What follows belongs to an exercise in optimizing a design on an open flow for small area and a short achievable clock period; a production flow would make more cautious choices. RTL that was checked went through simulation tests only; none was proved equivalent to the original. The series may have gaps, and a smaller design here may also do less where the tests do not look. The RTL of runs 2 to 10 was laid out without a check of its function.

### flow/design.v
module DOUBLY_PIPELINE(clk,xi,yi,r,ang,xf,yf);
input signed[15:0] xi,yi;
input clk;
output reg signed [15:0] r,ang;
output reg signed [15:0] xf,yf;
 wire signed [15:0] ri,angi;
 wire  signed [15:0] xfi,yfi;
wire  signed [15:0] g1,g2,g3,g4,g5,g6,g7,g8;
ROTATING x1(clk,xi,yi,g1,g2,g3,g4,g5,g6,g7,g8,xfi,yfi);     
VECTORING x2(clk,xi,yi,g1,g2,g3,g4,g5,g6,g7,g8,ri,angi);  
always @(*)
begin 
xf<=xfi;
yf<=yfi;  
r<=ri;
ang<=angi;
end
endmodule
module ROTATING(clk,xi,yi,a1,a2,a3,a4,a5,a6,a7,a8,xf,yf);
input signed[15:0] xi,yi;
input   signed [15:0] a1,a2,a3,a4,a5,a6,a7,a8;
input clk;
output reg  signed [15:0] xf,yf;
reg  signed [15:0] x1,x2,x3,x4,x5,x6,x7,x8;
reg  signed [15:0] y1,y2,y3,y4,y5,y6,y7,y8;
wire signed [15:0] angle45,angle26,angle14,angle7,angle3_5,angle1_79,angle0_89,angle0_44;
reg  signed [15:0] angle_i [8:0];  
wire signed [15:0] s = 16'd607;
assign angle45 = 16'd4500;
assign angle26 = 16'd2657;
assign angle14 = 16'd1404;
assign angle7 = 16'd713;
assign angle3_5 = 16'd358;
assign angle1_79 = 16'd179;
assign angle0_89 = 16'd89;
assign angle0_44 = 16'd44;
always @(posedge clk)
begin  
    angle_i[0] <= angle45 ;
	    x1<= xi + yi;   
		y1<= yi - xi;
	   if (angle_i[0] > a2)
		begin 
		x2<= x1 - (y1>>>1);  
		y2<= y1 + (x1>>>1); 
		angle_i[1] <= angle_i[0] - angle26 ; 
		end 
	   else
		begin 
		x2<= x1+(y1>>>1); 
		y2<= y1-(x1>>>1);
	    angle_i[1] <= angle_i[0] + angle26 ;  
	   end
	 if (angle_i[1] > a3)
	    begin 
		 angle_i[2] <= angle_i[1] - angle14 ;  
		  x3<= x2 - (y2>>>2); 
		  y3<= y2 +(x2>>>2);
		end 
		else 
		begin 
	      angle_i[2] <= angle_i[1] + angle14 ;  
		  x3<= x2+(y2>>>2); 
		  y3<= y2-(x2>>>2);
		end 
	if (angle_i[2] > a4)
	    begin 
		  angle_i[3] <= angle_i[2] - angle7 ;  
		  x4<= x3 - (y3>>>3); 
		  y4<= y3 +(x3>>>3);
		 end 
		else 
		begin 
	     angle_i[3] <= angle_i[2] + angle7 ;  
		  x4<= x3+(y3>>>3); 
		  y4<= y3-(x3>>>3);
		end 
		if (angle_i[3] > a5)
	    begin 
			angle_i[4] <= angle_i[3] - angle3_5 ;  
			x5<= x4 - (y4>>>4); 
			y5<= y4 + (x4>>>4);
		 end 
		else 
		begin
			angle_i[4] <= angle_i[3] + angle3_5 ;  
			x5<= x4+(y4>>>4); 
			y5<= y4-(x4>>>4);
		end 
	   if (angle_i[4] > a6)
	    begin 
			angle_i[5] <= angle_i[4] - angle1_79 ;  
			x6<= x5 - (y5>>>5); 
			y6<= y5 +(x5>>>5);
		end
		else 
		begin 
	       angle_i[5] <= angle_i[4] + angle1_79 ;  
		   x6<= x5+(y5>>>5); 
		   y6<= y5-(x5>>>5);
		end 
		if (angle_i[5] > a7)
	    begin 
			angle_i[6] <= angle_i[5] - angle0_89 ;  
			x7<= x6 - (y6>>>6); 
			y7<= y6 +(x6>>>6);
		end
		else 
		begin 
			angle_i[6] <= angle_i[5] + angle0_89;  
			x7<= x6+(y6>>>6); 
			y7<= y6-(x6>>>6);
		end 
		if (angle_i[6] > a8)
	     begin 
			angle_i[7] <= angle_i[6] - angle0_44 ;  
			x8<= x7 - (y7>>>7); 
			y8<= y7 +(x7>>>7);
		 end 
		 else 
         begin 	     
			angle_i[7] <= angle_i[6] + angle0_44 ;  
			x8<= x7+(y7>>>7); 
			y8<= y7-(x7>>>7);
		 end  
      xf <=  (s*x8)/1000 ;
      yf <=  (s*y8)/1000 ;	  
end 
endmodule
module VECTORING(clk,a0,b0,ang1,ang2,ang3,ang4,ang5,ang6,ang7,ang8,r,ang);
input signed[15:0]a0,b0;
input clk;
  output reg signed [15:0]r,ang;  
  output reg signed[15:0] ang1,ang2,ang3,ang4,ang5,ang6,ang7,ang8;  
  reg signed [15:0] a1,a2,a3,a4,a5,a6,a7,a8;
  reg signed [15:0] b1,b2,b3,b4,b5,b6,b7,b8;
  reg signed[15:0] angle_x1,angle_x2,angle_x3,angle_x4,angle_x5,angle_x6,angle_x7,angle_x8;
wire signed [15:0] v = 16'd0607;
wire [15:0] angle_c0 = 16'd4500;
wire [15:0] angle_c1 = 16'd2657;
wire [15:0] angle_c2 = 16'd1404;
wire [15:0] angle_c3 = 16'd713;
wire [15:0] angle_c4 = 16'd358;
wire [15:0] angle_c5 = 16'd179;
wire [15:0] angle_c6 = 16'd089;
wire [15:0] angle_c7 = 16'd044; 
  always @ (posedge clk)
   begin
      a1<=a0+b0;
      b1<=b0-a0;
      angle_x1 <= angle_c0;
	  ang1 <= angle_x1;
    if(b1 < 0)  
   begin
      a2<= a1 - (b1>>>1);
      b2<= b1 + (a1>>>1);
     angle_x2<=angle_x1-angle_c1;
	   ang2<= angle_x2;
     end
    else
   begin
      a2<=a1+(b1>>>1);
      b2<=b1-(a1>>>1);
      angle_x2<=angle_x1+angle_c1;
	  ang2<= angle_x2;
    end
     if(b2<0)
	begin
     a3<=a2-(b2>>>2);
     b3<=b2+(a2>>>2);
     angle_x3<=angle_x2-angle_c2;
	  ang3<= angle_x3;
     end
  	else
  	begin
      a3<=a2+(b2>>>2);
      b3<=b2-(a2>>>2);
      angle_x3<=angle_x2+angle_c2;
	  ang3<= angle_x3;
	end
     if(b3<0)
	begin
     a4<=a3-(b3>>>3);
     b4<=b3+(a3>>>3);
     angle_x4<=angle_x3-angle_c3;
	 ang4<=angle_x4;
     end
  	else
  	begin
      a4<=a3+(b3>>>3);
      b4<=b3-(a3>>>3);
     angle_x4<=angle_x3+angle_c3;
	 ang4<=angle_x4;
	end
     if(b4<0)
	begin
     a5<=a4-(b4>>>4);
     b5<=b4+(a4>>>4);
      angle_x5<=angle_x4-angle_c4;
	   ang5<=angle_x5;
     end
  	else
  	begin
      a5<=a4+(b4>>>4);
      b5<=b4-(a4>>>4);
      angle_x5<=angle_x4+angle_c4;
	   ang5<=angle_x5;
	end
     if(b5<0)
	begin
     a6<=a5-(b5>>>5);
     b6<=b5+(a5>>>5);
    angle_x6<=angle_x5-angle_c5;
	 ang6<=angle_x6;
     end
  	else
  	begin
      a6<=a5+(b5>>>5);
      b6<=b5-(a5>>>5);
      angle_x6<=angle_x5+angle_c5;
	  ang6<=angle_x6;
	end
     if(b6<0)
	begin
     a7<=a6-(b6>>>6);
     b7<=b6+(a6>>>6);
     angle_x7<=angle_x6-angle_c6;
	 ang7<=angle_x7;
     end
  	else
  	begin
     a7<=a6+(b6>>>6);
     b7<=b6-(a6>>>6);
      angle_x7<=angle_x6+angle_c6;
	  ang7<=angle_x7;
 	 end
     if(b7<0)
	begin
      a8<=a7-(b7>>>7);
      b8<=b7+(a7>>>7);
      angle_x8<=angle_x7-angle_c7;
	  ang8<=angle_x8;
     end
  	else
      begin
      a8<=a7+(b7>>>7);
      b8<=b7-(a7>>>7);
       angle_x8<=angle_x7-angle_c7;
	   ang8<=angle_x8;
     end
r<=v*a8/1000;
ang<=angle_x8;
end
endmodule
### flow/run.sh
#!/bin/bash
# synth_recipe.tcl (not shown) runs the flow's synth.tcl, then flattens the netlist and writes it again
# the make line also repeats each setting of config.mk as NAME=value (left out here)
make -C /OpenROAD-flow-scripts/flow DESIGN_CONFIG=/design/flow/config.mk WORK_HOME=/design/flow/orfs CLKGATE_MAP_FILE= SYNTH_SCRIPT=/design/flow/synth_recipe.tcl finish
### flow/config.mk
export PLATFORM = sky130hd
export DESIGN_NAME = DOUBLY_PIPELINE
export DESIGN_NICKNAME = DOUBLY_PIPELINE
export VERILOG_FILES = /design/flow/design.v
export SDC_FILE = /design/flow/constraint.sdc
export NUM_CORES = 4
export LEC_CHECK = 0
export CAP_MARGIN = 20
export CORE_MARGIN = 2
export CORE_UTILIZATION = 40
export SLEW_MARGIN = 20
### flow/constraint.sdc
create_clock -name core_clock -period 25.0 [get_ports {clk}]
set_input_delay 5.0000 -clock core_clock [delete_from_list [all_inputs] [get_ports {clk}]]
set_output_delay 5.0000 -clock core_clock [all_outputs]
set_load 0.01 [all_outputs]
Fig. 1: run 1, port wiring
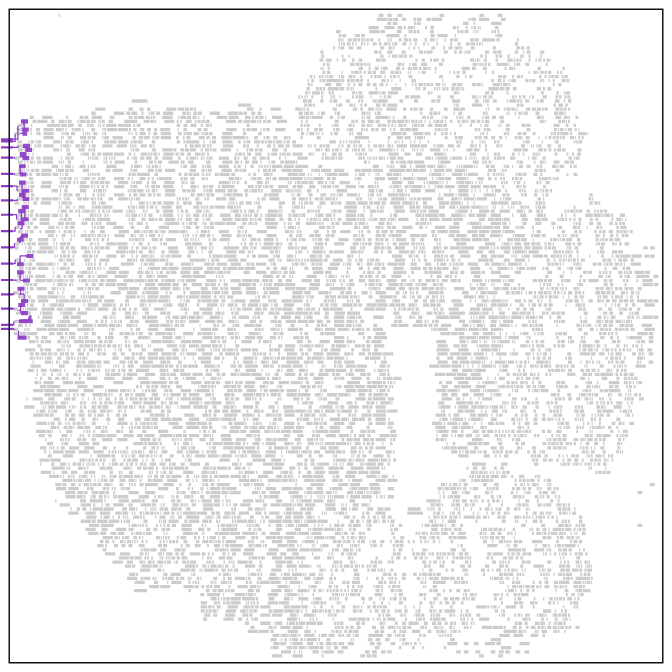
| port | colour | direction | end cells | buffers | wire |
|---|---|---|---|---|---|
| yi | purple | input | 32 | 16 | 220 um |

Fig. 2: run 1, signal metal coverage by tile
Bar = 100 um. 22 x 22 tiles, from dark blue (low) to red (high), scaled to the fullest tile. Values are wire area over tile area, all layers added.
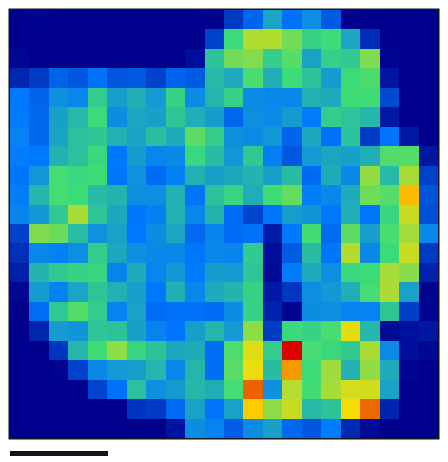
tiles over half the peak: 14%
nearly empty tiles: 18%
mean over tiles: 0.15
fullest tile: 0.50
WL final: 179 mm
gr usage total: 18.7%

Fig. 3: run 1, cell placement
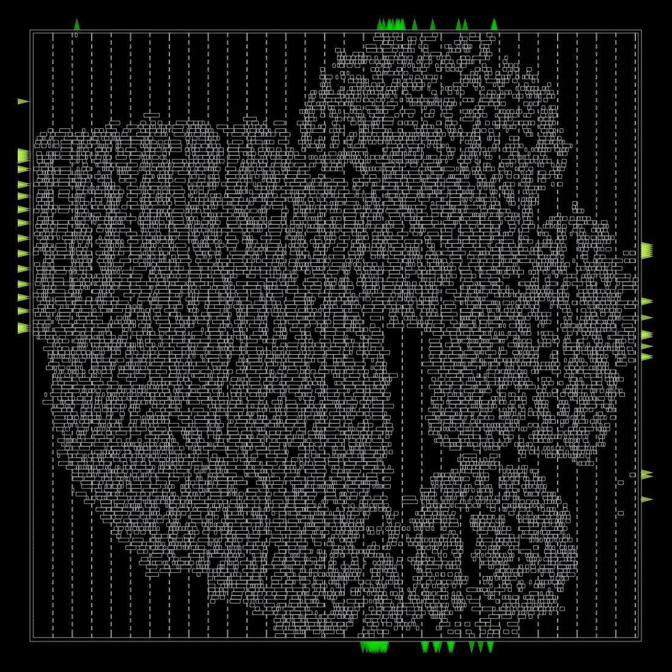
FFs & Latches: 750
Core Box Area: 185000 um^2
fraction of area in registers: 18.6%
Tap Count: 2480

Fig. 4: run 1, routing view
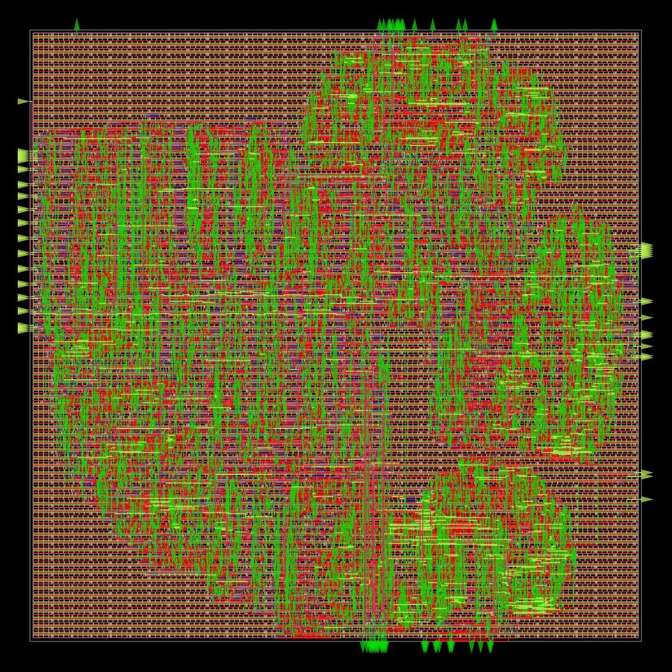
met1 WL: 81.3 mm
met2 routed WL: 86.4 mm
routed length on met3: 6.58 mm
top layer in use: met4

==> results.py, run 1 <==
metrics = {
    "floorplan": {
        "die_x_um": 435,
        "ioPinCount": 97,
        "initial_core_util_pct": 40.1,
        "die-area_um2": 189000,
        "rows": 158,
    },
    "setup_path": {
        "cp_slowest_stage_delay_ps": 1060,
        "rr_startpoint": "x1.y8[5]",
        "crit_fanout": 16,
        "timing.rr.end": "x1.yf[12]",
        "slowest_stage": "a41oi_1",
        "worstSetupPathDepth": 61,
        "endpoint": "x1.yf[12]",
        "crit_path_start_kind": "flop",
        "reg2reg_setup_slack_ps": 3010,
        "critPathKind": "flop to flop",
        "crit_required_ps": 25560,
        "rr_worst_depth": 61,
        "path_buf_inv": 5,
    },
    "timing": {
        "max_freq_mhz": 45.5,
        "hold_viol_final": 0,
        "tns_ps": 0,
        "clock_skew_ps": 31.0,
        "fin_hold_ws_ps": 319,
        "slew_violations": 0,
        "relSlewSlack_pct": 23.2,
        "rsz0062_at_grt": "false",
        "fin_crit_ps": 21990,
    },
    "global_route": {
        "grt_pass1_wl_mm": 299,
        "met3_usage_pct": 1.96,
        "use_met2_pct": 33.0,
        "grt-ovfl-total": 0,
        "first_global_vias": 60800,
        "busiest_layer": "met2",
        "antenna_found_initial": 2,
        "grt_max_degree": 42,
    },
    "detailed_routing": {
        "vias": 61700,
        "drtPass1Iterations": 6,
        "first_iter_violations": 3457,
        "drc_errors": 0,
        "ant_nets": 0,
        "routedWlPerCell_um": 15.6,
    },
    "cts": {
        "clock_latency_ps": 710,
        "cts_sinks": 750,
        "clkTransAtPathRegs_ps": 70,
        "numCtsBuffers": 89,
        "holdBufCountCts": 0,
        "cts-root-buf": "clkbuf_16",
        "postCtsResizedCells": 0,
        "cts.path.max_buffers": 3,
    },
    "logic_synthesis": {
        "yosysTopAreaCell": "dfxtp_1",
        "synthSimpleGateAreaFrac_pct": 13.8,
        "syn_avg_cell_area_um2": 8.32,
        "synth_compound_area_share_pct": 22.4,
        "synth_top_family_by_area": "adder cells",
        "synth_adder_area_share_pct": 22.5,
        "synth_top_area_share_pct": 20.2,
        "muxShareOfSynthArea_pct": 2.18,
        "synth.distinct_cells": 146,
        "syn_inst": 8922,
        "postSynth.asyncResetShare_pct": 0,
        "ys_top_cells_by_area": "dfxtp_1 (20%), ha_1 (15%), xnor2_1 (7.9%)",
        "synth_xor_area_share_pct": 12.4,
        "synthFlopType": "dfxtp_1",
        "synth-edff-count": 0,
        "yosys_register_bits": 750,
        "ys_seq_area_share_pct": 20.2,
        "synth.most_common_cell": "inv_1",
    },
    "cells_and_area": {
        "nets": 10100,
        "final_area_um2": 80800,
        "final_common_cell": "inv_1",
        "n_all_buffers": 143,
        "clkCellAreaFrac_pct": 3.78,
        "multi_input_area_um2": 54400,
        "final_util_pct": 43.7,
        "n_clock_buffer": 117,
        "drive_gt1_share_pct": 4.79,
        "inverters_excl_clock": 1020,
        "final_cells": 11500,
        "largest-register": "x1.angle_i",
        "largest_reg_flops": 74,
        "multi_input_area_share_pct": 67.4,
    },
    "placed_design": {
        "gp_congestion": 0.894,
        "port_buffers": 95,
        "postPlaceCellArea_um2": 77700,
        "dp_slack_ps": 3360,
        "dp.cells": 11300,
    },
    "worst_hold_path": {
        "min_to": "x2.ang8[2]",
        "whs_path_depth": 0,
        "hold_class": "flop to flop",
        "hold_start": "x2.angle_x8[2]",
    },
    "run": {
        "maxCapViolCount": 0,
    },
    "status": {
        "status": "timing/DRC/antenna clean",
    },
}
## Run 2: what changed since run 1
==> flow/design.v (replaced) <==
module DOUBLY_PIPELINE(clk,xi,yi,r,ang,xf,yf);
input signed [15:0] xi,yi;
input clk;
output reg signed [15:0] r,ang;
output reg signed [15:0] xf,yf;
reg signed [15:0] a1,a2,a3,a4,a5,a6,a7,a8;
reg signed [15:0] b1,b2,b3,b4,b5,b6,b7;
reg [1:1] d2;
reg [2:1] d3;
reg [3:1] d4;
reg [4:1] d5;
reg [5:1] d6;
reg [6:1] d7;
reg [6:1] d8;
reg signed [15:0] x2,x3,x4,x5,x6,x7,x8;
reg signed [15:0] y2,y3,y4,y5,y6,y7,y8;
function signed [15:0] scale;
  input signed [15:0] v;
  reg signed [40:0] p;
  begin
    p = v * 41'sd5091885 + (v[15] ? 41'sd8384512 : 41'sd4096);
    scale = p[38:23];
  end
endfunction
function [15:0] angle;
  input [6:1] d;
  begin
    angle = 16'd4456 + (d[1] ? -16'd2657 : 16'd2657) + (d[2] ? -16'd1404 : 16'd1404)
          + (d[3] ? -16'd713 : 16'd713) + (d[4] ? -16'd358 : 16'd358)
          + (d[5] ? -16'd179 : 16'd179) + (d[6] ? -16'd89 : 16'd89);
  end
endfunction
always @(posedge clk) begin
  a1 <= xi + yi;
  b1 <= yi - xi;
  if (b1[15]) begin a2 <= a1 - (b1>>>1); b2 <= b1 + (a1>>>1); end
  else        begin a2 <= a1 + (b1>>>1); b2 <= b1 - (a1>>>1); end
  if (b2[15]) begin a3 <= a2 - (b2>>>2); b3 <= b2 + (a2>>>2); end
  else        begin a3 <= a2 + (b2>>>2); b3 <= b2 - (a2>>>2); end
  if (b3[15]) begin a4 <= a3 - (b3>>>3); b4 <= b3 + (a3>>>3); end
  else        begin a4 <= a3 + (b3>>>3); b4 <= b3 - (a3>>>3); end
  if (b4[15]) begin a5 <= a4 - (b4>>>4); b5 <= b4 + (a4>>>4); end
  else        begin a5 <= a4 + (b4>>>4); b5 <= b4 - (a4>>>4); end
  if (b5[15]) begin a6 <= a5 - (b5>>>5); b6 <= b5 + (a5>>>5); end
  else        begin a6 <= a5 + (b5>>>5); b6 <= b5 - (a5>>>5); end
  if (b6[15]) begin a7 <= a6 - (b6>>>6); b7 <= b6 + (a6>>>6); end
  else        begin a7 <= a6 + (b6>>>6); b7 <= b6 - (a6>>>6); end
  if (b7[15]) a8 <= a7 - (b7>>>7);
  else        a8 <= a7 + (b7>>>7);
  d2 <= b1[15];
  d3 <= {b2[15], d2};
  d4 <= {b3[15], d3};
  d5 <= {b4[15], d4};
  d6 <= {b5[15], d5};
  d7 <= {b6[15], d6};
  d8 <= d7;
  if (d3[1]) begin x2 <= a1 - (b1>>>1); y2 <= b1 + (a1>>>1); end
  else       begin x2 <= a1 + (b1>>>1); y2 <= b1 - (a1>>>1); end
  if (d4[2]) begin x3 <= x2 - (y2>>>2); y3 <= y2 + (x2>>>2); end
  else       begin x3 <= x2 + (y2>>>2); y3 <= y2 - (x2>>>2); end
  if (d5[3]) begin x4 <= x3 - (y3>>>3); y4 <= y3 + (x3>>>3); end
  else       begin x4 <= x3 + (y3>>>3); y4 <= y3 - (x3>>>3); end
  if (d6[4]) begin x5 <= x4 - (y4>>>4); y5 <= y4 + (x4>>>4); end
  else       begin x5 <= x4 + (y4>>>4); y5 <= y4 - (x4>>>4); end
  if (d7[5]) begin x6 <= x5 - (y5>>>5); y6 <= y5 + (x5>>>5); end
  else       begin x6 <= x5 + (y5>>>5); y6 <= y5 - (x5>>>5); end
  if (d8[6]) begin x7 <= x6 - (y6>>>6); y7 <= y6 + (x6>>>6); end
  else       begin x7 <= x6 + (y6>>>6); y7 <= y6 - (x6>>>6); end
  x8 <= x7 - (y7>>>7);
  y8 <= y7 + (x7>>>7);
  xf  <= scale(x8);
  yf  <= scale(y8);
  r   <= scale(a8);
  ang <= angle(d8);
end
endmodule
==> results.py, run 2 <==
metrics = {
    "status": {
        "status": "timing/DRC/antenna clean",
    },
    "cts": {
        "holdBufCountCts": 0,
        "cts_sinks": 544,
        "clock_latency_ps": 670,
        "cts-root-buf": "clkbuf_16",
    },
    "timing": {
        "relSlewSlack_pct": 29.3,
        "fin_crit_ps": 7540,
        "clock_skew_ps": 34.0,
        "tns_ps": 0,
        "slew_violations": 0,
    },
    "logic_synthesis": {
        "synth_top_area_share_pct": 21.8,
        "synth.most_common_cell": "inv_1",
        "synth_compound_area_share_pct": 12.9,
        "postSynth.asyncResetShare_pct": 0,
        "ys_top_cells_by_area": "ha_1 (22%), dfxtp_1 (20%), fa_1 (15%)",
        "yosysTopAreaCell": "ha_1",
        "synth_xor_area_share_pct": 9.75,
        "synthSimpleGateAreaFrac_pct": 12.3,
        "synthFlopType": "dfxtp_1",
        "syn_avg_cell_area_um2": 8.99,
        "syn_inst": 6062,
    },
    "cells_and_area": {
        "n_all_buffers": 105,
        "n_clock_buffer": 95,
        "multi_input_area_share_pct": 66.3,
        "nFlopsAndLatches": 544,
        "final_common_cell": "inv_1",
        "final_util_pct": 44.3,
        "inverters_excl_clock": 959,
        "nets": 7566,
    },
    "setup_path": {
        "path_buf_inv": 2,
        "endpoint": "a1[15]",
        "critPathKind": "input port to flop",
        "reg2reg_setup_slack_ps": 18810,
        "rr_startpoint": "a8[15]",
        "slowest_stage": "o41ai_1",
        "rr_worst_depth": 22,
        "crit_required_ps": 25520,
    },
    "floorplan": {
        "taps": 1781,
        "rows": 135,
        "die-area_um2": 139000,
    },
    "placed_design": {
        "gp_congestion": 0.929,
        "dp.cells": 7876,
        "dp_slack_ps": 16750,
        "postPlaceCellArea_um2": 57400,
    },
    "detailed_routing": {
        "ant_nets": 0,
        "highest_layer": "met4",
        "first_iter_violations": 1442,
        "drc_errors": 0,
    },
    "worst_hold_path": {
        "min_to": "d7[1]",
        "hold_start": "d6[1]",
    },
    "global_route": {
        "grt_pass1_wl_mm": 204,
        "met3_usage_pct": 1.86,
        "first_global_vias": 41000,
        "antenna_found_initial": 1,
        "grt_max_degree": 43,
    },
    "run": {
        "maxCapViolCount": 0,
    },
}
Fig. 5: run 2, signal metal coverage by tile
Bar = 100 um. 37 x 37 tiles, from dark blue (low) to red (high), scaled to the fullest tile. Values are wire area over tile area, all layers added.
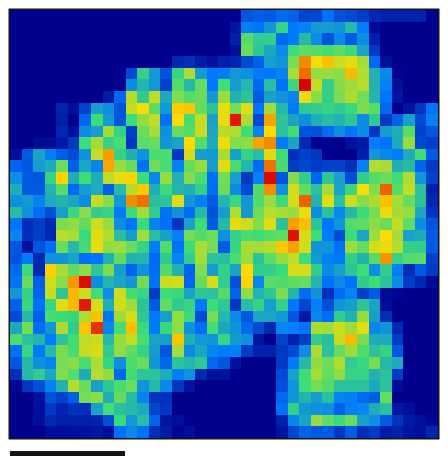
tiles over half the peak: 26%
fullest tile: 0.43
densest ninth of the die: centre
Vias: 40200
gr usage total: 17.8%
WL final: 123 mm

Fig. 6: run 2, layout detail
Bar = 10 um. Window x 260 to 300, y 73 to 113 um. Cells in grey, sequential cells in the stronger grey; small squares are vias.
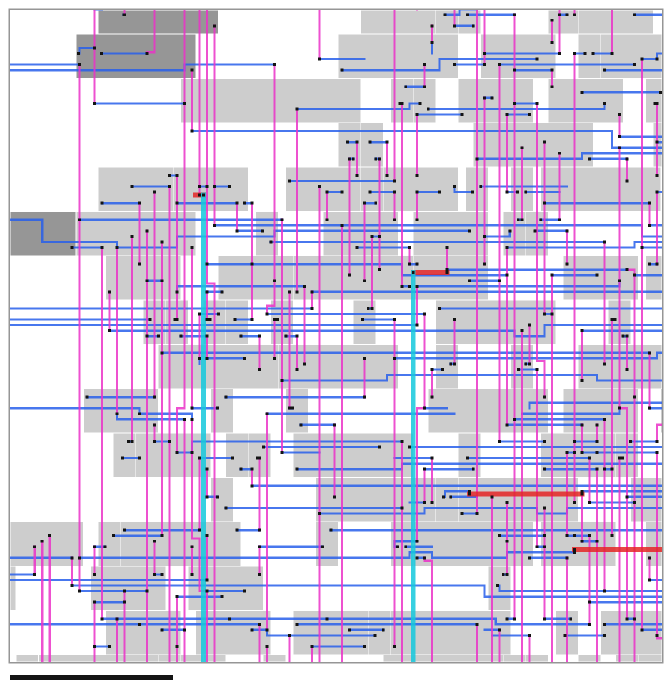
| layer | colour |
|---|---|
| met2 | magenta |
| met1 | blue |
| met3 | red |
| met4 | cyan |
cells with their middle in the window: 87
netlist names of flops here include: y8 (3)
sequential cells in the window: 3
most frequent: inv_1 (38), ha_1 (27), fa_1 (17)

Fig. 7: run 2, port wiring
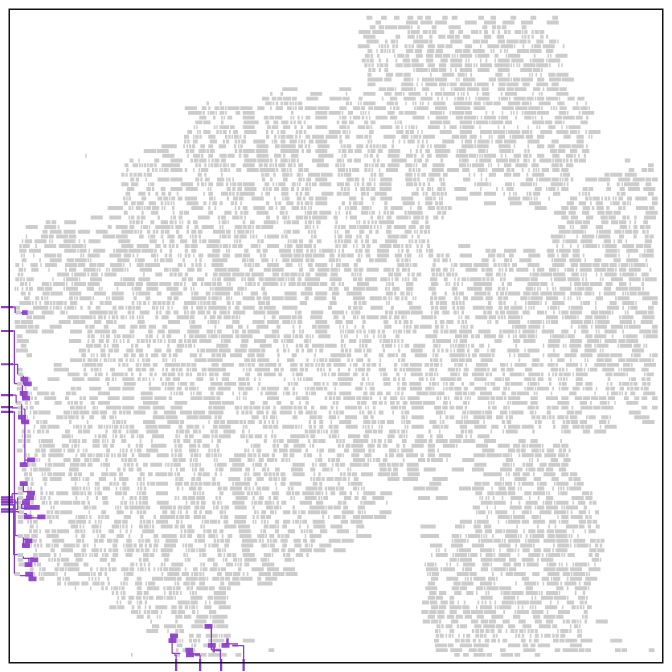
| port | colour | direction | end cells | buffers | wire |
|---|---|---|---|---|---|
| yi | purple | input | 32 | 16 | 459 um |
input/output buffers: 95
# IOs: 97

Fig. 8: run 2, routing view
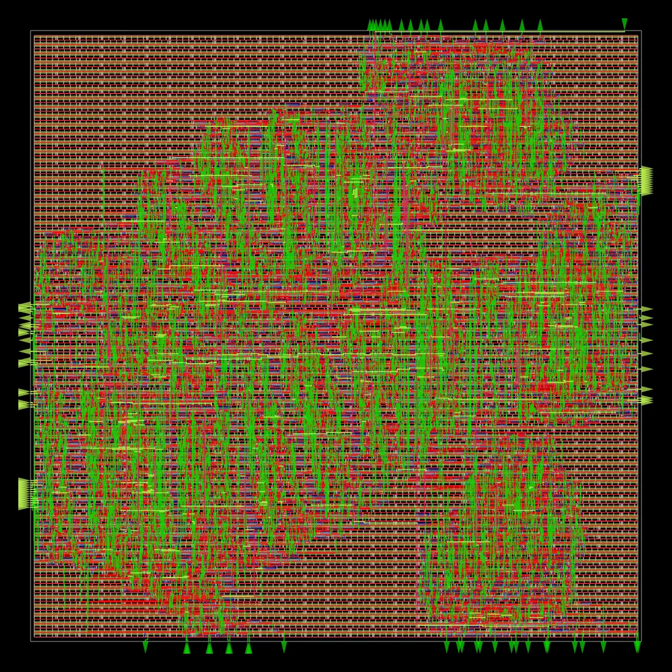
Routed WL per cell: 15.3 um
routed length on met3: 3.34 mm
met1 WL: 54.7 mm

==> run 3: too many edits to list; what changed since run 2 <==
flow/design.v: 76 -> 1001 lines; modules unchanged: 0
  DOUBLY_PIPELINE: edited, 76 -> 837 lines
  scale607: new, 132 lines
  cpa28: new, 5 lines
  fa: new, 6 lines
  ha: new, 6 lines
  mj: new, 5 lines
  add16: new, 5 lines
  sub16: new, 5 lines
==> module ha as of run 3 <==
module ha(a, b, s, co);
input a, b;
output s, co;
assign s = a ^ b;
assign co = a & b;
endmodule
==> module add16 as of run 3 <==
module add16(a, b, s);
input [15:0] a, b;
output [15:0] s;
assign s = a + b;
endmodule
==> module sub16 as of run 3 <==
module sub16(a, b, s);
input [15:0] a, b;
output [15:0] s;
assign s = a - b;
endmodule
==> module fa as of run 3 <==
module fa(a, b, c, s, co);
input a, b, c;
output s, co;
assign s = a ^ b ^ c;
assign co = (a & b) | (c & (a ^ b));
endmodule
==> module scale607 as of run 3 <==
module scale607(v, q);
input [15:0] v;
output [15:0] q;
wire [15:0] nv = ~v;
wire t_s1, t_c2; ha u_t_s1 (.a(v[13]), .b(nv[11]), .s(t_s1), .co(t_c2));
wire t_s3, t_c4; fa u_t_s3 (.a(v[14]), .b(nv[12]), .c(nv[10]), .s(t_s3), .co(t_c4));
wire t_s5, t_c6; ha u_t_s5 (.a(v[8]), .b(v[5]), .s(t_s5), .co(t_c6));
wire t_s7, t_c8; fa u_t_s7 (.a(nv[15]), .b(nv[13]), .c(nv[11]), .s(t_s7), .co(t_c8));
wire t_s9, t_c10; fa u_t_s9 (.a(v[9]), .b(v[6]), .c(nv[3]), .s(t_s9), .co(t_c10));
wire t_s11, t_c12; fa u_t_s11 (.a(nv[14]), .b(nv[12]), .c(v[10]), .s(t_s11), .co(t_c12));
wire t_s13, t_c14; ha u_t_s13 (.a(v[7]), .b(nv[4]), .s(t_s13), .co(t_c14));
wire t_s15, t_c16; fa u_t_s15 (.a(v[15]), .b(nv[13]), .c(v[11]), .s(t_s15), .co(t_c16));
wire t_s17, t_c18; fa u_t_s17 (.a(v[8]), .b(nv[5]), .c(nv[3]), .s(t_s17), .co(t_c18));
wire t_s19, t_c20; fa u_t_s19 (.a(nv[14]), .b(v[12]), .c(v[9]), .s(t_s19), .co(t_c20));
wire t_s21, t_c22; ha u_t_s21 (.a(nv[6]), .b(nv[4]), .s(t_s21), .co(t_c22));
wire t_s23, t_c24; fa u_t_s23 (.a(v[15]), .b(v[13]), .c(v[10]), .s(t_s23), .co(t_c24));
wire t_s25, t_c26; fa u_t_s25 (.a(v[14]), .b(v[11]), .c(nv[8]), .s(t_s25), .co(t_c26));
wire t_s27, t_c28; ha u_t_s27 (.a(nv[15]), .b(v[12]), .s(t_s27), .co(t_c28));
wire t_s29, t_c30; fa u_t_s29 (.a(v[13]), .b(nv[10]), .c(nv[8]), .s(t_s29), .co(t_c30));
wire t_s31, t_c32; fa u_t_s31 (.a(v[14]), .b(nv[11]), .c(nv[9]), .s(t_s31), .co(t_c32));
wire t_s33, t_c34; ha u_t_s33 (.a(nv[6]), .b(v[3]), .s(t_s33), .co(t_c34));
wire t_s35, t_c36; fa u_t_s35 (.a(nv[15]), .b(nv[12]), .c(nv[10]), .s(t_s35), .co(t_c36));
wire t_s37, t_c38; ha u_t_s37 (.a(nv[13]), .b(nv[11]), .s(t_s37), .co(t_c38));
wire t_s39, t_c40; ha u_t_s39 (.a(nv[14]), .b(nv[12]), .s(t_s39), .co(t_c40));
wire t_s41, t_c42; fa u_t_s41 (.a(v[11]), .b(nv[9]), .c(nv[7]), .s(t_s41), .co(t_c42));
wire t_s43, t_c44; fa u_t_s43 (.a(v[12]), .b(nv[10]), .c(nv[8]), .s(t_s43), .co(t_c44));
wire t_s45, t_c46; ha u_t_s45 (.a(v[6]), .b(v[3]), .s(t_s45), .co(t_c46));
wire t_s47, t_c48; fa u_t_s47 (.a(t_s1), .b(nv[9]), .c(v[7]), .s(t_s47), .co(t_c48));
wire t_s49, t_c50; fa u_t_s49 (.a(v[4]), .b(nv[1]), .c(nv[15]), .s(t_s49), .co(t_c50));
wire t_s51, t_c52; fa u_t_s51 (.a(t_c2), .b(t_s3), .c(t_s5), .s(t_s51), .co(t_c52));
wire t_s53 = ~(nv[2] ^ nv[0]);
wire t_c54 = nv[2] | nv[0];
wire t_s55, t_c56; fa u_t_s55 (.a(t_c4), .b(t_c6), .c(t_s7), .s(t_s55), .co(t_c56));
wire t_s57 = ~(t_s9 ^ nv[1]);
wire t_c58 = t_s9 | nv[1];
wire t_s59, t_c60; fa u_t_s59 (.a(t_c8), .b(t_c10), .c(t_s11), .s(t_s59), .co(t_c60));
wire t_s61 = ~(t_s13 ^ nv[2]);
wire t_c62 = t_s13 | nv[2];
wire t_s63, t_c64; fa u_t_s63 (.a(t_c12), .b(t_c14), .c(t_s15), .s(t_s63), .co(t_c64));
wire t_s65 = ~(t_s17 ^ nv[0]);
wire t_c66 = t_s17 | nv[0];
wire t_s67, t_c68; fa u_t_s67 (.a(t_c16), .b(t_c18), .c(t_s19), .s(t_s67), .co(t_c68));
wire t_s69 = ~(t_s21 ^ nv[1]);
wire t_c70 = t_s21 | nv[1];
wire t_s71, t_c72; fa u_t_s71 (.a(t_c20), .b(t_c22), .c(t_s23), .s(t_s71), .co(t_c72));
wire t_s73, t_c74; fa u_t_s73 (.a(nv[7]), .b(nv[5]), .c(nv[2]), .s(t_s73), .co(t_c74));
wire t_s75, t_c76; fa u_t_s75 (.a(t_c24), .b(t_s25), .c(nv[6]), .s(t_s75), .co(t_c76));
wire t_s77 = ~(nv[3] ^ v[0]);
wire t_c78 = nv[3] | v[0];
wire t_s79, t_c80; fa u_t_s79 (.a(t_c26), .b(t_s27), .c(nv[9]), .s(t_s79), .co(t_c80));
wire t_s81, t_c82; fa u_t_s81 (.a(nv[7]), .b(nv[4]), .c(v[1]), .s(t_s81), .co(t_c82));
wire t_s83, t_c84; fa u_t_s83 (.a(t_c28), .b(t_s29), .c(nv[5]), .s(t_s83), .co(t_c84));
wire t_s85 = ~(v[2] ^ v[0]);
wire t_c86 = v[2] | v[0];
wire t_s87, t_c88; fa u_t_s87 (.a(t_c30), .b(t_s31), .c(t_s33), .s(t_s87), .co(t_c88));
wire t_s89 = ~(v[1] ^ v[15]);
wire t_c90 = v[1] | v[15];
wire t_s91, t_c92; fa u_t_s91 (.a(t_c32), .b(t_c34), .c(t_s35), .s(t_s91), .co(t_c92));
wire t_s93, t_c94; fa u_t_s93 (.a(nv[7]), .b(v[4]), .c(v[2]), .s(t_s93), .co(t_c94));
wire t_s95, t_c96; fa u_t_s95 (.a(t_c36), .b(t_s37), .c(nv[8]), .s(t_s95), .co(t_c96));
wire t_s97 = ~(v[5] ^ v[3]);
wire t_c98 = v[5] | v[3];
wire t_s99, t_c100; fa u_t_s99 (.a(t_c38), .b(t_s39), .c(nv[9]), .s(t_s99), .co(t_c100));
wire t_s101 = ~(v[6] ^ v[4]);
wire t_c102 = v[6] | v[4];
wire t_s103, t_c104; fa u_t_s103 (.a(t_c40), .b(v[15]), .c(nv[13]), .s(t_s103), .co(t_c104));
wire t_s105, t_c106; fa u_t_s105 (.a(nv[10]), .b(v[7]), .c(v[5]), .s(t_s105), .co(t_c106));
wire t_s107, t_c108; fa u_t_s107 (.a(nv[14]), .b(nv[11]), .c(v[8]), .s(t_s107), .co(t_c108));
wire t_s109 = ~v[6];
wire t_s110, t_c111; fa u_t_s110 (.a(v[15]), .b(nv[12]), .c(v[9]), .s(t_s110), .co(t_c111));
wire t_s112, t_c113; ha u_t_s112 (.a(nv[13]), .b(v[10]), .s(t_s112), .co(t_c113));
wire t_s114, t_c115; ha u_t_s114 (.a(nv[14]), .b(v[11]), .s(t_s114), .co(t_c115));
wire t_s116, t_c117; ha u_t_s116 (.a(t_s41), .b(v[5]), .s(t_s116), .co(t_c117));
wire t_s118, t_c119; fa u_t_s118 (.a(t_c42), .b(t_s43), .c(t_s45), .s(t_s118), .co(t_c119));
wire t_s120, t_c121; fa u_t_s120 (.a(t_c44), .b(t_c46), .c(t_s47), .s(t_s120), .co(t_c121));
wire t_s122, t_c123; fa u_t_s122 (.a(t_c48), .b(t_c50), .c(t_s51), .s(t_s122), .co(t_c123));
wire t_s124, t_c125; fa u_t_s124 (.a(t_c52), .b(t_c54), .c(t_s55), .s(t_s124), .co(t_c125));
wire t_s126, t_c127; fa u_t_s126 (.a(t_c56), .b(t_c58), .c(t_s59), .s(t_s126), .co(t_c127));
wire t_s128, t_c129; fa u_t_s128 (.a(t_c60), .b(t_c62), .c(t_s63), .s(t_s128), .co(t_c129));
wire t_s130, t_c131; fa u_t_s130 (.a(t_c64), .b(t_c66), .c(t_s67), .s(t_s130), .co(t_c131));
wire t_s132, t_c133; fa u_t_s132 (.a(t_c68), .b(t_c70), .c(t_s71), .s(t_s132), .co(t_c133));
wire t_s134, t_c135; fa u_t_s134 (.a(t_c72), .b(t_c74), .c(t_s75), .s(t_s134), .co(t_c135));
wire t_s136, t_c137; fa u_t_s136 (.a(t_c76), .b(t_c78), .c(t_s79), .s(t_s136), .co(t_c137));
wire t_s138, t_c139; fa u_t_s138 (.a(t_c80), .b(t_c82), .c(t_s83), .s(t_s138), .co(t_c139));
wire t_s140, t_c141; fa u_t_s140 (.a(t_c84), .b(t_c86), .c(t_s87), .s(t_s140), .co(t_c141));
wire t_s142, t_c143; fa u_t_s142 (.a(t_c88), .b(t_c90), .c(t_s91), .s(t_s142), .co(t_c143));
wire t_s144, t_c145; fa u_t_s144 (.a(t_c92), .b(t_c94), .c(t_s95), .s(t_s144), .co(t_c145));
wire t_s146, t_c147; fa u_t_s146 (.a(t_c96), .b(t_c98), .c(t_s99), .s(t_s146), .co(t_c147));
wire t_s148, t_c149; fa u_t_s148 (.a(t_c100), .b(t_c102), .c(t_s103), .s(t_s148), .co(t_c149));
wire t_s150, t_c151; fa u_t_s150 (.a(t_c104), .b(t_c106), .c(t_s107), .s(t_s150), .co(t_c151));
wire t_s152, t_c153; fa u_t_s152 (.a(t_c108), .b(v[6]), .c(t_s110), .s(t_s152), .co(t_c153));
wire t_s154, t_c155; fa u_t_s154 (.a(t_c111), .b(t_s112), .c(v[8]), .s(t_s154), .co(t_c155));
wire t_s156, t_c157; fa u_t_s156 (.a(t_c113), .b(t_s114), .c(v[9]), .s(t_s156), .co(t_c157));
wire t_s158, t_c159; fa u_t_s158 (.a(t_c115), .b(v[15]), .c(v[12]), .s(t_s158), .co(t_c159));
wire t_s160, t_c161; ha u_t_s160 (.a(v[13]), .b(v[11]), .s(t_s160), .co(t_c161));
wire t_s162, t_c163; ha u_t_s162 (.a(v[14]), .b(v[12]), .s(t_s162), .co(t_c163));
wire t_s164, t_c165; ha u_t_s164 (.a(t_s116), .b(v[2]), .s(t_s164), .co(t_c165));
wire t_s166, t_c167; fa u_t_s166 (.a(t_c117), .b(t_s118), .c(nv[0]), .s(t_s166), .co(t_c167));
wire t_s168, t_c169; fa u_t_s168 (.a(t_c119), .b(t_s120), .c(t_s49), .s(t_s168), .co(t_c169));
wire t_s170, t_c171; fa u_t_s170 (.a(t_c121), .b(t_s122), .c(t_s53), .s(t_s170), .co(t_c171));
wire t_s172, t_c173; fa u_t_s172 (.a(t_c123), .b(t_s124), .c(t_s57), .s(t_s172), .co(t_c173));
wire t_s174, t_c175; fa u_t_s174 (.a(t_c125), .b(t_s126), .c(t_s61), .s(t_s174), .co(t_c175));
wire t_s176, t_c177; fa u_t_s176 (.a(t_c127), .b(t_s128), .c(t_s65), .s(t_s176), .co(t_c177));
wire t_s178, t_c179; fa u_t_s178 (.a(t_c129), .b(t_s130), .c(t_s69), .s(t_s178), .co(t_c179));
wire t_s180, t_c181; fa u_t_s180 (.a(t_c131), .b(t_s132), .c(t_s73), .s(t_s180), .co(t_c181));
wire t_s182, t_c183; fa u_t_s182 (.a(t_c133), .b(t_s134), .c(t_s77), .s(t_s182), .co(t_c183));
wire t_s184, t_c185; fa u_t_s184 (.a(t_c135), .b(t_s136), .c(t_s81), .s(t_s184), .co(t_c185));
wire t_s186, t_c187; fa u_t_s186 (.a(t_c137), .b(t_s138), .c(t_s85), .s(t_s186), .co(t_c187));
wire t_s188, t_c189; fa u_t_s188 (.a(t_c139), .b(t_s140), .c(t_s89), .s(t_s188), .co(t_c189));
wire t_s190, t_c191; fa u_t_s190 (.a(t_c141), .b(t_s142), .c(t_s93), .s(t_s190), .co(t_c191));
wire t_s192, t_c193; fa u_t_s192 (.a(t_c143), .b(t_s144), .c(t_s97), .s(t_s192), .co(t_c193));
wire t_s194, t_c195; fa u_t_s194 (.a(t_c145), .b(t_s146), .c(t_s101), .s(t_s194), .co(t_c195));
wire t_s196, t_c197; fa u_t_s196 (.a(t_c147), .b(t_s148), .c(t_s105), .s(t_s196), .co(t_c197));
wire t_s198, t_c199; fa u_t_s198 (.a(t_c149), .b(t_s150), .c(t_s109), .s(t_s198), .co(t_c199));
wire t_s200, t_c201; fa u_t_s200 (.a(t_c151), .b(t_s152), .c(v[7]), .s(t_s200), .co(t_c201));
wire t_s202 = ~(t_c153 ^ t_s154);
wire t_c203 = t_c153 | t_s154;
wire t_s204 = ~(t_c155 ^ t_s156);
wire t_c205 = t_c155 | t_s156;
wire t_s206, t_c207; fa u_t_s206 (.a(t_c157), .b(t_s158), .c(v[10]), .s(t_s206), .co(t_c207));
wire t_s208 = ~(t_c159 ^ t_s160);
wire t_c209 = t_c159 | t_s160;
wire t_s210 = ~(t_c161 ^ t_s162);
wire t_c211 = t_c161 | t_s162;
wire t_s212, t_c213; fa u_t_s212 (.a(t_c163), .b(nv[15]), .c(v[13]), .s(t_s212), .co(t_c213));
wire t_s214 = ~v[14];
wire [27:0] ra = {1'b1, v[14], t_c213, t_c211, t_c209, t_c207, t_c205, t_c203, t_c201, t_c199, t_c197, t_c195, t_c193, t_c191, t_c189, t_c187, t_c185, t_c183, t_c181, t_c179, t_c177, t_c175, t_c173, t_c171, t_c169, t_c167, t_c165, t_s164};
wire [27:0] rb = {1'b0, nv[15], t_s214, t_s212, t_s210, t_s208, t_s206, t_s204, t_s202, t_s200, t_s198, t_s196, t_s194, t_s192, t_s190, t_s188, t_s186, t_s184, t_s182, t_s180, t_s178, t_s176, t_s174, t_s172, t_s170, t_s168, t_s166, 1'b1};
wire [27:0] sum;
cpa28 u_cpa (.a(ra), .b(rb), .s(sum));
assign q = sum[27:12];
endmodule
==> module cpa28 as of run 3 <==
module cpa28(a, b, s);
input [27:0] a, b;
output [27:0] s;
assign s = a + b;
endmodule
==> module mj as of run 3 <==
module mj(a, b, c, co);
input a, b, c;
output co;
assign co = (a & b) | (c & (a | b));
endmodule
--- a/flow/config.mk
+++ b/flow/config.mk
@@ -10,2 +10,4 @@
 export CORE_UTILIZATION = 40
 export SLEW_MARGIN = 20
+export SYNTH_HIERARCHICAL = 1
+export SYNTH_MINIMUM_KEEP_SIZE = 0
Fig. 9: run 3, drive-strength map
Bar = 100 um.
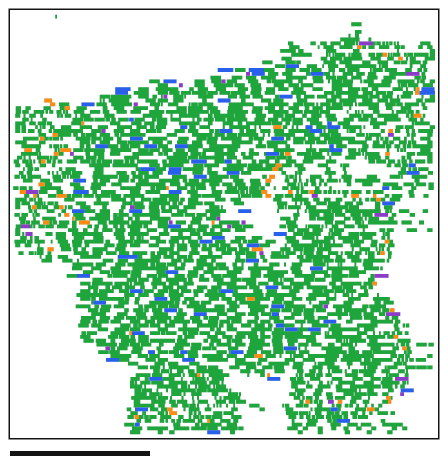
| size | colour | cells | share |
|---|---|---|---|
| drive 1 or less | green | 2785 | 94% |
| drive 3 to 4 | purple | 28 | 0.94% |
| drive 6 and up | blue | 84 | 2.8% |
| drive 2 | orange | 66 | 2.2% |
Post-Layout Inst Area: 40800 um^2
Layout area overhead: 12.2%
fin worst setup slack: 17420 ps
number of non-clock buffers: 106

Fig. 10: run 3, layout detail
Bar = 10 um. Window x 209 to 249, y 56 to 96 um. Cells in grey, sequential cells in the stronger grey; small squares are vias.
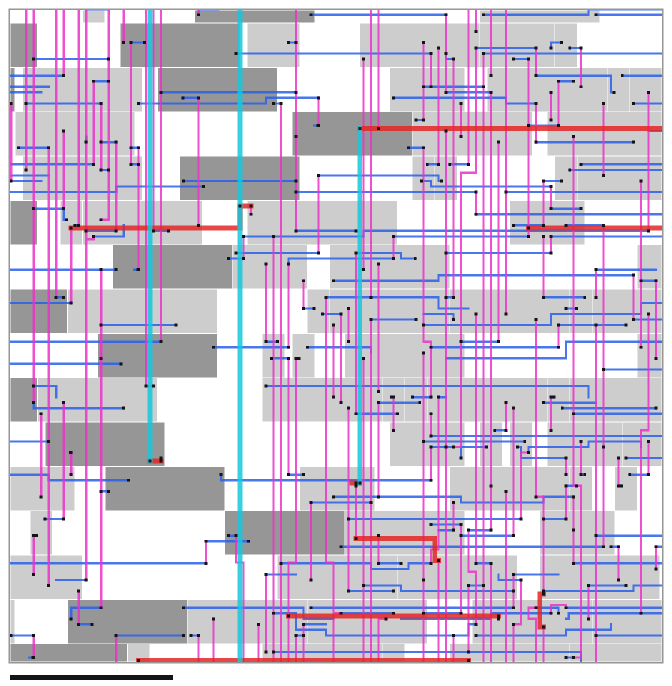

==> results.py, run 3 <==
metrics = {
    "cells_and_area": {
        "n_clock_buffer": 86,
        "nFlopsAndLatches": 547,
        "inverters_excl_clock": 270,
        "nets": 3880,
        "final_common_cell": "fa_1",
        "multi_input_area_share_pct": 59.4,
    },
    "placed_design": {
        "gp_congestion": 0.858,
        "port_buffers": 95,
        "dp.cells": 4029,
    },
    "cts": {
        "clock_latency_ps": 620,
        "cts_sinks": 547,
        "holdBufCountCts": 0,
        "cts-root-buf": "clkbuf_16",
    },
    "timing": {
        "slew_violations": 0,
        "clock_skew_ps": 24.9,
        "relSlewSlack_pct": 39.6,
        "tns_ps": 0,
        "fin_crit_ps": 7580,
        "rsz0062_at_grt": "false",
    },
    "setup_path": {
        "reg2reg_setup_slack_ps": 17420,
        "slowest_stage": "dfxtp_2",
        "path_buf_inv": 0,
        "endpoint": "y2[15]",
        "rr_worst_depth": 17,
        "crit_path_end_kind": "flop",
    },
    "global_route": {
        "busiest_layer": "met2",
        "first_global_vias": 21200,
        "grt_max_degree": 36,
        "antenna_found_initial": 0,
        "grt_pass1_wl_mm": 108,
    },
    "floorplan": {
        "die-area_um2": 93200,
        "ioPinCount": 97,
        "rows": 110,
        "taps": 1176,
    },
    "worst_hold_path": {
        "hold_start": "d6[2]",
        "min_to": "d7[2]",
    },
    "detailed_routing": {
        "highest_layer": "met4",
        "wl_met3_mm": 1.82,
        "drc_errors": 0,
        "ant_nets": 0,
        "wl_met1_mm": 29.2,
    },
    "status": {
        "status": "timing/DRC/antenna clean",
    },
    "logic_synthesis": {
        "syn_avg_cell_area_um2": 13.1,
        "syn_inst": 2773,
    },
}
Fig. 11: run 3, routing view
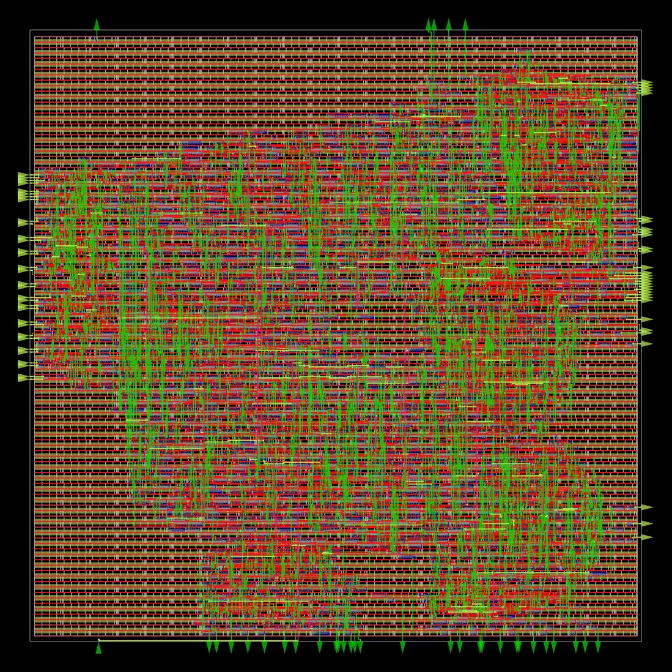
Routed WL per cell: 15.3 um
Vias: 18900

Fig. 12: run 3, signal metal coverage by tile
Bar = 100 um. 31 x 31 tiles, from dark blue (low) to red (high), scaled to the fullest tile. Values are wire area over tile area, all layers added.
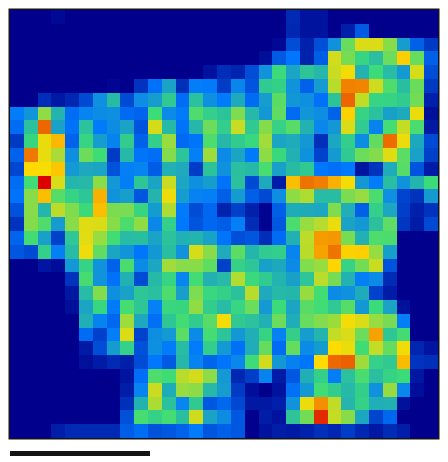
gr usage total: 14.3%
WL final: 63.3 mm

## Run 4: what changed since run 3
==> flow/flow/run.sh (new file) <==
#!/bin/bash
# Standard layout, but buffer the ports with buf_4 instead of the default delay-cell buffer.
export BUFFER_PORTS_ARGS="-buffer_cell sky130_fd_sc_hd__buf_4"
bash standard.sh > standard.log 2>&1
==> flow/standard.sh (new file) <==
#!/bin/bash
# synth_recipe.tcl (not shown) runs the flow's synth.tcl, then flattens the netlist and writes it again
# the make line also repeats each setting of config.mk as NAME=value (left out here)
make -C /OpenROAD-flow-scripts/flow DESIGN_CONFIG=/design/flow/config.mk WORK_HOME=/design/flow/orfs CLKGATE_MAP_FILE= SYNTH_SCRIPT=/design/flow/synth_recipe.tcl "${@:-finish}"
removed: flow/run.sh
Fig. 13: run 4, drive-strength map
Bar = 100 um.
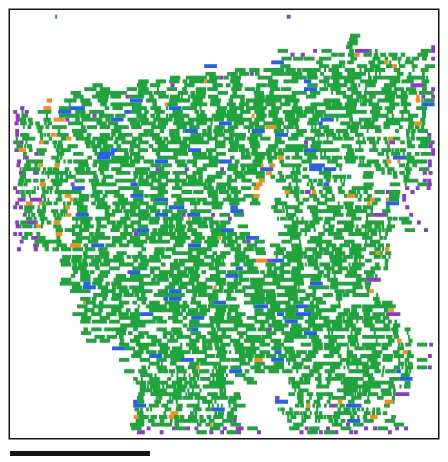
| size | colour | cells | share |
|---|---|---|---|
| drive 2 | orange | 70 | 2.4% |
| drive 6 and up | blue | 80 | 2.7% |
| drive 1 or less | green | 2689 | 91% |
| drive 3 to 4 | purple | 127 | 4.3% |

Fig. 14: run 4, cell placement
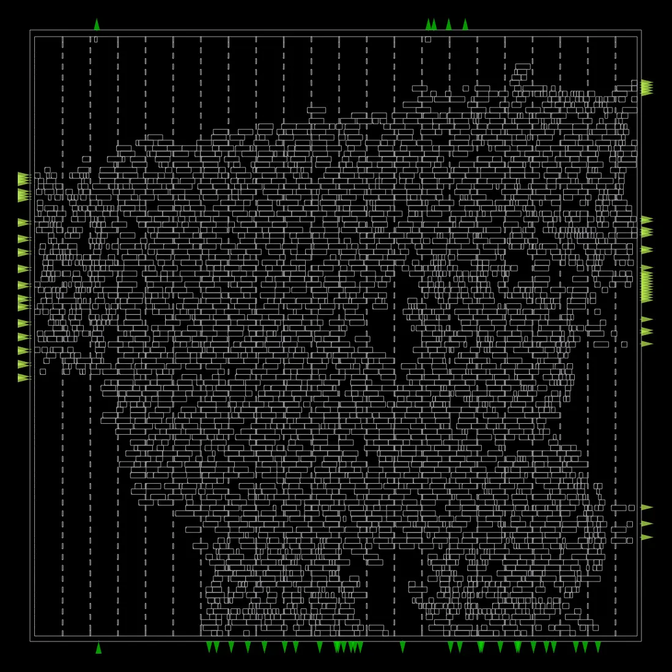
FP Rows: 110
# fillers: 8231
Tap Count: 1176
final core occ: 44.9%
FFs & Latches: 547

==> results.py, run 4 <==
metrics = {
    "timing": {
        "clock_skew_ps": 31.2,
        "hold_viol_final": 0,
        "relSlewSlack_pct": 32.1,
        "rsz0062_at_grt": "false",
        "slew_violations": 0,
        "fin_crit_ps": 7630,
        "tns_ps": 0,
        "setup_ws_ps": 17370,
    },
    "detailed_routing": {
        "highest_layer": "met4",
        "wl_met3_mm": 1.98,
        "drc_errors": 0,
        "routed_wl_mm": 63.7,
        "ant_nets": 0,
    },
    "global_route": {
        "grt_max_degree": 36,
        "busiest_layer": "met2",
        "track_usage_pct": 14.2,
        "first_global_vias": 20900,
    },
    "worst_hold_path": {
        "hold_start": "d4[3]",
        "min_to": "d5[3]",
    },
    "setup_path": {
        "rr_worst_depth": 17,
        "crit_path_end_kind": "flop",
        "slowest_stage": "dfxtp_2",
        "endpoint": "x2[15]",
        "reg2reg_setup_slack_ps": 17370,
        "cp_slowest_stage_delay_ps": 930,
        "path_buf_inv": 0,
    },
    "cts": {
        "cts-root-buf": "clkbuf_16",
        "holdBufCountCts": 0,
        "cts_sinks": 547,
        "clock_latency_ps": 630,
    },
    "cells_and_area": {
        "final_common_cell": "fa_1",
        "n_all_buffers": 107,
        "final_area_um2": 40400,
        "multi_input_area_share_pct": 59.8,
        "areaGrowthSynthToFinish_pct": 11.4,
        "final-seq-area_um2": 11000,
        "inverters_excl_clock": 270,
        "nets": 3879,
    },
    "placed_design": {
        "port_buffers": 95,
        "gp_congestion": 0.860,
    },
    "floorplan": {
        "ioPinCount": 97,
    },
    "status": {
        "status": "timing/DRC/antenna clean",
    },
    "logic_synthesis": {
        "syn_avg_cell_area_um2": 13.1,
    },
}
Fig. 15: run 4, routing view
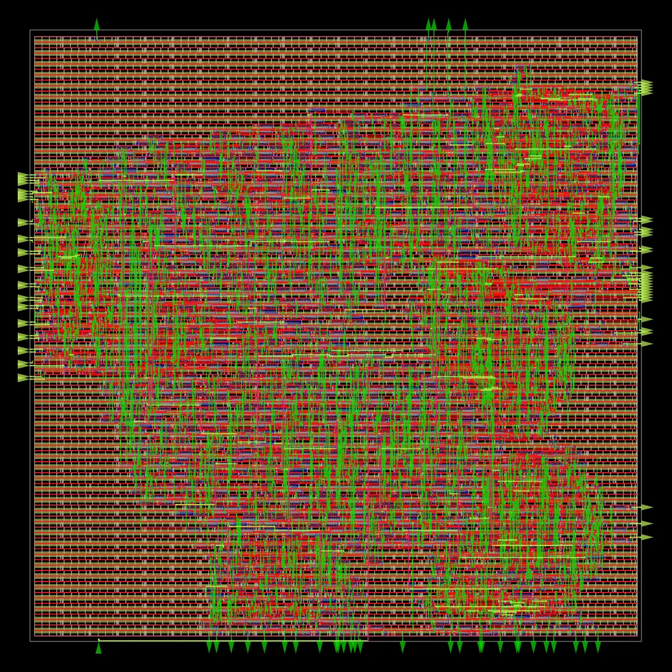
Routed WL per cell: 15.4 um
met1 WL: 29.3 mm
Vias: 18900

Fig. 16: run 4, port wiring
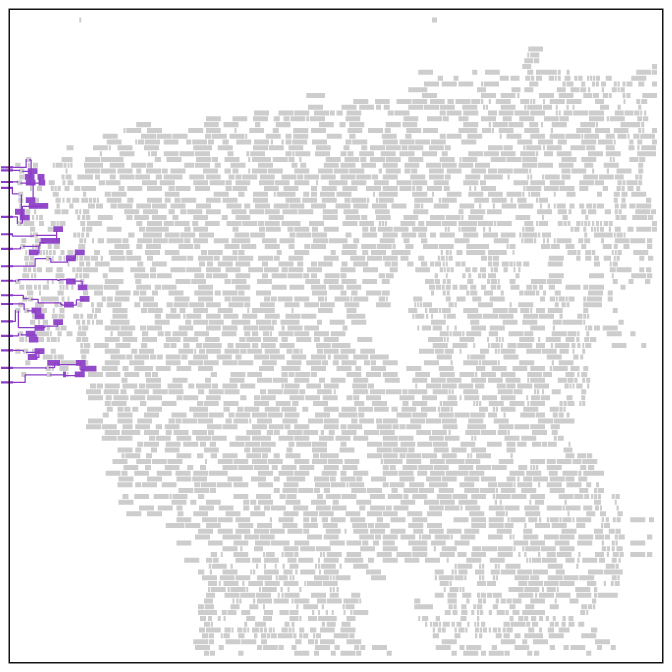

## Run 5: large edit since run 4, in outline
flow/design.v: 1001 -> 1433 lines; modules unchanged: 5
  DOUBLY_PIPELINE: edited, 837 -> 1168 lines
  scale607: edited, 132 -> 196 lines
  angtab_a: new, 16 lines
  angtab_b: new, 16 lines
  xn2: new, 5 lines
  or2: new, 5 lines
  removed: cpa28
==> module or2 as of run 5 <==
module or2(a, b, y);
input a, b;
output y;
assign y = a | b;
endmodule
==> module angtab_b as of run 5 <==
module angtab_b(d, q);
input [2:0] d;
output reg [9:0] q;
always @(*)
  case (d)
    3'd0: q = 10'd626;
    3'd1: q = 10'd268;
    3'd2: q = 10'd447;
    3'd3: q = 10'd89;
    3'd4: q = 10'd537;
    3'd5: q = 10'd179;
    3'd6: q = 10'd358;
    3'd7: q = 10'd0;
    default: q = 0;
  endcase
endmodule
==> module xn2 as of run 5 <==
module xn2(a, b, y);
input a, b;
output y;
assign y = ~(a ^ b);
endmodule
==> module angtab_a as of run 5 <==
module angtab_a(d, q);
input [2:0] d;
output reg [14:0] q;
always @(*)
  case (d)
    3'd0: q = 15'd4302;
    3'd1: q = 15'd1645;
    3'd2: q = 15'd2898;
    3'd3: q = 15'd241;
    3'd4: q = 15'd3589;
    3'd5: q = 15'd932;
    3'd6: q = 15'd2185;
    3'd7: q = 15'd32296;
    default: q = 0;
  endcase
endmodule
--- a/flow/config.mk
+++ b/flow/config.mk
@@ -8,5 +8,8 @@
 export CAP_MARGIN = 20
 export CORE_MARGIN = 2
-export CORE_UTILIZATION = 40
+export CORE_UTILIZATION = 55
+export CTS_BUF_LIST = sky130_fd_sc_hd__clkbuf_16 sky130_fd_sc_hd__clkbuf_8
+export CTS_CLUSTER_DIAMETER = 80
+export CTS_CLUSTER_SIZE = 16
 export SLEW_MARGIN = 20
 export SYNTH_HIERARCHICAL = 1
==> results.py, run 5 <==
metrics = {
    "status": {
        "status": "timing/DRC/antenna clean",
    },
    "cts": {
        "cts-root-buf": "clkbuf_16",
        "cts_max_level": 2,
        "postCtsResizedCells": 0,
        "cts_setup_buffers": 0,
        "cts_sinks": 559,
        "clock_latency_ps": 580,
        "cts_tree": "yes",
        "holdBufCountCts": 0,
    },
    "floorplan": {
        "taps": 846,
        "die_x_um": 256,
        "initial_core_util_pct": 55.6,
        "fp.dieH_um": 256,
        "rows": 92,
        "ioPinCount": 97,
    },
    "logic_synthesis": {
        "synthSimpleGateAreaFrac_pct": 4.43,
        "netlist_area_um2": 35100,
        "ys_top_cells_by_area": "fa_1 (38%), dfxtp_1 (32%), xor2_1 (9.6%)",
        "synth_xor_area_share_pct": 13.0,
        "syn_avg_cell_area_um2": 13.7,
        "synth_adder_area_share_pct": 44.8,
    },
    "setup_path": {
        "path_delay_family": "compound AO/OA/AOI/OAI gates",
        "crit_path_end_kind": "flop",
        "rr_worst_depth": 16,
        "endpoint": "b1[8]",
        "crit_fanout": 4,
        "slowest_stage": "fa_1",
        "crit_required_ps": 25480,
        "worstSetupPathDepth": 9,
        "cp_data_arrival_time_ps": 6870,
        "rr_startpoint": "x8[15]",
        "worstPathCellList": "buf_4 -> inv_1 -> ha_1 -> fa_1 -> and2b_1 -> o211ai_1 -> a31oi_1 -> o22ai_1 -> xnor2_1",
        "cp_slowest_stage_delay_ps": 410,
        "timing.rr.end": "xf[13]",
        "path_buf_inv": 2,
        "reg2reg_setup_slack_ps": 18730,
    },
    "cells_and_area": {
        "diodes": 1,
        "final_common_cell": "fa_1",
        "final_util_pct": 59.4,
        "inverters_excl_clock": 120,
        "area_dominant_class": "multi-input gates",
        "areaGrowthSynthToFinish_pct": 6.80,
        "fill_cells": 5132,
        "multiInputCombCellCount": 1787,
        "final-seq-area_um2": 11200,
        "n_all_buffers": 105,
        "buffer_area_share_pct": 2.11,
        "multi_input_area_um2": 22700,
        "nets": 3493,
        "final_cell_mix": "fa_1 (658), dfxtp_1 (559), xor2_1 (385)",
        "drive_gt1_share_pct": 8.30,
        "multi_input_area_share_pct": 60.6,
        "final_area_um2": 37400,
        "n_clock_buffer": 45,
        "clkCellAreaFrac_pct": 3.35,
    },
    "timing": {
        "hold_viol_final": 0,
        "setup_ws_ps": 18600,
        "worstMarginPinSlew_ps": 989,
        "clock_skew_ps": 16.4,
        "rsz0062_at_grt": "false",
        "slew_violations": 0,
        "setup_viol": 0,
        "max_freq_mhz": 156,
        "tns_ps": 0,
        "relSlewSlack_pct": 34.0,
        "fin_crit_ps": 6400,
        "fin_crit_sh_pct": 25.6,
        "fin_hold_ws_ps": 323,
    },
    "placed_design": {
        "dp_slack_ps": 18040,
        "gp_congestion": 0.935,
        "port_buffers": 95,
        "dp.cells": 3417,
    },
    "worst_hold_path": {
        "min_to": "d7[1]",
        "hold_start": "d6[1]",
    },
    "detailed_routing": {
        "ant_nets": 0,
        "highest_layer": "met4",
        "vias": 17300,
        "dr_wl_met2_mm": 32.4,
        "drc_errors": 0,
        "wl_met3_mm": 2.66,
        "routed_wl_mm": 62.1,
    },
    "global_route": {
        "first_global_vias": 20200,
        "busiest_layer": "met2",
        "grt_max_degree": 22,
        "met3_usage_pct": 3.98,
        "grt_pass1_wl_mm": 105,
        "antenna_found_initial": 0,
    },
    "run": {
        "maxCapViolCount": 0,
    },
}
Fig. 17: run 5, drive-strength map
Bar = 100 um.
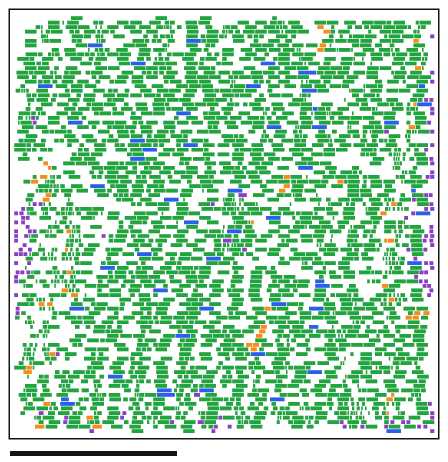
| size | colour | cells | share |
|---|---|---|---|
| drive 6 and up | blue | 52 | 2.0% |
| drive 2 | orange | 53 | 2.0% |
| drive 1 or less | green | 2408 | 92% |
| drive 3 to 4 | purple | 113 | 4.3% |

Fig. 18: run 5, port wiring
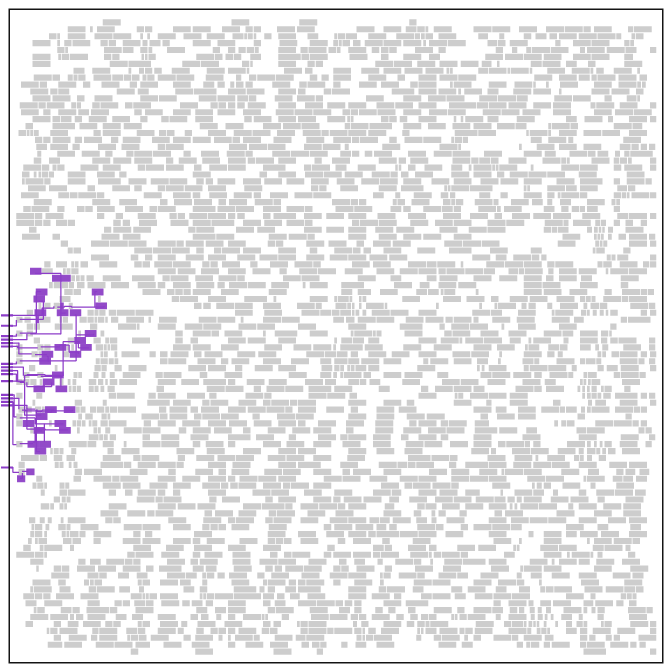

Fig. 19: run 5, routing view
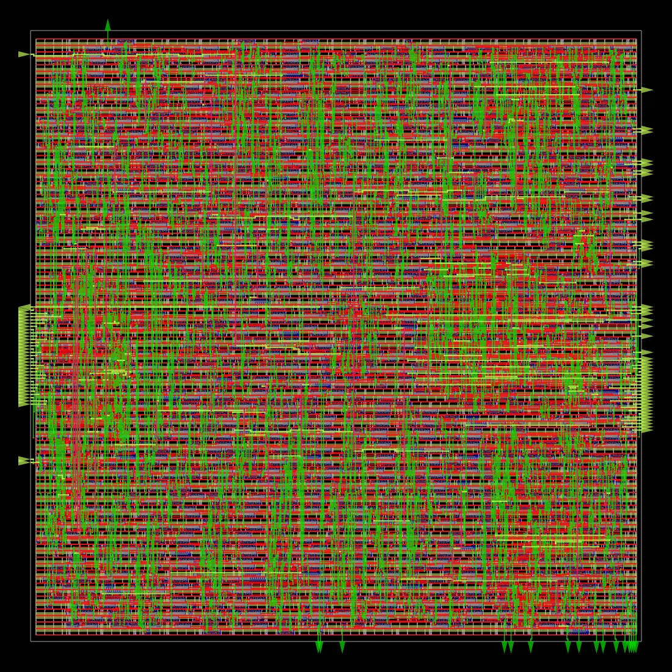
Routed WL per cell: 17.9 um
gr usage total: 20.1%
met1 WL: 25.3 mm

Fig. 20: run 5, cell placement
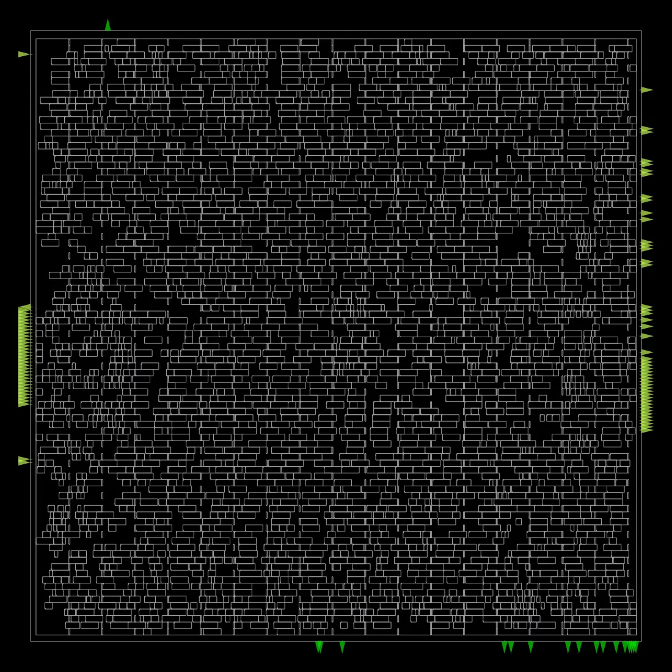
Core Box Area: 63100 um^2
FFs & Latches: 559
fraction of area in registers: 29.9%

## Run 6: what changed since run 5
==> flow/config.mk (replaced) <==
export PLATFORM = sky130hd
export DESIGN_NAME = DOUBLY_PIPELINE
export DESIGN_NICKNAME = DOUBLY_PIPELINE
export VERILOG_FILES = /design/flow/design.v
export SDC_FILE = /design/flow/constraint.sdc
export NUM_CORES = 4
export LEC_CHECK = 0
export CAP_MARGIN = 20
export CORE_MARGIN = 2
export CORE_UTILIZATION = 40
export SLEW_MARGIN = 20
export SYNTH_HIERARCHICAL = 1
export SYNTH_MINIMUM_KEEP_SIZE = 0
Fig. 21: run 6, routing view
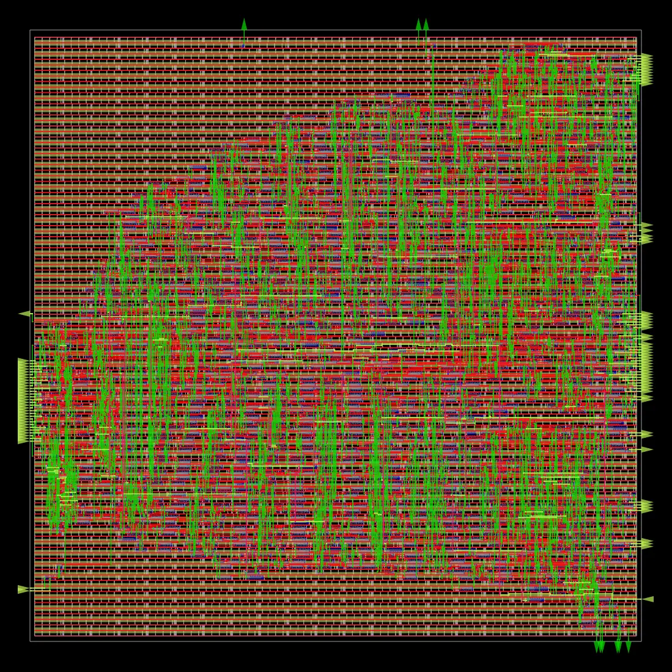
Routed WL per cell: 16.2 um
met1 WL: 26.6 mm
routed length on met3: 1.92 mm
Vias: 17300
met2 routed WL: 32.1 mm

Fig. 22: run 6, port wiring
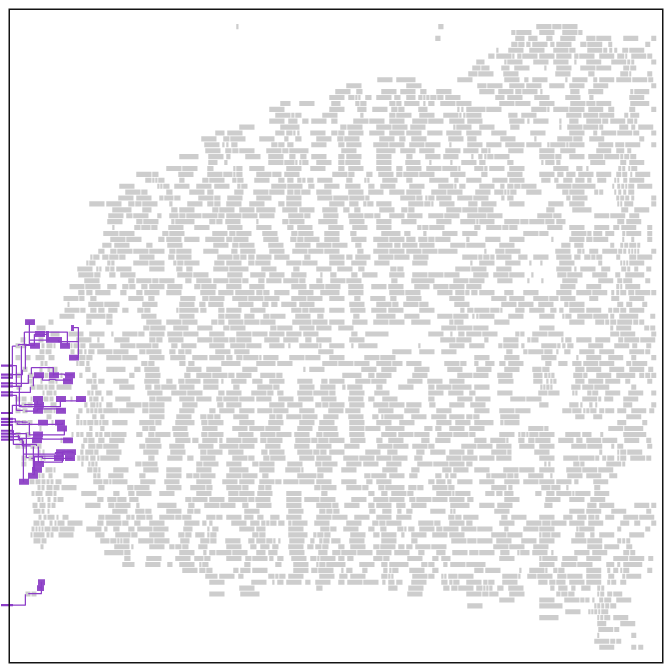

==> results.py, run 6 <==
metrics = {
    "status": {
        "status": "timing/DRC/antenna clean",
    },
    "timing": {
        "fin_crit_ps": 6370,
        "worstMarginPinSlew_ps": 1080,
        "relSlewSlack_pct": 28.0,
        "max_freq_mhz": 157,
        "fin_crit_sh_pct": 25.5,
        "tns_ps": 0,
        "slew_violations": 0,
        "rsz0062_at_grt": "false",
    },
    "global_route": {
        "antenna_found_initial": 1,
        "met3_usage_pct": 1.75,
        "track_usage_pct": 14.4,
        "grt_max_degree": 22,
        "busiest_layer": "met2",
    },
    "cells_and_area": {
        "n_all_buffers": 104,
        "diodes": 1,
        "final_area_um2": 38600,
        "sh_seq_area_pct": 29.0,
        "multiInputCombCellCount": 1787,
        "clkCellAreaFrac_pct": 5.24,
        "area_dominant_class": "multi-input gates",
        "drive_gt1_share_pct": 9.67,
        "nFlopsAndLatches": 559,
        "multi_input_area_share_pct": 58.8,
        "n_clock_buffer": 86,
        "final_common_cell": "fa_1",
        "nets": 3510,
        "multi_input_area_um2": 22700,
        "final-seq-area_um2": 11200,
    },
    "logic_synthesis": {
        "netlist_area_um2": 35100,
        "synth_xor_area_share_pct": 13.0,
        "synth_adder_area_share_pct": 44.8,
        "ys_top_cells_by_area": "fa_1 (38%), dfxtp_1 (32%), xor2_1 (9.6%)",
        "synthSimpleGateAreaFrac_pct": 4.43,
    },
    "detailed_routing": {
        "routed_wl_mm": 62.3,
        "ant_nets": 0,
    },
    "worst_hold_path": {
        "hold_start": "d6[1]",
        "min_to": "d7[1]",
    },
    "placed_design": {
        "gp_congestion": 0.874,
        "port_buffers": 95,
        "dp.cells": 3725,
    },
    "cts": {
        "cts_setup_buffers": 0,
        "cts_max_level": 2,
        "cts_sinks": 559,
        "clock_latency_ps": 630,
        "cts_tree": "yes",
    },
    "setup_path": {
        "slowest_stage": "dfxtp_1",
        "reg2reg_setup_slack_ps": 18630,
        "worstPathCellList": "inv_1 -> fa_1 -> fa_1 -> fa_1 -> fa_1 -> ha_1 -> fa_1 -> fa_1 -> fa_1 -> fa_1 -> nand4_1 -> nor3_2 -> o21bai_2 -> o31ai_1 -> ha_1 -> xor2_1",
        "path_delay_family": "adder cells",
        "cp_data_arrival_time_ps": 6930,
        "rr_startpoint": "x8[15]",
        "timing.rr.end": "xf[13]",
        "cp_slowest_stage_delay_ps": 650,
        "rr_worst_depth": 16,
    },
    "floorplan": {
        "initial_core_util_pct": 40.4,
        "fp.dieH_um": 300,
        "ioPinCount": 97,
        "rows": 108,
    },
    "run": {
        "maxCapViolCount": 0,
    },
}
Fig. 23: run 6, signal metal coverage by tile
Bar = 100 um. 30 x 30 tiles, from dark blue (low) to red (high), scaled to the fullest tile. Values are wire area over tile area, all layers added.
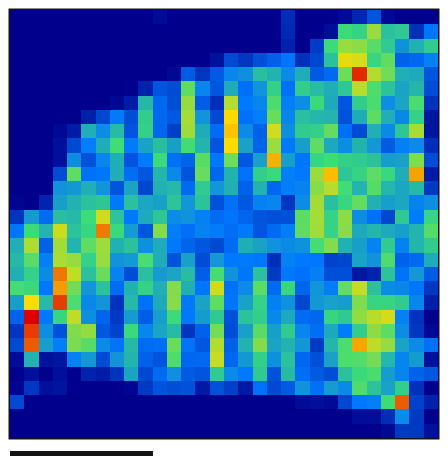
densest ninth of the die: middle right
emptiest ninth of the die: upper left
mean over tiles: 0.11
nearly empty tiles: 24%

Fig. 24: run 6, cell placement
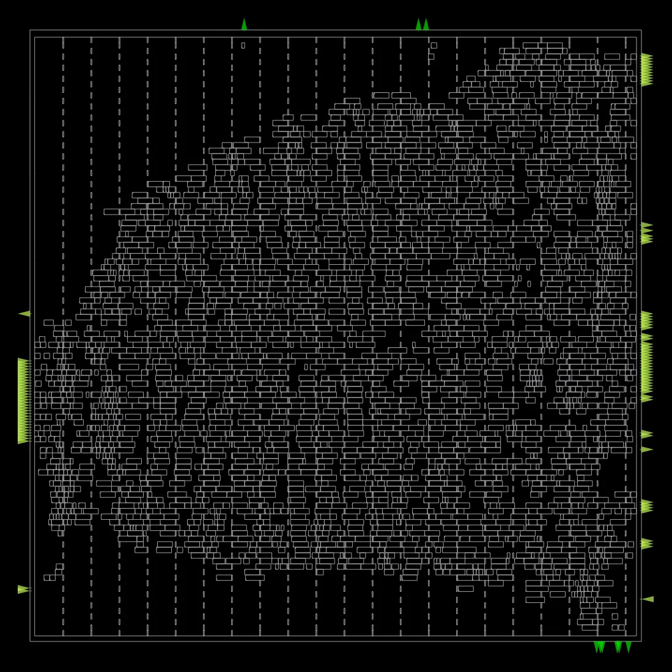
Tap Count: 1155
Core Box Area: 86800 um^2
non-filler instance count after layout: 3835

## Run 7: what changed since run 6
--- a/flow/design.v
+++ b/flow/design.v
@@ -1154,14 +1154,33 @@
 wire t_s1490, t_c1491; fa u_t_s1490 (.a(angA[5]), .b(angB[5]), .c(t_c1489), .s(t_s1490), .co(t_c1491));
 wire t_s1492, t_c1493; fa u_t_s1492 (.a(angA[6]), .b(angB[6]), .c(t_c1491), .s(t_s1492), .co(t_c1493));
 wire t_s1494, t_c1495; fa u_t_s1494 (.a(angA[7]), .b(angB[7]), .c(t_c1493), .s(t_s1494), .co(t_c1495));
-wire t_s1496, t_c1497; fa u_t_s1496 (.a(angA[8]), .b(angB[8]), .c(t_c1495), .s(t_s1496), .co(t_c1497));
+wire t_s1496, t_c1497; ha u_t_s1496 (.a(angA[8]), .b(angB[8]), .s(t_s1496), .co(t_c1497));
 wire t_s1498, t_c1499; fa u_t_s1498 (.a(angA[9]), .b(angB[9]), .c(t_c1497), .s(t_s1498), .co(t_c1499));
 wire t_s1500, t_c1501; ha u_t_s1500 (.a(angA[10]), .b(t_c1499), .s(t_s1500), .co(t_c1501));
 wire t_s1502, t_c1503; ha u_t_s1502 (.a(angA[11]), .b(t_c1501), .s(t_s1502), .co(t_c1503));
 wire t_s1504, t_c1505; ha u_t_s1504 (.a(angA[12]), .b(t_c1503), .s(t_s1504), .co(t_c1505));
 wire t_s1506, t_c1507; ha u_t_s1506 (.a(angA[13]), .b(t_c1505), .s(t_s1506), .co(t_c1507));
 wire t_s1508, t_c1509; ha u_t_s1508 (.a(angA[14]), .b(t_c1507), .s(t_s1508), .co(t_c1509));
-wire [15:0] angv = {t_s1508, t_s1506, t_s1504, t_s1502, t_s1500, t_s1498, t_s1496, t_s1494, t_s1492, t_s1490, t_s1488, t_s1486, t_s1484, t_s1482, t_s1480, 1'b0};
+wire t_n1510 = t_s1496 & t_s1498;
+wire t_n1511 = t_n1510 & t_s1500;
+wire t_n1512 = t_n1511 & t_s1502;
+wire t_n1513 = t_n1512 & t_s1504;
+wire t_n1514 = t_n1513 & t_s1506;
+wire t_n1515 = t_n1514 & t_s1508;
+wire t_n1516 = t_s1496 ^ t_c1495;
+wire t_n1517 = t_c1495 & t_s1496;
+wire t_n1518 = t_s1498 ^ t_n1517;
+wire t_n1519 = t_c1495 & t_n1510;
+wire t_n1520 = t_s1500 ^ t_n1519;
+wire t_n1521 = t_c1495 & t_n1511;
+wire t_n1522 = t_s1502 ^ t_n1521;
+wire t_n1523 = t_c1495 & t_n1512;
+wire t_n1524 = t_s1504 ^ t_n1523;
+wire t_n1525 = t_c1495 & t_n1513;
+wire t_n1526 = t_s1506 ^ t_n1525;
+wire t_n1527 = t_c1495 & t_n1514;
+wire t_n1528 = t_s1508 ^ t_n1527;
+wire [15:0] angv = {t_n1528, t_n1526, t_n1524, t_n1522, t_n1520, t_n1518, t_n1516, t_s1494, t_s1492, t_s1490, t_s1488, t_s1486, t_s1484, t_s1482, t_s1480, 1'b0};
 wire [15:0] sx, sy, sr;
 scale607 u_sx(.v(x8), .q(sx)); scale607 u_sy(.v(y8), .q(sy)); scale607 u_sr(.v(a8), .q(sr));
 always @(posedge clk) begin xf <= sx; yf <= sy; r <= sr; ang <= angv; end
--- a/flow/config.mk
+++ b/flow/config.mk
@@ -7,7 +7,10 @@
 export LEC_CHECK = 0
 export CAP_MARGIN = 20
 export CORE_MARGIN = 2
-export CORE_UTILIZATION = 40
+export CORE_UTILIZATION = 55
+export CTS_BUF_LIST = sky130_fd_sc_hd__clkbuf_16 sky130_fd_sc_hd__clkbuf_8
+export CTS_CLUSTER_DIAMETER = 80
+export CTS_CLUSTER_SIZE = 16
 export SLEW_MARGIN = 20
 export SYNTH_HIERARCHICAL = 1
 export SYNTH_MINIMUM_KEEP_SIZE = 0
Fig. 25: run 7, port wiring
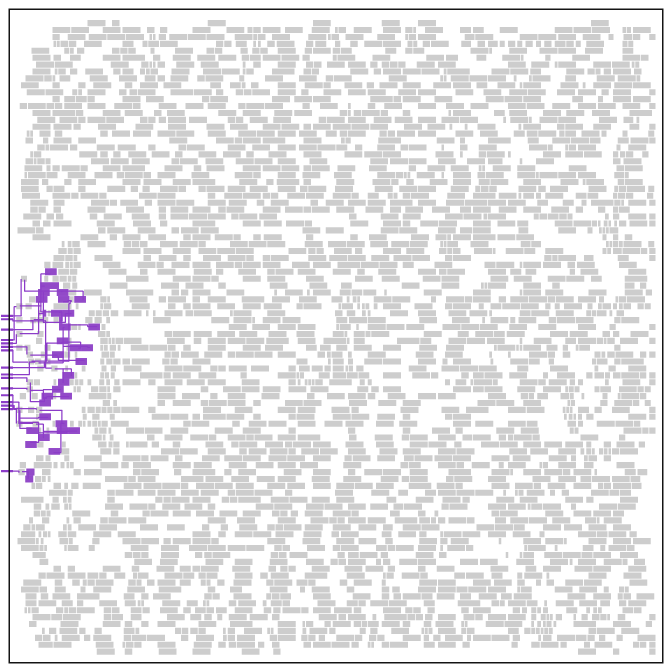

Fig. 26: run 7, signal metal coverage by tile
Bar = 100 um. 26 x 26 tiles, from dark blue (low) to red (high), scaled to the fullest tile. Values are wire area over tile area, all layers added.
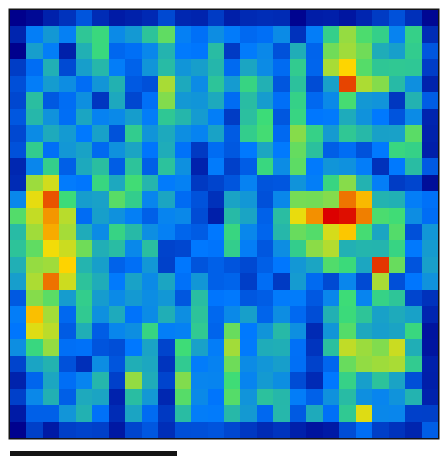
gr usage total: 20.1%
WL final: 62.3 mm

==> results.py, run 7 <==
metrics = {
    "cts": {
        "cts_sinks": 559,
        "clock_latency_ps": 580,
        "cts_setup_buffers": 0,
        "cts_max_level": 2,
        "cts_tree": "yes",
    },
    "cells_and_area": {
        "n_all_buffers": 105,
        "diodes": 0,
        "multi_input_area_share_pct": 60.5,
        "n_clock_buffer": 51,
        "drive_gt1_share_pct": 8.38,
        "clkCellAreaFrac_pct": 3.61,
        "nFlopsAndLatches": 559,
        "multi_input_area_um2": 22800,
        "final_cells": 3494,
        "final_area_um2": 37600,
        "final-seq-area_um2": 11200,
        "multiInputCombCellCount": 1801,
        "inverters_excl_clock": 121,
        "area_dominant_class": "multi-input gates",
        "nets": 3511,
    },
    "placed_design": {
        "gp_congestion": 0.928,
        "dp.cells": 3432,
        "port_buffers": 95,
    },
    "setup_path": {
        "slowest_stage": "fa_1",
        "crit_path_end_kind": "flop",
        "timing.rr.end": "r[13]",
        "path_delay_family": "compound AO/OA/AOI/OAI gates",
        "rr_worst_depth": 16,
        "worstPathCellList": "buf_4 -> inv_1 -> ha_1 -> fa_1 -> and2b_1 -> o211ai_1 -> a31oi_1 -> o22ai_1 -> xnor2_1",
        "cp_slowest_stage_delay_ps": 420,
        "rr_startpoint": "a8[15]",
        "cp_data_arrival_time_ps": 6860,
    },
    "logic_synthesis": {
        "synth_adder_area_share_pct": 44.7,
        "synthSimpleGateAreaFrac_pct": 4.48,
    },
    "timing": {
        "fin_crit_ps": 6390,
        "relSlewSlack_pct": 35.3,
        "rsz0062_at_grt": "false",
        "max_freq_mhz": 157,
        "tns_ps": 0,
        "slew_violations": 0,
        "fin_crit_sh_pct": 25.6,
    },
    "global_route": {
        "busiest_layer": "met2",
        "grt_max_degree": 22,
        "antenna_found_initial": 1,
    },
    "floorplan": {
        "ioPinCount": 97,
        "initial_core_util_pct": 55.7,
        "fp.dieH_um": 257,
    },
    "detailed_routing": {
        "ant_nets": 0,
    },
    "status": {
        "status": "timing/DRC/antenna clean",
    },
    "worst_hold_path": {
        "min_to": "d8[3]",
    },
}
Fig. 27: run 7, routing view
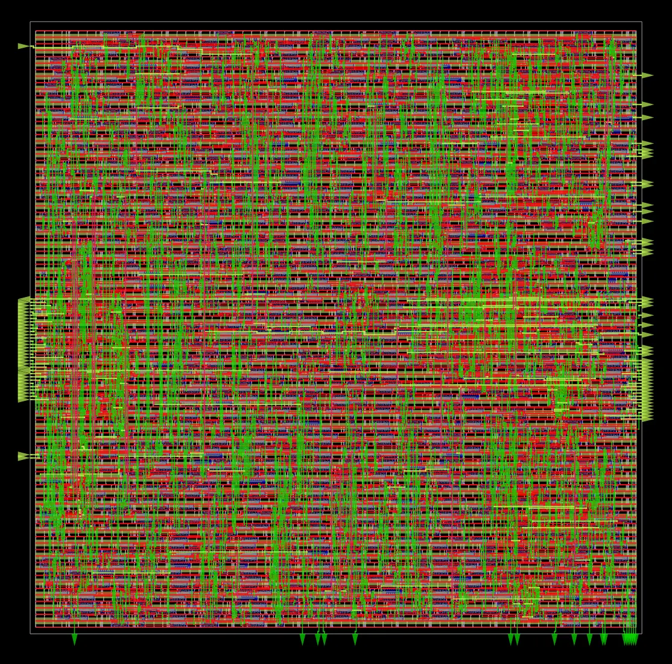
met2 routed WL: 32.4 mm
met1 WL: 25.2 mm
Routed WL per cell: 17.8 um
Vias: 17400
routed length on met3: 2.72 mm

Fig. 28: run 7, cell placement
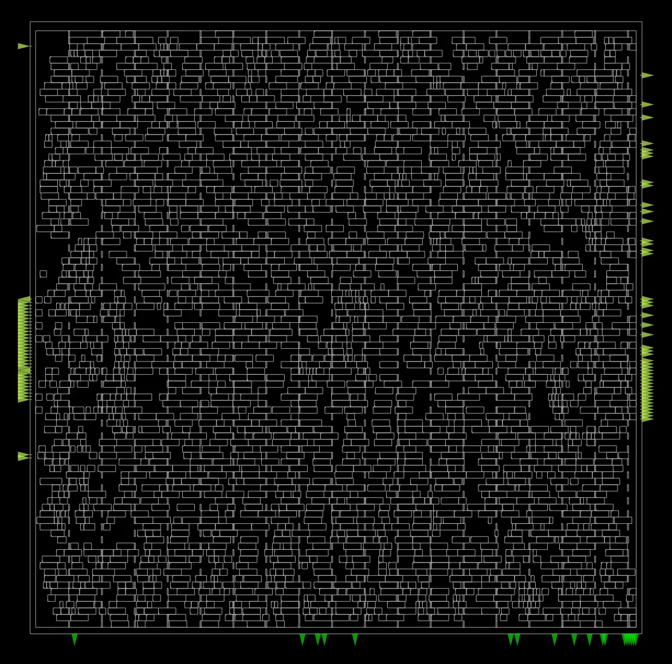
fraction of area in registers: 29.7%
final core occ: 59.6%
Tap Count: 846
Core Box Area: 63100 um^2
FP Rows: 92

Fig. 29: run 7, drive-strength map
Bar = 100 um.
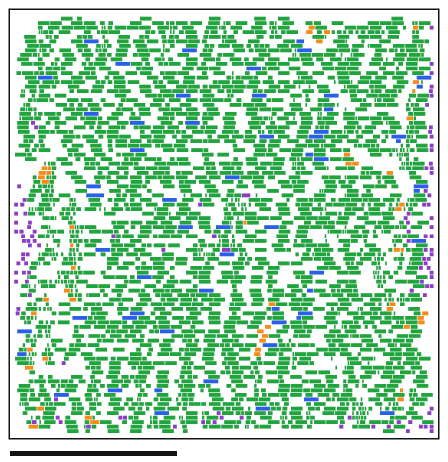

## Run 8: what changed since run 7
--- a/flow/config.mk
+++ b/flow/config.mk
@@ -8,9 +8,9 @@
 export CAP_MARGIN = 20
 export CORE_MARGIN = 2
 export CORE_UTILIZATION = 55
-export CTS_BUF_LIST = sky130_fd_sc_hd__clkbuf_16 sky130_fd_sc_hd__clkbuf_8
-export CTS_CLUSTER_DIAMETER = 80
-export CTS_CLUSTER_SIZE = 16
+export CTS_BUF_LIST = sky130_fd_sc_hd__clkbuf_16
+export CTS_CLUSTER_DIAMETER = 120
+export CTS_CLUSTER_SIZE = 30
 export SLEW_MARGIN = 20
 export SYNTH_HIERARCHICAL = 1
 export SYNTH_MINIMUM_KEEP_SIZE = 0
Fig. 30: run 8, drive-strength map
Bar = 100 um.
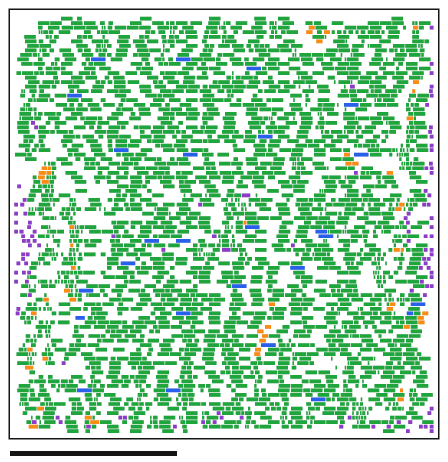
number of non-clock buffers: 105
Post-Layout Inst Area: 36900 um^2
fin worst setup slack: 18620 ps

Fig. 31: run 8, signal metal coverage by tile
Bar = 100 um. 26 x 26 tiles, from dark blue (low) to red (high), scaled to the fullest tile. Values are wire area over tile area, all layers added.
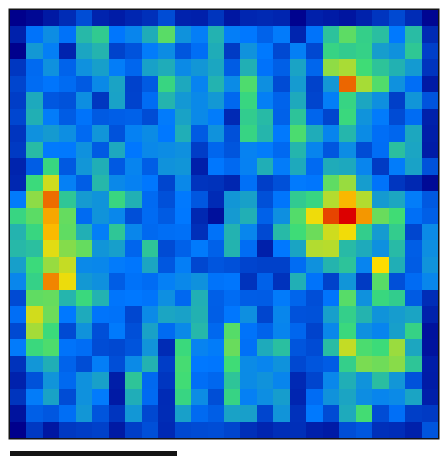
gr usage total: 19.8%
Vias: 17300
WL final: 61.8 mm
Routed WL per cell: 17.9 um

==> results.py, run 8 <==
metrics = {
    "status": {
        "status": "timing/DRC/antenna clean",
    },
    "logic_synthesis": {
        "synthSimpleGateAreaFrac_pct": 4.48,
        "syn_avg_cell_area_um2": 13.6,
        "synth_adder_area_share_pct": 44.7,
        "ys_top_cells_by_area": "fa_1 (37%), dfxtp_1 (32%), xor2_1 (9.7%)",
        "synth_top_family_by_area": "adder cells",
        "netlist_area_um2": 35100,
        "synthFlopType": "dfxtp_1",
    },
    "detailed_routing": {
        "ant_nets": 0,
        "dr_wl_met2_mm": 32.5,
        "wl_met1_mm": 25.2,
        "wl_met3_mm": 2.31,
        "highest_layer": "met4",
    },
    "setup_path": {
        "worstPathCellList": "buf_4 -> inv_1 -> ha_1 -> fa_1 -> and2b_1 -> o211ai_1 -> a31oi_1 -> o22ai_1 -> xnor2_1",
        "crit_path_end_kind": "flop",
        "slowest_stage": "fa_1",
        "path_delay_family": "compound AO/OA/AOI/OAI gates",
        "timing.rr.end": "xf[13]",
        "rr_startpoint": "x8[15]",
        "reg2reg_setup_slack_ps": 18740,
        "rr_worst_depth": 16,
        "cp_data_arrival_time_ps": 6860,
    },
    "cells_and_area": {
        "multi_input_area_um2": 22800,
        "inverters_excl_clock": 121,
        "diodes": 0,
        "final-seq-area_um2": 11200,
        "area_dominant_class": "multi-input gates",
        "final_util_pct": 58.5,
        "multi_input_area_share_pct": 61.7,
        "clkCellAreaFrac_pct": 1.75,
        "nFlopsAndLatches": 559,
        "drive_gt1_share_pct": 7.30,
        "n_clock_buffer": 23,
        "nets": 3489,
        "final_cells": 3461,
    },
    "placed_design": {
        "dp.cells": 3432,
        "gp_congestion": 0.928,
        "port_buffers": 95,
    },
    "timing": {
        "fin_crit_ps": 6380,
        "rsz0062_at_grt": "false",
        "max_freq_mhz": 157,
        "relSlewSlack_pct": 34.3,
        "clock_skew_ps": 15.7,
        "fin_crit_sh_pct": 25.5,
    },
    "cts": {
        "cts_tree": "yes",
        "clock_latency_ps": 600,
        "cts_max_level": 1,
        "cts_sinks": 559,
        "cts_setup_buffers": 0,
    },
    "global_route": {
        "antenna_found_initial": 1,
        "busiest_layer": "met2",
        "met3_usage_pct": 3.17,
        "grt_max_degree": 31,
    },
    "floorplan": {
        "initial_core_util_pct": 55.7,
        "taps": 846,
        "fp.dieH_um": 257,
    },
}
Fig. 32: run 8, port wiring
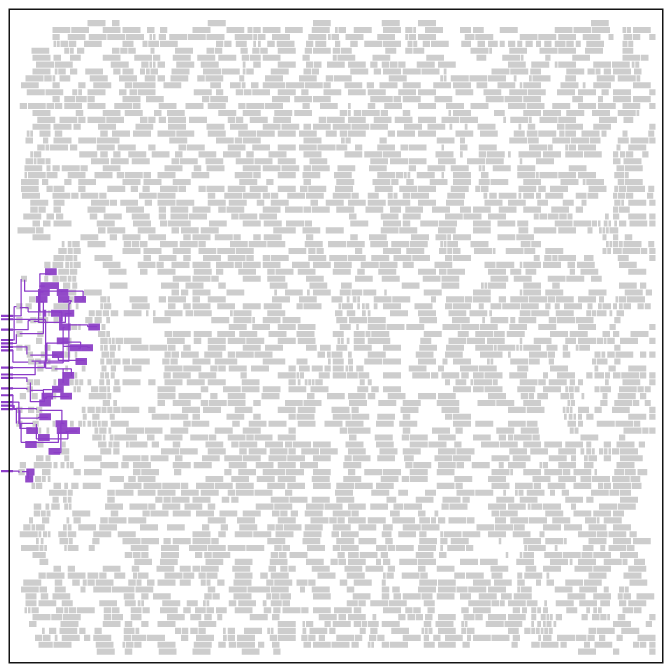
| port | colour | direction | end cells | buffers | wire |
|---|---|---|---|---|---|
| yi | purple | input | 34 | 16 | 632 um |

Fig. 33: run 8, layout detail
Bar = 10 um. Window x 173 to 213, y 44 to 84 um. Cells in grey, sequential cells in the stronger grey; small squares are vias.
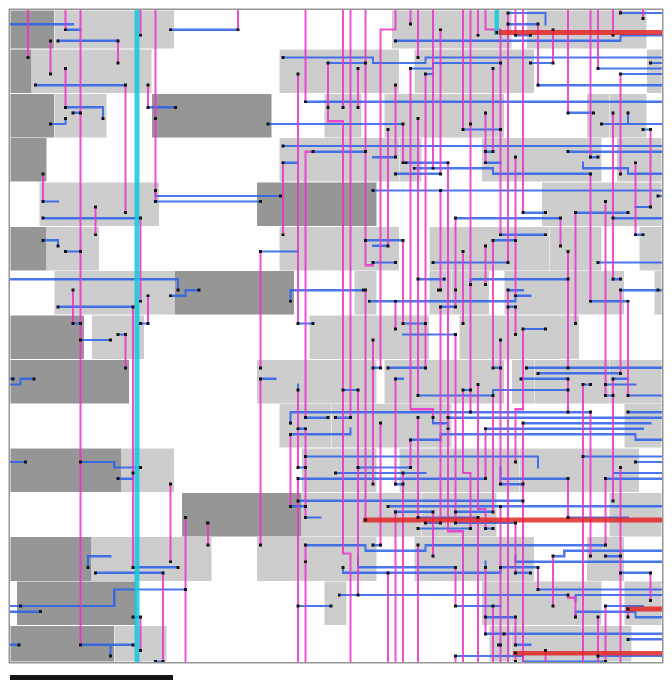
| layer | colour |
|---|---|
| met3 | red |
| met4 | cyan |
| met1 | blue |
| met2 | magenta |
sequential cells in the window: 10
most frequent: fa_1 (28), dfxtp_1 (10), inv_1 (7)
netlist names of flops here include: a8 (4), b7 (4), a7 (2)
cells with their middle in the window: 59

--- run 9: outline of the changes from run 8 ---
flow/design.v: 1452 -> 1357 lines; modules unchanged: 10
  DOUBLY_PIPELINE: edited, 1187 -> 1092 lines
Fig. 34: run 9, layout detail
Bar = 10 um. Window x 172 to 212, y 44 to 84 um. Cells in grey, sequential cells in the stronger grey; small squares are vias.
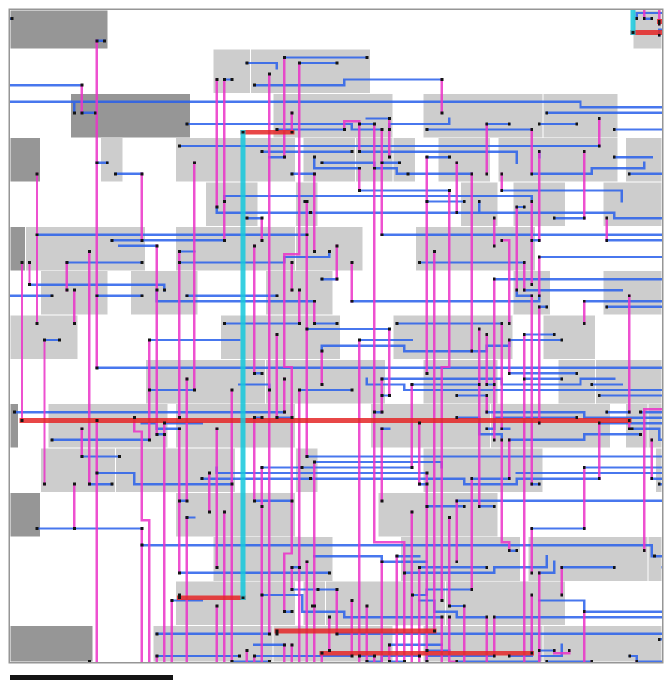
| layer | colour |
|---|---|
| met1 | blue |
| met4 | cyan |
| met2 | magenta |
| met3 | red |
most frequent: fa_1 (31), inv_1 (7)
cells with their middle in the window: 60
sequential cells in the window: 3
netlist names of flops here include: a8 (3)

Fig. 35: run 9, signal metal coverage by tile
Bar = 100 um. 26 x 26 tiles, from dark blue (low) to red (high), scaled to the fullest tile. Values are wire area over tile area, all layers added.
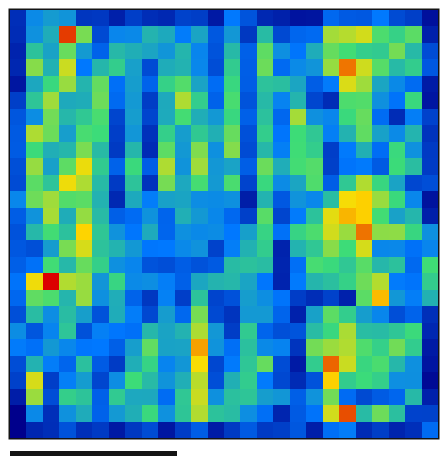
mean over tiles: 0.15
tiles over half the peak: 19%
fullest tile: 0.42
nearly empty tiles: 0.40%

==> results.py, run 9 <==
metrics = {
    "status": {
        "status": "timing/DRC/antenna clean",
    },
    "global_route": {
        "grt_max_degree": 31,
        "met1_usage_pct": 24.3,
        "antenna_found_initial": 0,
        "met3_usage_pct": 2.15,
        "track_usage_pct": 19.7,
        "busiest_layer": "met2",
    },
    "timing": {
        "fin_crit_sh_pct": 26.0,
        "clock_skew_ps": 26.8,
        "fin_crit_ps": 6490,
    },
    "detailed_routing": {
        "wl_met3_mm": 1.64,
        "routedWlPerCell_um": 18.2,
        "vias": 17100,
        "dr_wl_met2_mm": 32.8,
        "highest_layer": "met4",
    },
    "logic_synthesis": {
        "syn_avg_cell_area_um2": 13.9,
        "synthFlopType": "dfxtp_1",
        "synth_adder_area_share_pct": 45.4,
        "synth_top_family_by_area": "adder cells",
        "ys_top_cells_by_area": "fa_1 (38%), dfxtp_1 (32%), xor2_1 (9.0%)",
        "netlist_area_um2": 34900,
    },
    "cells_and_area": {
        "drive_gt1_share_pct": 7.33,
        "final-seq-area_um2": 11200,
        "inverters_excl_clock": 103,
        "multi_input_area_share_pct": 61.5,
        "final_util_pct": 58.1,
        "final_cells": 3385,
        "nets": 3422,
        "nFlopsAndLatches": 559,
        "diodes": 0,
        "clkCellAreaFrac_pct": 1.75,
        "n_clock_buffer": 23,
    },
    "setup_path": {
        "slowest_stage": "dfxtp_1",
        "reg2reg_setup_slack_ps": 18510,
        "rr_startpoint": "ne1",
        "worstPathCellList": "xor2_1 -> fa_1 -> fa_1 -> fa_1 -> fa_1 -> fa_1 -> fa_1 -> fa_1 -> fa_1 -> fa_1 -> fa_1 -> fa_1 -> fa_1 -> ha_1 -> xor2_1",
        "crit_path_end_kind": "flop",
        "timing.rr.end": "y2[13]",
        "path_delay_family": "adder cells",
        "cp_data_arrival_time_ps": 6990,
        "rr_worst_depth": 15,
    },
    "floorplan": {
        "initial_core_util_pct": 55.5,
        "fp.dieH_um": 256,
        "taps": 846,
    },
    "cts": {
        "cts_setup_buffers": 0,
        "clock_latency_ps": 600,
        "cts_tree": "yes",
        "cts_max_level": 1,
    },
    "placed_design": {
        "gp_congestion": 0.882,
        "dp.cells": 3358,
        "port_buffers": 95,
    },
}
Fig. 36: run 9, drive-strength map
Bar = 100 um.
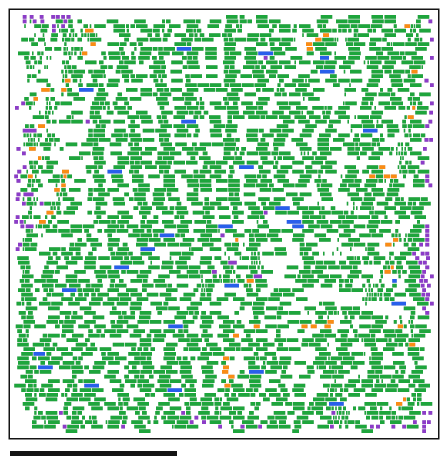
| size | colour | cells | share |
|---|---|---|---|
| drive 1 or less | green | 2353 | 93% |
| drive 2 | orange | 50 | 2.0% |
| drive 3 to 4 | purple | 109 | 4.3% |
| drive 6 and up | blue | 27 | 1.1% |
Post-Layout Inst Area: 36500 um^2
number of non-clock buffers: 103
fin worst setup slack: 18510 ps
Layout area overhead: 4.81%

Fig. 37: run 9, port wiring
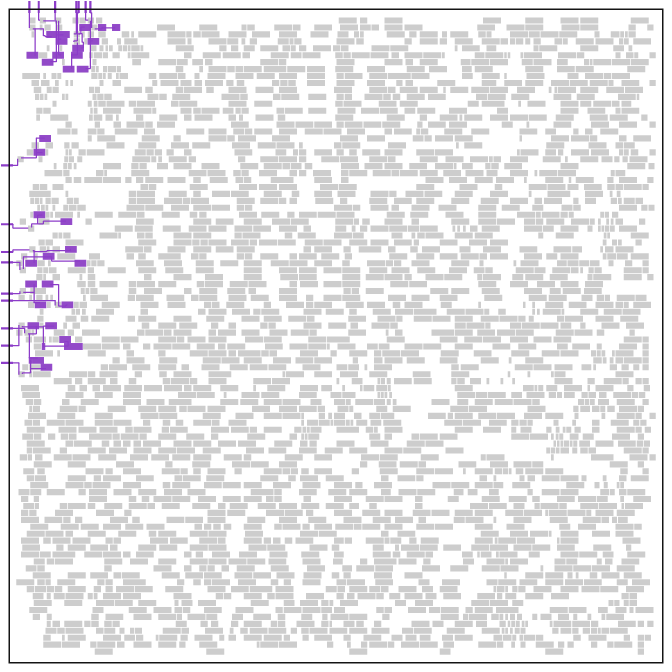
| port | colour | direction | end cells | buffers | wire |
|---|---|---|---|---|---|
| yi | purple | input | 34 | 16 | 431 um |

--- run 10: outline of the changes from run 9 ---
flow/design.v: 1357 -> 1596 lines; modules unchanged: 9
  add16: edited, 5 -> 120 lines
  sub16: edited, 5 -> 121 lines
  kg: new, 1 lines
  kp: new, 1 lines
  kgn: new, 1 lines
  kpn: new, 1 lines
  kor: new, 1 lines
  kao: new, 1 lines
  kan: new, 1 lines
  kx: new, 1 lines
==> module kp as of run 10 <==
module kp(a, b, y); input a, b; output y; assign y = a ^ b; endmodule
==> module kan as of run 10 <==
module kan(a, b, y); input a, b; output y; assign y = a & b; endmodule
==> module kg as of run 10 <==
module kg(a, b, y); input a, b; output y; assign y = a & b; endmodule
==> module kao as of run 10 <==
module kao(g1, p1, g0, y); input g1, p1, g0; output y; assign y = g1 | (p1 & g0); endmodule
==> module kgn as of run 10 <==
module kgn(a, b, y); input a, b; output y; assign y = a & ~b; endmodule
==> module kor as of run 10 <==
module kor(a, b, y); input a, b; output y; assign y = a | b; endmodule
==> module kpn as of run 10 <==
module kpn(a, b, y); input a, b; output y; assign y = ~(a ^ b); endmodule
==> module kx as of run 10 <==
module kx(a, b, y); input a, b; output y; assign y = a ^ b; endmodule
Fig. 38: run 10, layout detail
Bar = 10 um. Window x 172 to 212, y 44 to 84 um. Cells in grey, sequential cells in the stronger grey; small squares are vias.
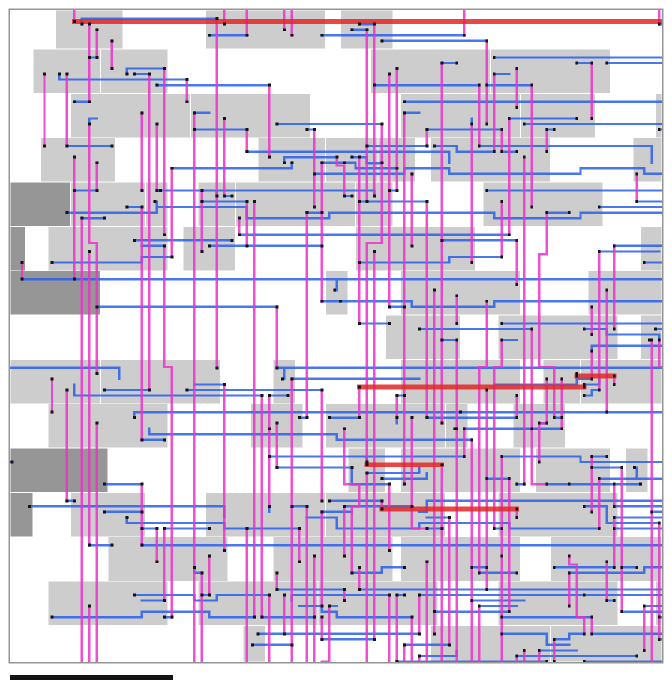
| layer | colour |
|---|---|
| met1 | blue |
| met3 | red |
| met2 | magenta |
most frequent: fa_1 (34), inv_1 (7), ha_1 (6)
sequential cells in the window: 3
cells with their middle in the window: 64
netlist names of flops here include: a8 (3)

Fig. 39: run 10, routing view
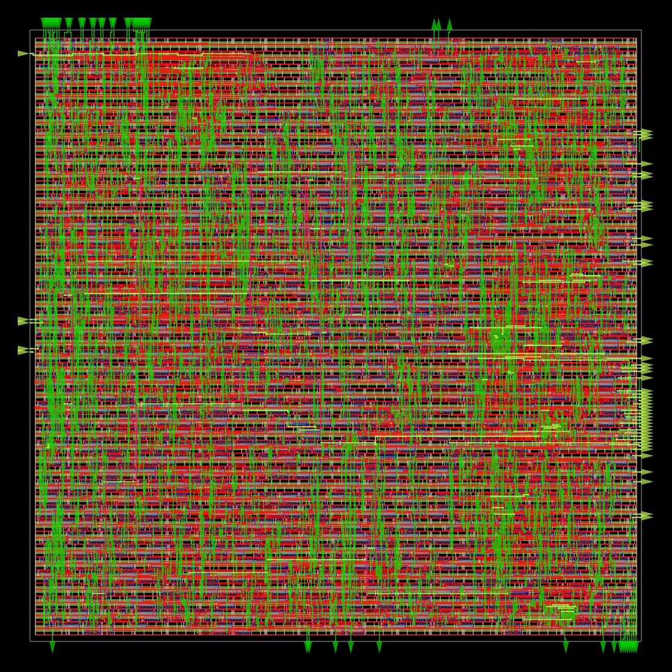
met1 WL: 27.7 mm
Vias: 16900
met2 routed WL: 32.8 mm
Routed WL per cell: 18.5 um

==> results.py, run 10 <==
metrics = {
    "cts": {
        "cts_max_level": 1,
        "cts-root-buf": "clkbuf_16",
        "cts_setup_buffers": 0,
        "cts_tree": "yes",
        "clock_latency_ps": 590,
    },
    "setup_path": {
        "timing.rr.end": "x5[13]",
        "path_delay_family": "adder cells",
        "cp_data_arrival_time_ps": 6870,
        "crit_path_end_kind": "flop",
        "worstPathCellList": "xor2_1 -> fa_1 -> fa_1 -> fa_1 -> fa_1 -> fa_1 -> fa_1 -> fa_1 -> fa_1 -> fa_1 -> fa_1 -> fa_1 -> fa_1 -> ha_1 -> xor2_1",
        "reg2reg_setup_slack_ps": 18590,
        "rr_startpoint": "d6[4]",
        "slowest_stage": "dfxtp_1",
        "worstSetupPathDepth": 15,
        "rr_worst_depth": 15,
    },
    "timing": {
        "fin_crit_ps": 6410,
        "relSlewSlack_pct": 34.2,
        "setup_ws_ps": 18590,
        "fin_hold_ws_ps": 332,
        "clock_skew_ps": 30.2,
        "fin_crit_sh_pct": 25.6,
    },
    "floorplan": {
        "rows": 92,
        "taps": 846,
        "initial_core_util_pct": 55.5,
        "die_x_um": 256,
        "fp.dieH_um": 256,
        "coreArea_um2": 63100,
    },
    "global_route": {
        "track_usage_pct": 20.3,
        "met3_usage_pct": 1.92,
        "met1_usage_pct": 27.1,
        "grt-ovfl-total": 0,
        "grt_max_degree": 31,
        "antenna_found_initial": 0,
        "busiest_layer": "met2",
    },
    "logic_synthesis": {
        "synthFlopType": "dfxtp_1",
        "synth_top_family_by_area": "adder cells",
        "synth_adder_area_share_pct": 44.0,
        "netlist_area_um2": 35000,
        "synth.most_common_cell": "fa_1",
        "synth_xor_area_share_pct": 13.0,
        "ys_top_cells_by_area": "fa_1 (37%), dfxtp_1 (32%), xor2_1 (9.8%)",
        "synth-edff-count": 0,
        "yosysWarnings": 9,
        "syn_avg_cell_area_um2": 13.9,
    },
    "cells_and_area": {
        "drive_gt1_share_pct": 7.06,
        "n_all_buffers": 106,
        "nFlopsAndLatches": 559,
        "final-seq-area_um2": 11200,
        "n_clock_buffer": 22,
        "nets": 3416,
        "multi_input_area_share_pct": 62.0,
        "clkCellAreaFrac_pct": 1.59,
        "diodes": 0,
        "inverters_excl_clock": 84,
        "final_area_um2": 36700,
        "areaGrowthSynthToFinish_pct": 4.85,
    },
    "detailed_routing": {
        "wl_met3_mm": 1.61,
        "highest_layer": "met4",
    },
    "placed_design": {
        "dp_slack_ps": 18420,
        "gp_congestion": 0.837,
        "dp.cells": 3385,
        "port_buffers": 95,
    },
    "status": {
        "status": "timing/DRC/antenna clean",
    },
    "worst_hold_path": {
        "whs_path_depth": 0,
    },
}
Fig. 40: run 10, cell placement
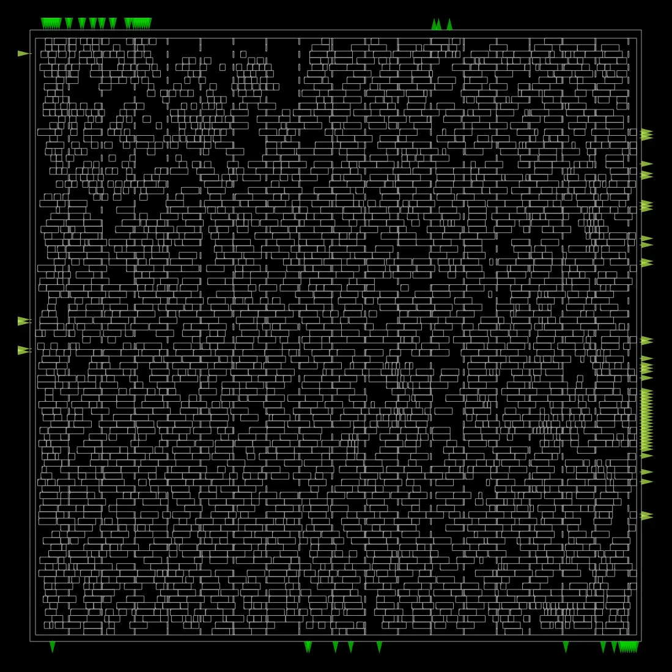
final core occ: 58.2%
non-filler instance count after layout: 3411
fraction of area in registers: 30.5%
# fillers: 5181

Fig. 41: run 10, signal metal coverage by tile
Bar = 100 um. 26 x 26 tiles, from dark blue (low) to red (high), scaled to the fullest tile. Values are wire area over tile area, all layers added.
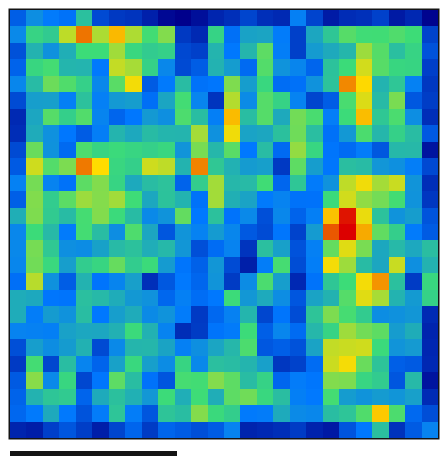
mean over tiles: 0.15
tiles over half the peak: 21%
nearly empty tiles: 0.40%
fullest tile: 0.40


==> screenshots <==
Layout detail.
(a)
Bar = 10 um. Window x 205 to 245, y 55 to 95 um. Cells in grey, sequential cells in the stronger grey; small squares are vias.
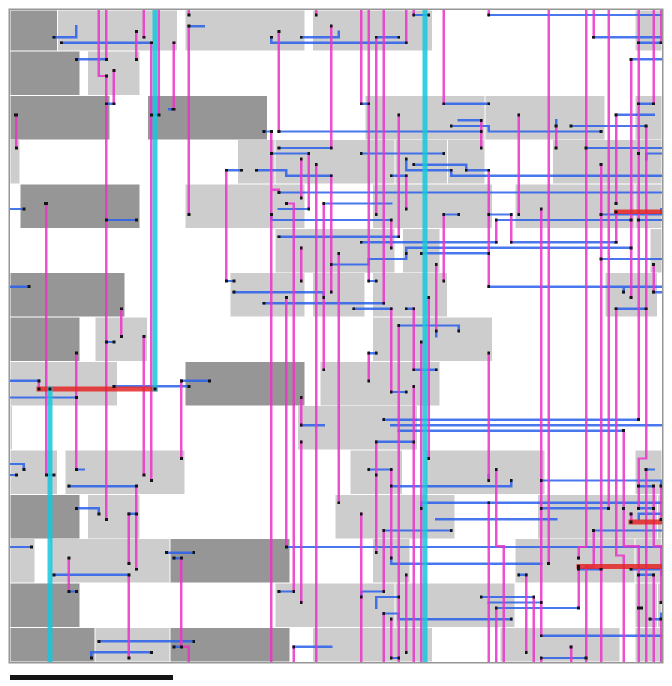
(b)
Bar = 10 um. Window x 172 to 212, y 44 to 84 um. Cells in grey, sequential cells in the stronger grey; small squares are vias.
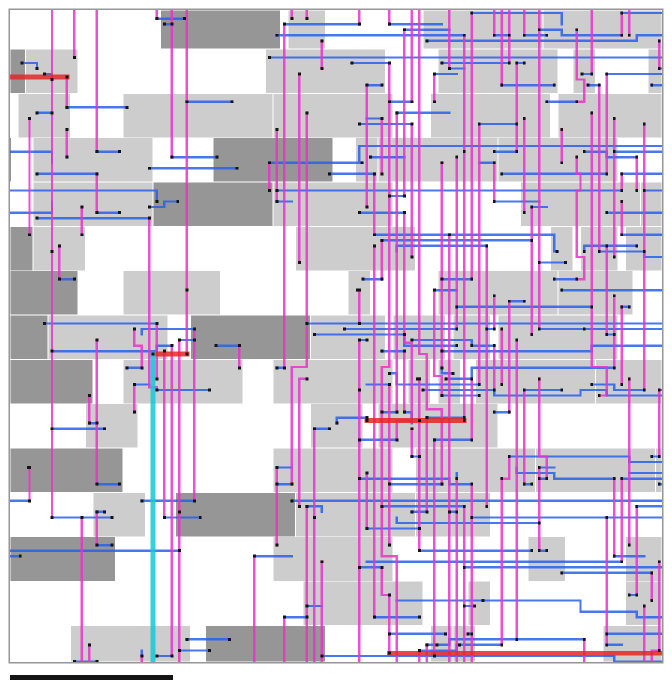
(c)
Bar = 10 um. Window x 209 to 249, y 56 to 96 um. Cells in grey, sequential cells in the stronger grey; small squares are vias.
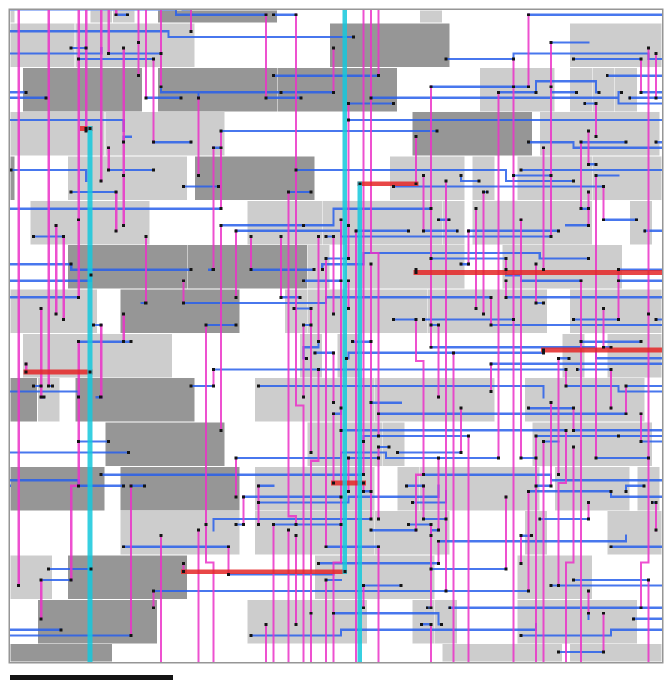
(d)
Bar = 10 um. Window x 306 to 346, y 89 to 129 um. Cells in grey, sequential cells in the stronger grey; small squares are vias.
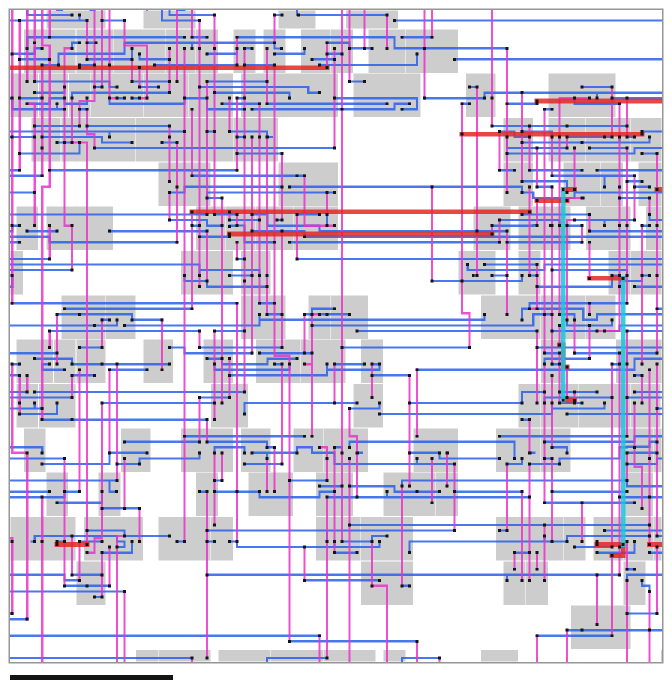
(e)
Bar = 10 um. Window x 173 to 213, y 44 to 84 um. Cells in grey, sequential cells in the stronger grey; small squares are vias.
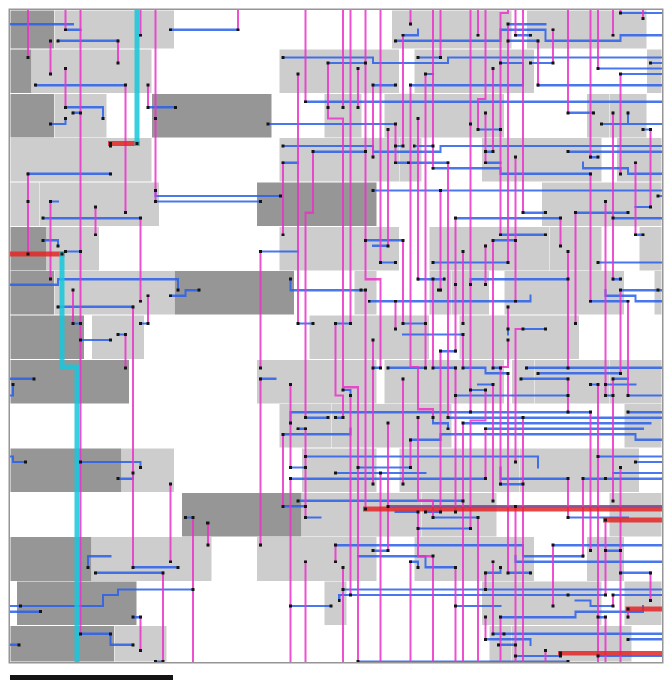
| picture | from |
|---|---|
| (b) | run 5 |
| (a) | run 6 |
| (e) | run 7 |
| (d) | run 1 |
| (c) | run 4 |
- largest die: (d)

Key to (e):
| layer | colour |
|---|---|
| met2 | magenta |
| met1 | blue |
| met3 | red |
| met4 | cyan |
netlist names of flops here include: a8 (4), b7 (4), a7 (2)
most frequent: fa_1 (28), dfxtp_1 (10), inv_1 (7)
sequential cells in the window: 10
cells with their middle in the window: 61


==> screenshots <==
Cell placement.
shot_01.png
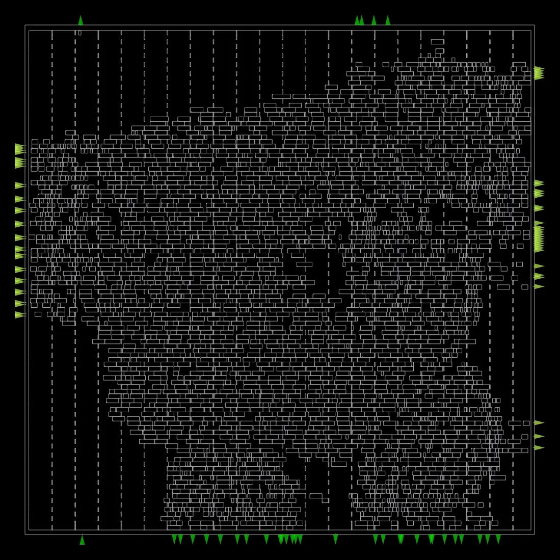
shot_02.png
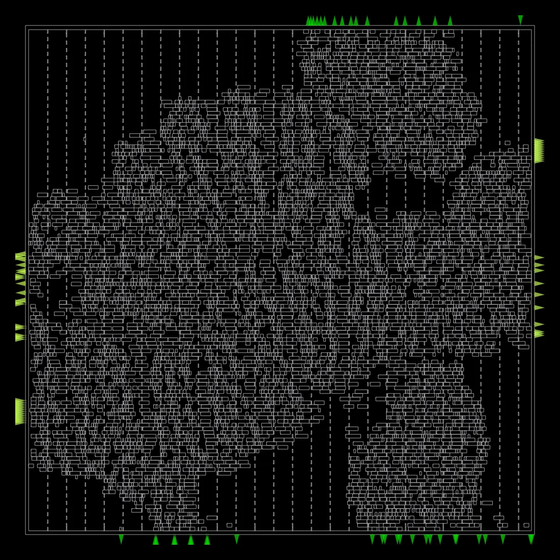
shot_03.png
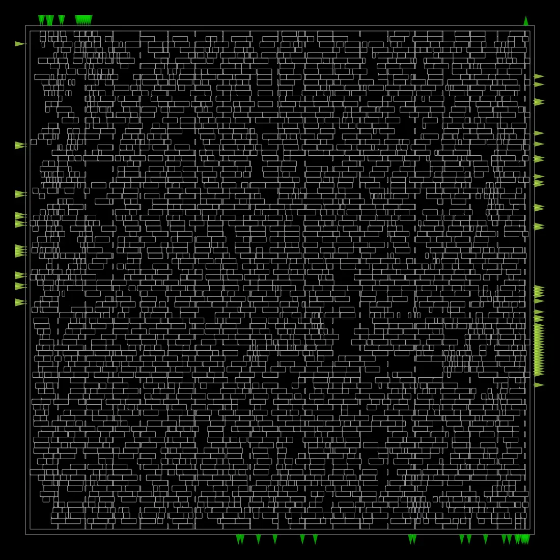
shot_02.png is run 2.
shot_01.png is run 3.
shot_03.png is run 9.
- most cells: shot_02.png

==> separate check: timing with driven ports <==
No port has a modelled driver above. Below, the same layouts with a new extraction and two added sets of constraints.
Step 1 (the two cells are an assumption about what drives the block):
set clk [get_ports {clk}]
set_driving_cell -lib_cell sky130_fd_sc_hd__clkbuf_16 $clk
set_driving_cell -lib_cell sky130_fd_sc_hd__buf_2 [delete_from_list [all_inputs] $clk]
Step 2 moves the port delays by t, midway between the first and last clock arrival at a register: inputs arrive t later, outputs are due t later. That takes back most of the time a late clock gives input paths.
Three values: no drivers, after step 1, after step 2; two values: the first two.
run	t (ns)	setup WS [ns]	worst slew at a driven data input, ns	pins driven straight from the clock port
run 1	0.768	3.009 / 3.009 / 3.009	0.03	1
run 2	0.728	17.460 / 17.514 / 16.786	0.07	1
run 3	0.667	17.417 / 17.417 / 17.417	0.04	1
run 4	0.671	17.372 / 17.372 / 17.372	0.04	1
run 5	0.646	18.602 / 18.646 / 18.000	0.04	1
run 6	0.678	18.634 / 18.634 / 18.029	0.04	1
run 7	0.643	18.612 / 18.650 / 18.007	0.05	1
run 8	0.659	18.618 / 18.660 / 18.001	0.05	1
run 9	0.656	18.508 / 18.508 / 18.002	0.04	1
run 10	0.636	18.591 / 18.591 / 18.422	0.04	1
After both steps every run listed still meets setup and hold. The setup slack of run 2, which loses most, moves by +0.054 ns with the drivers and by -0.674 ns with both steps.
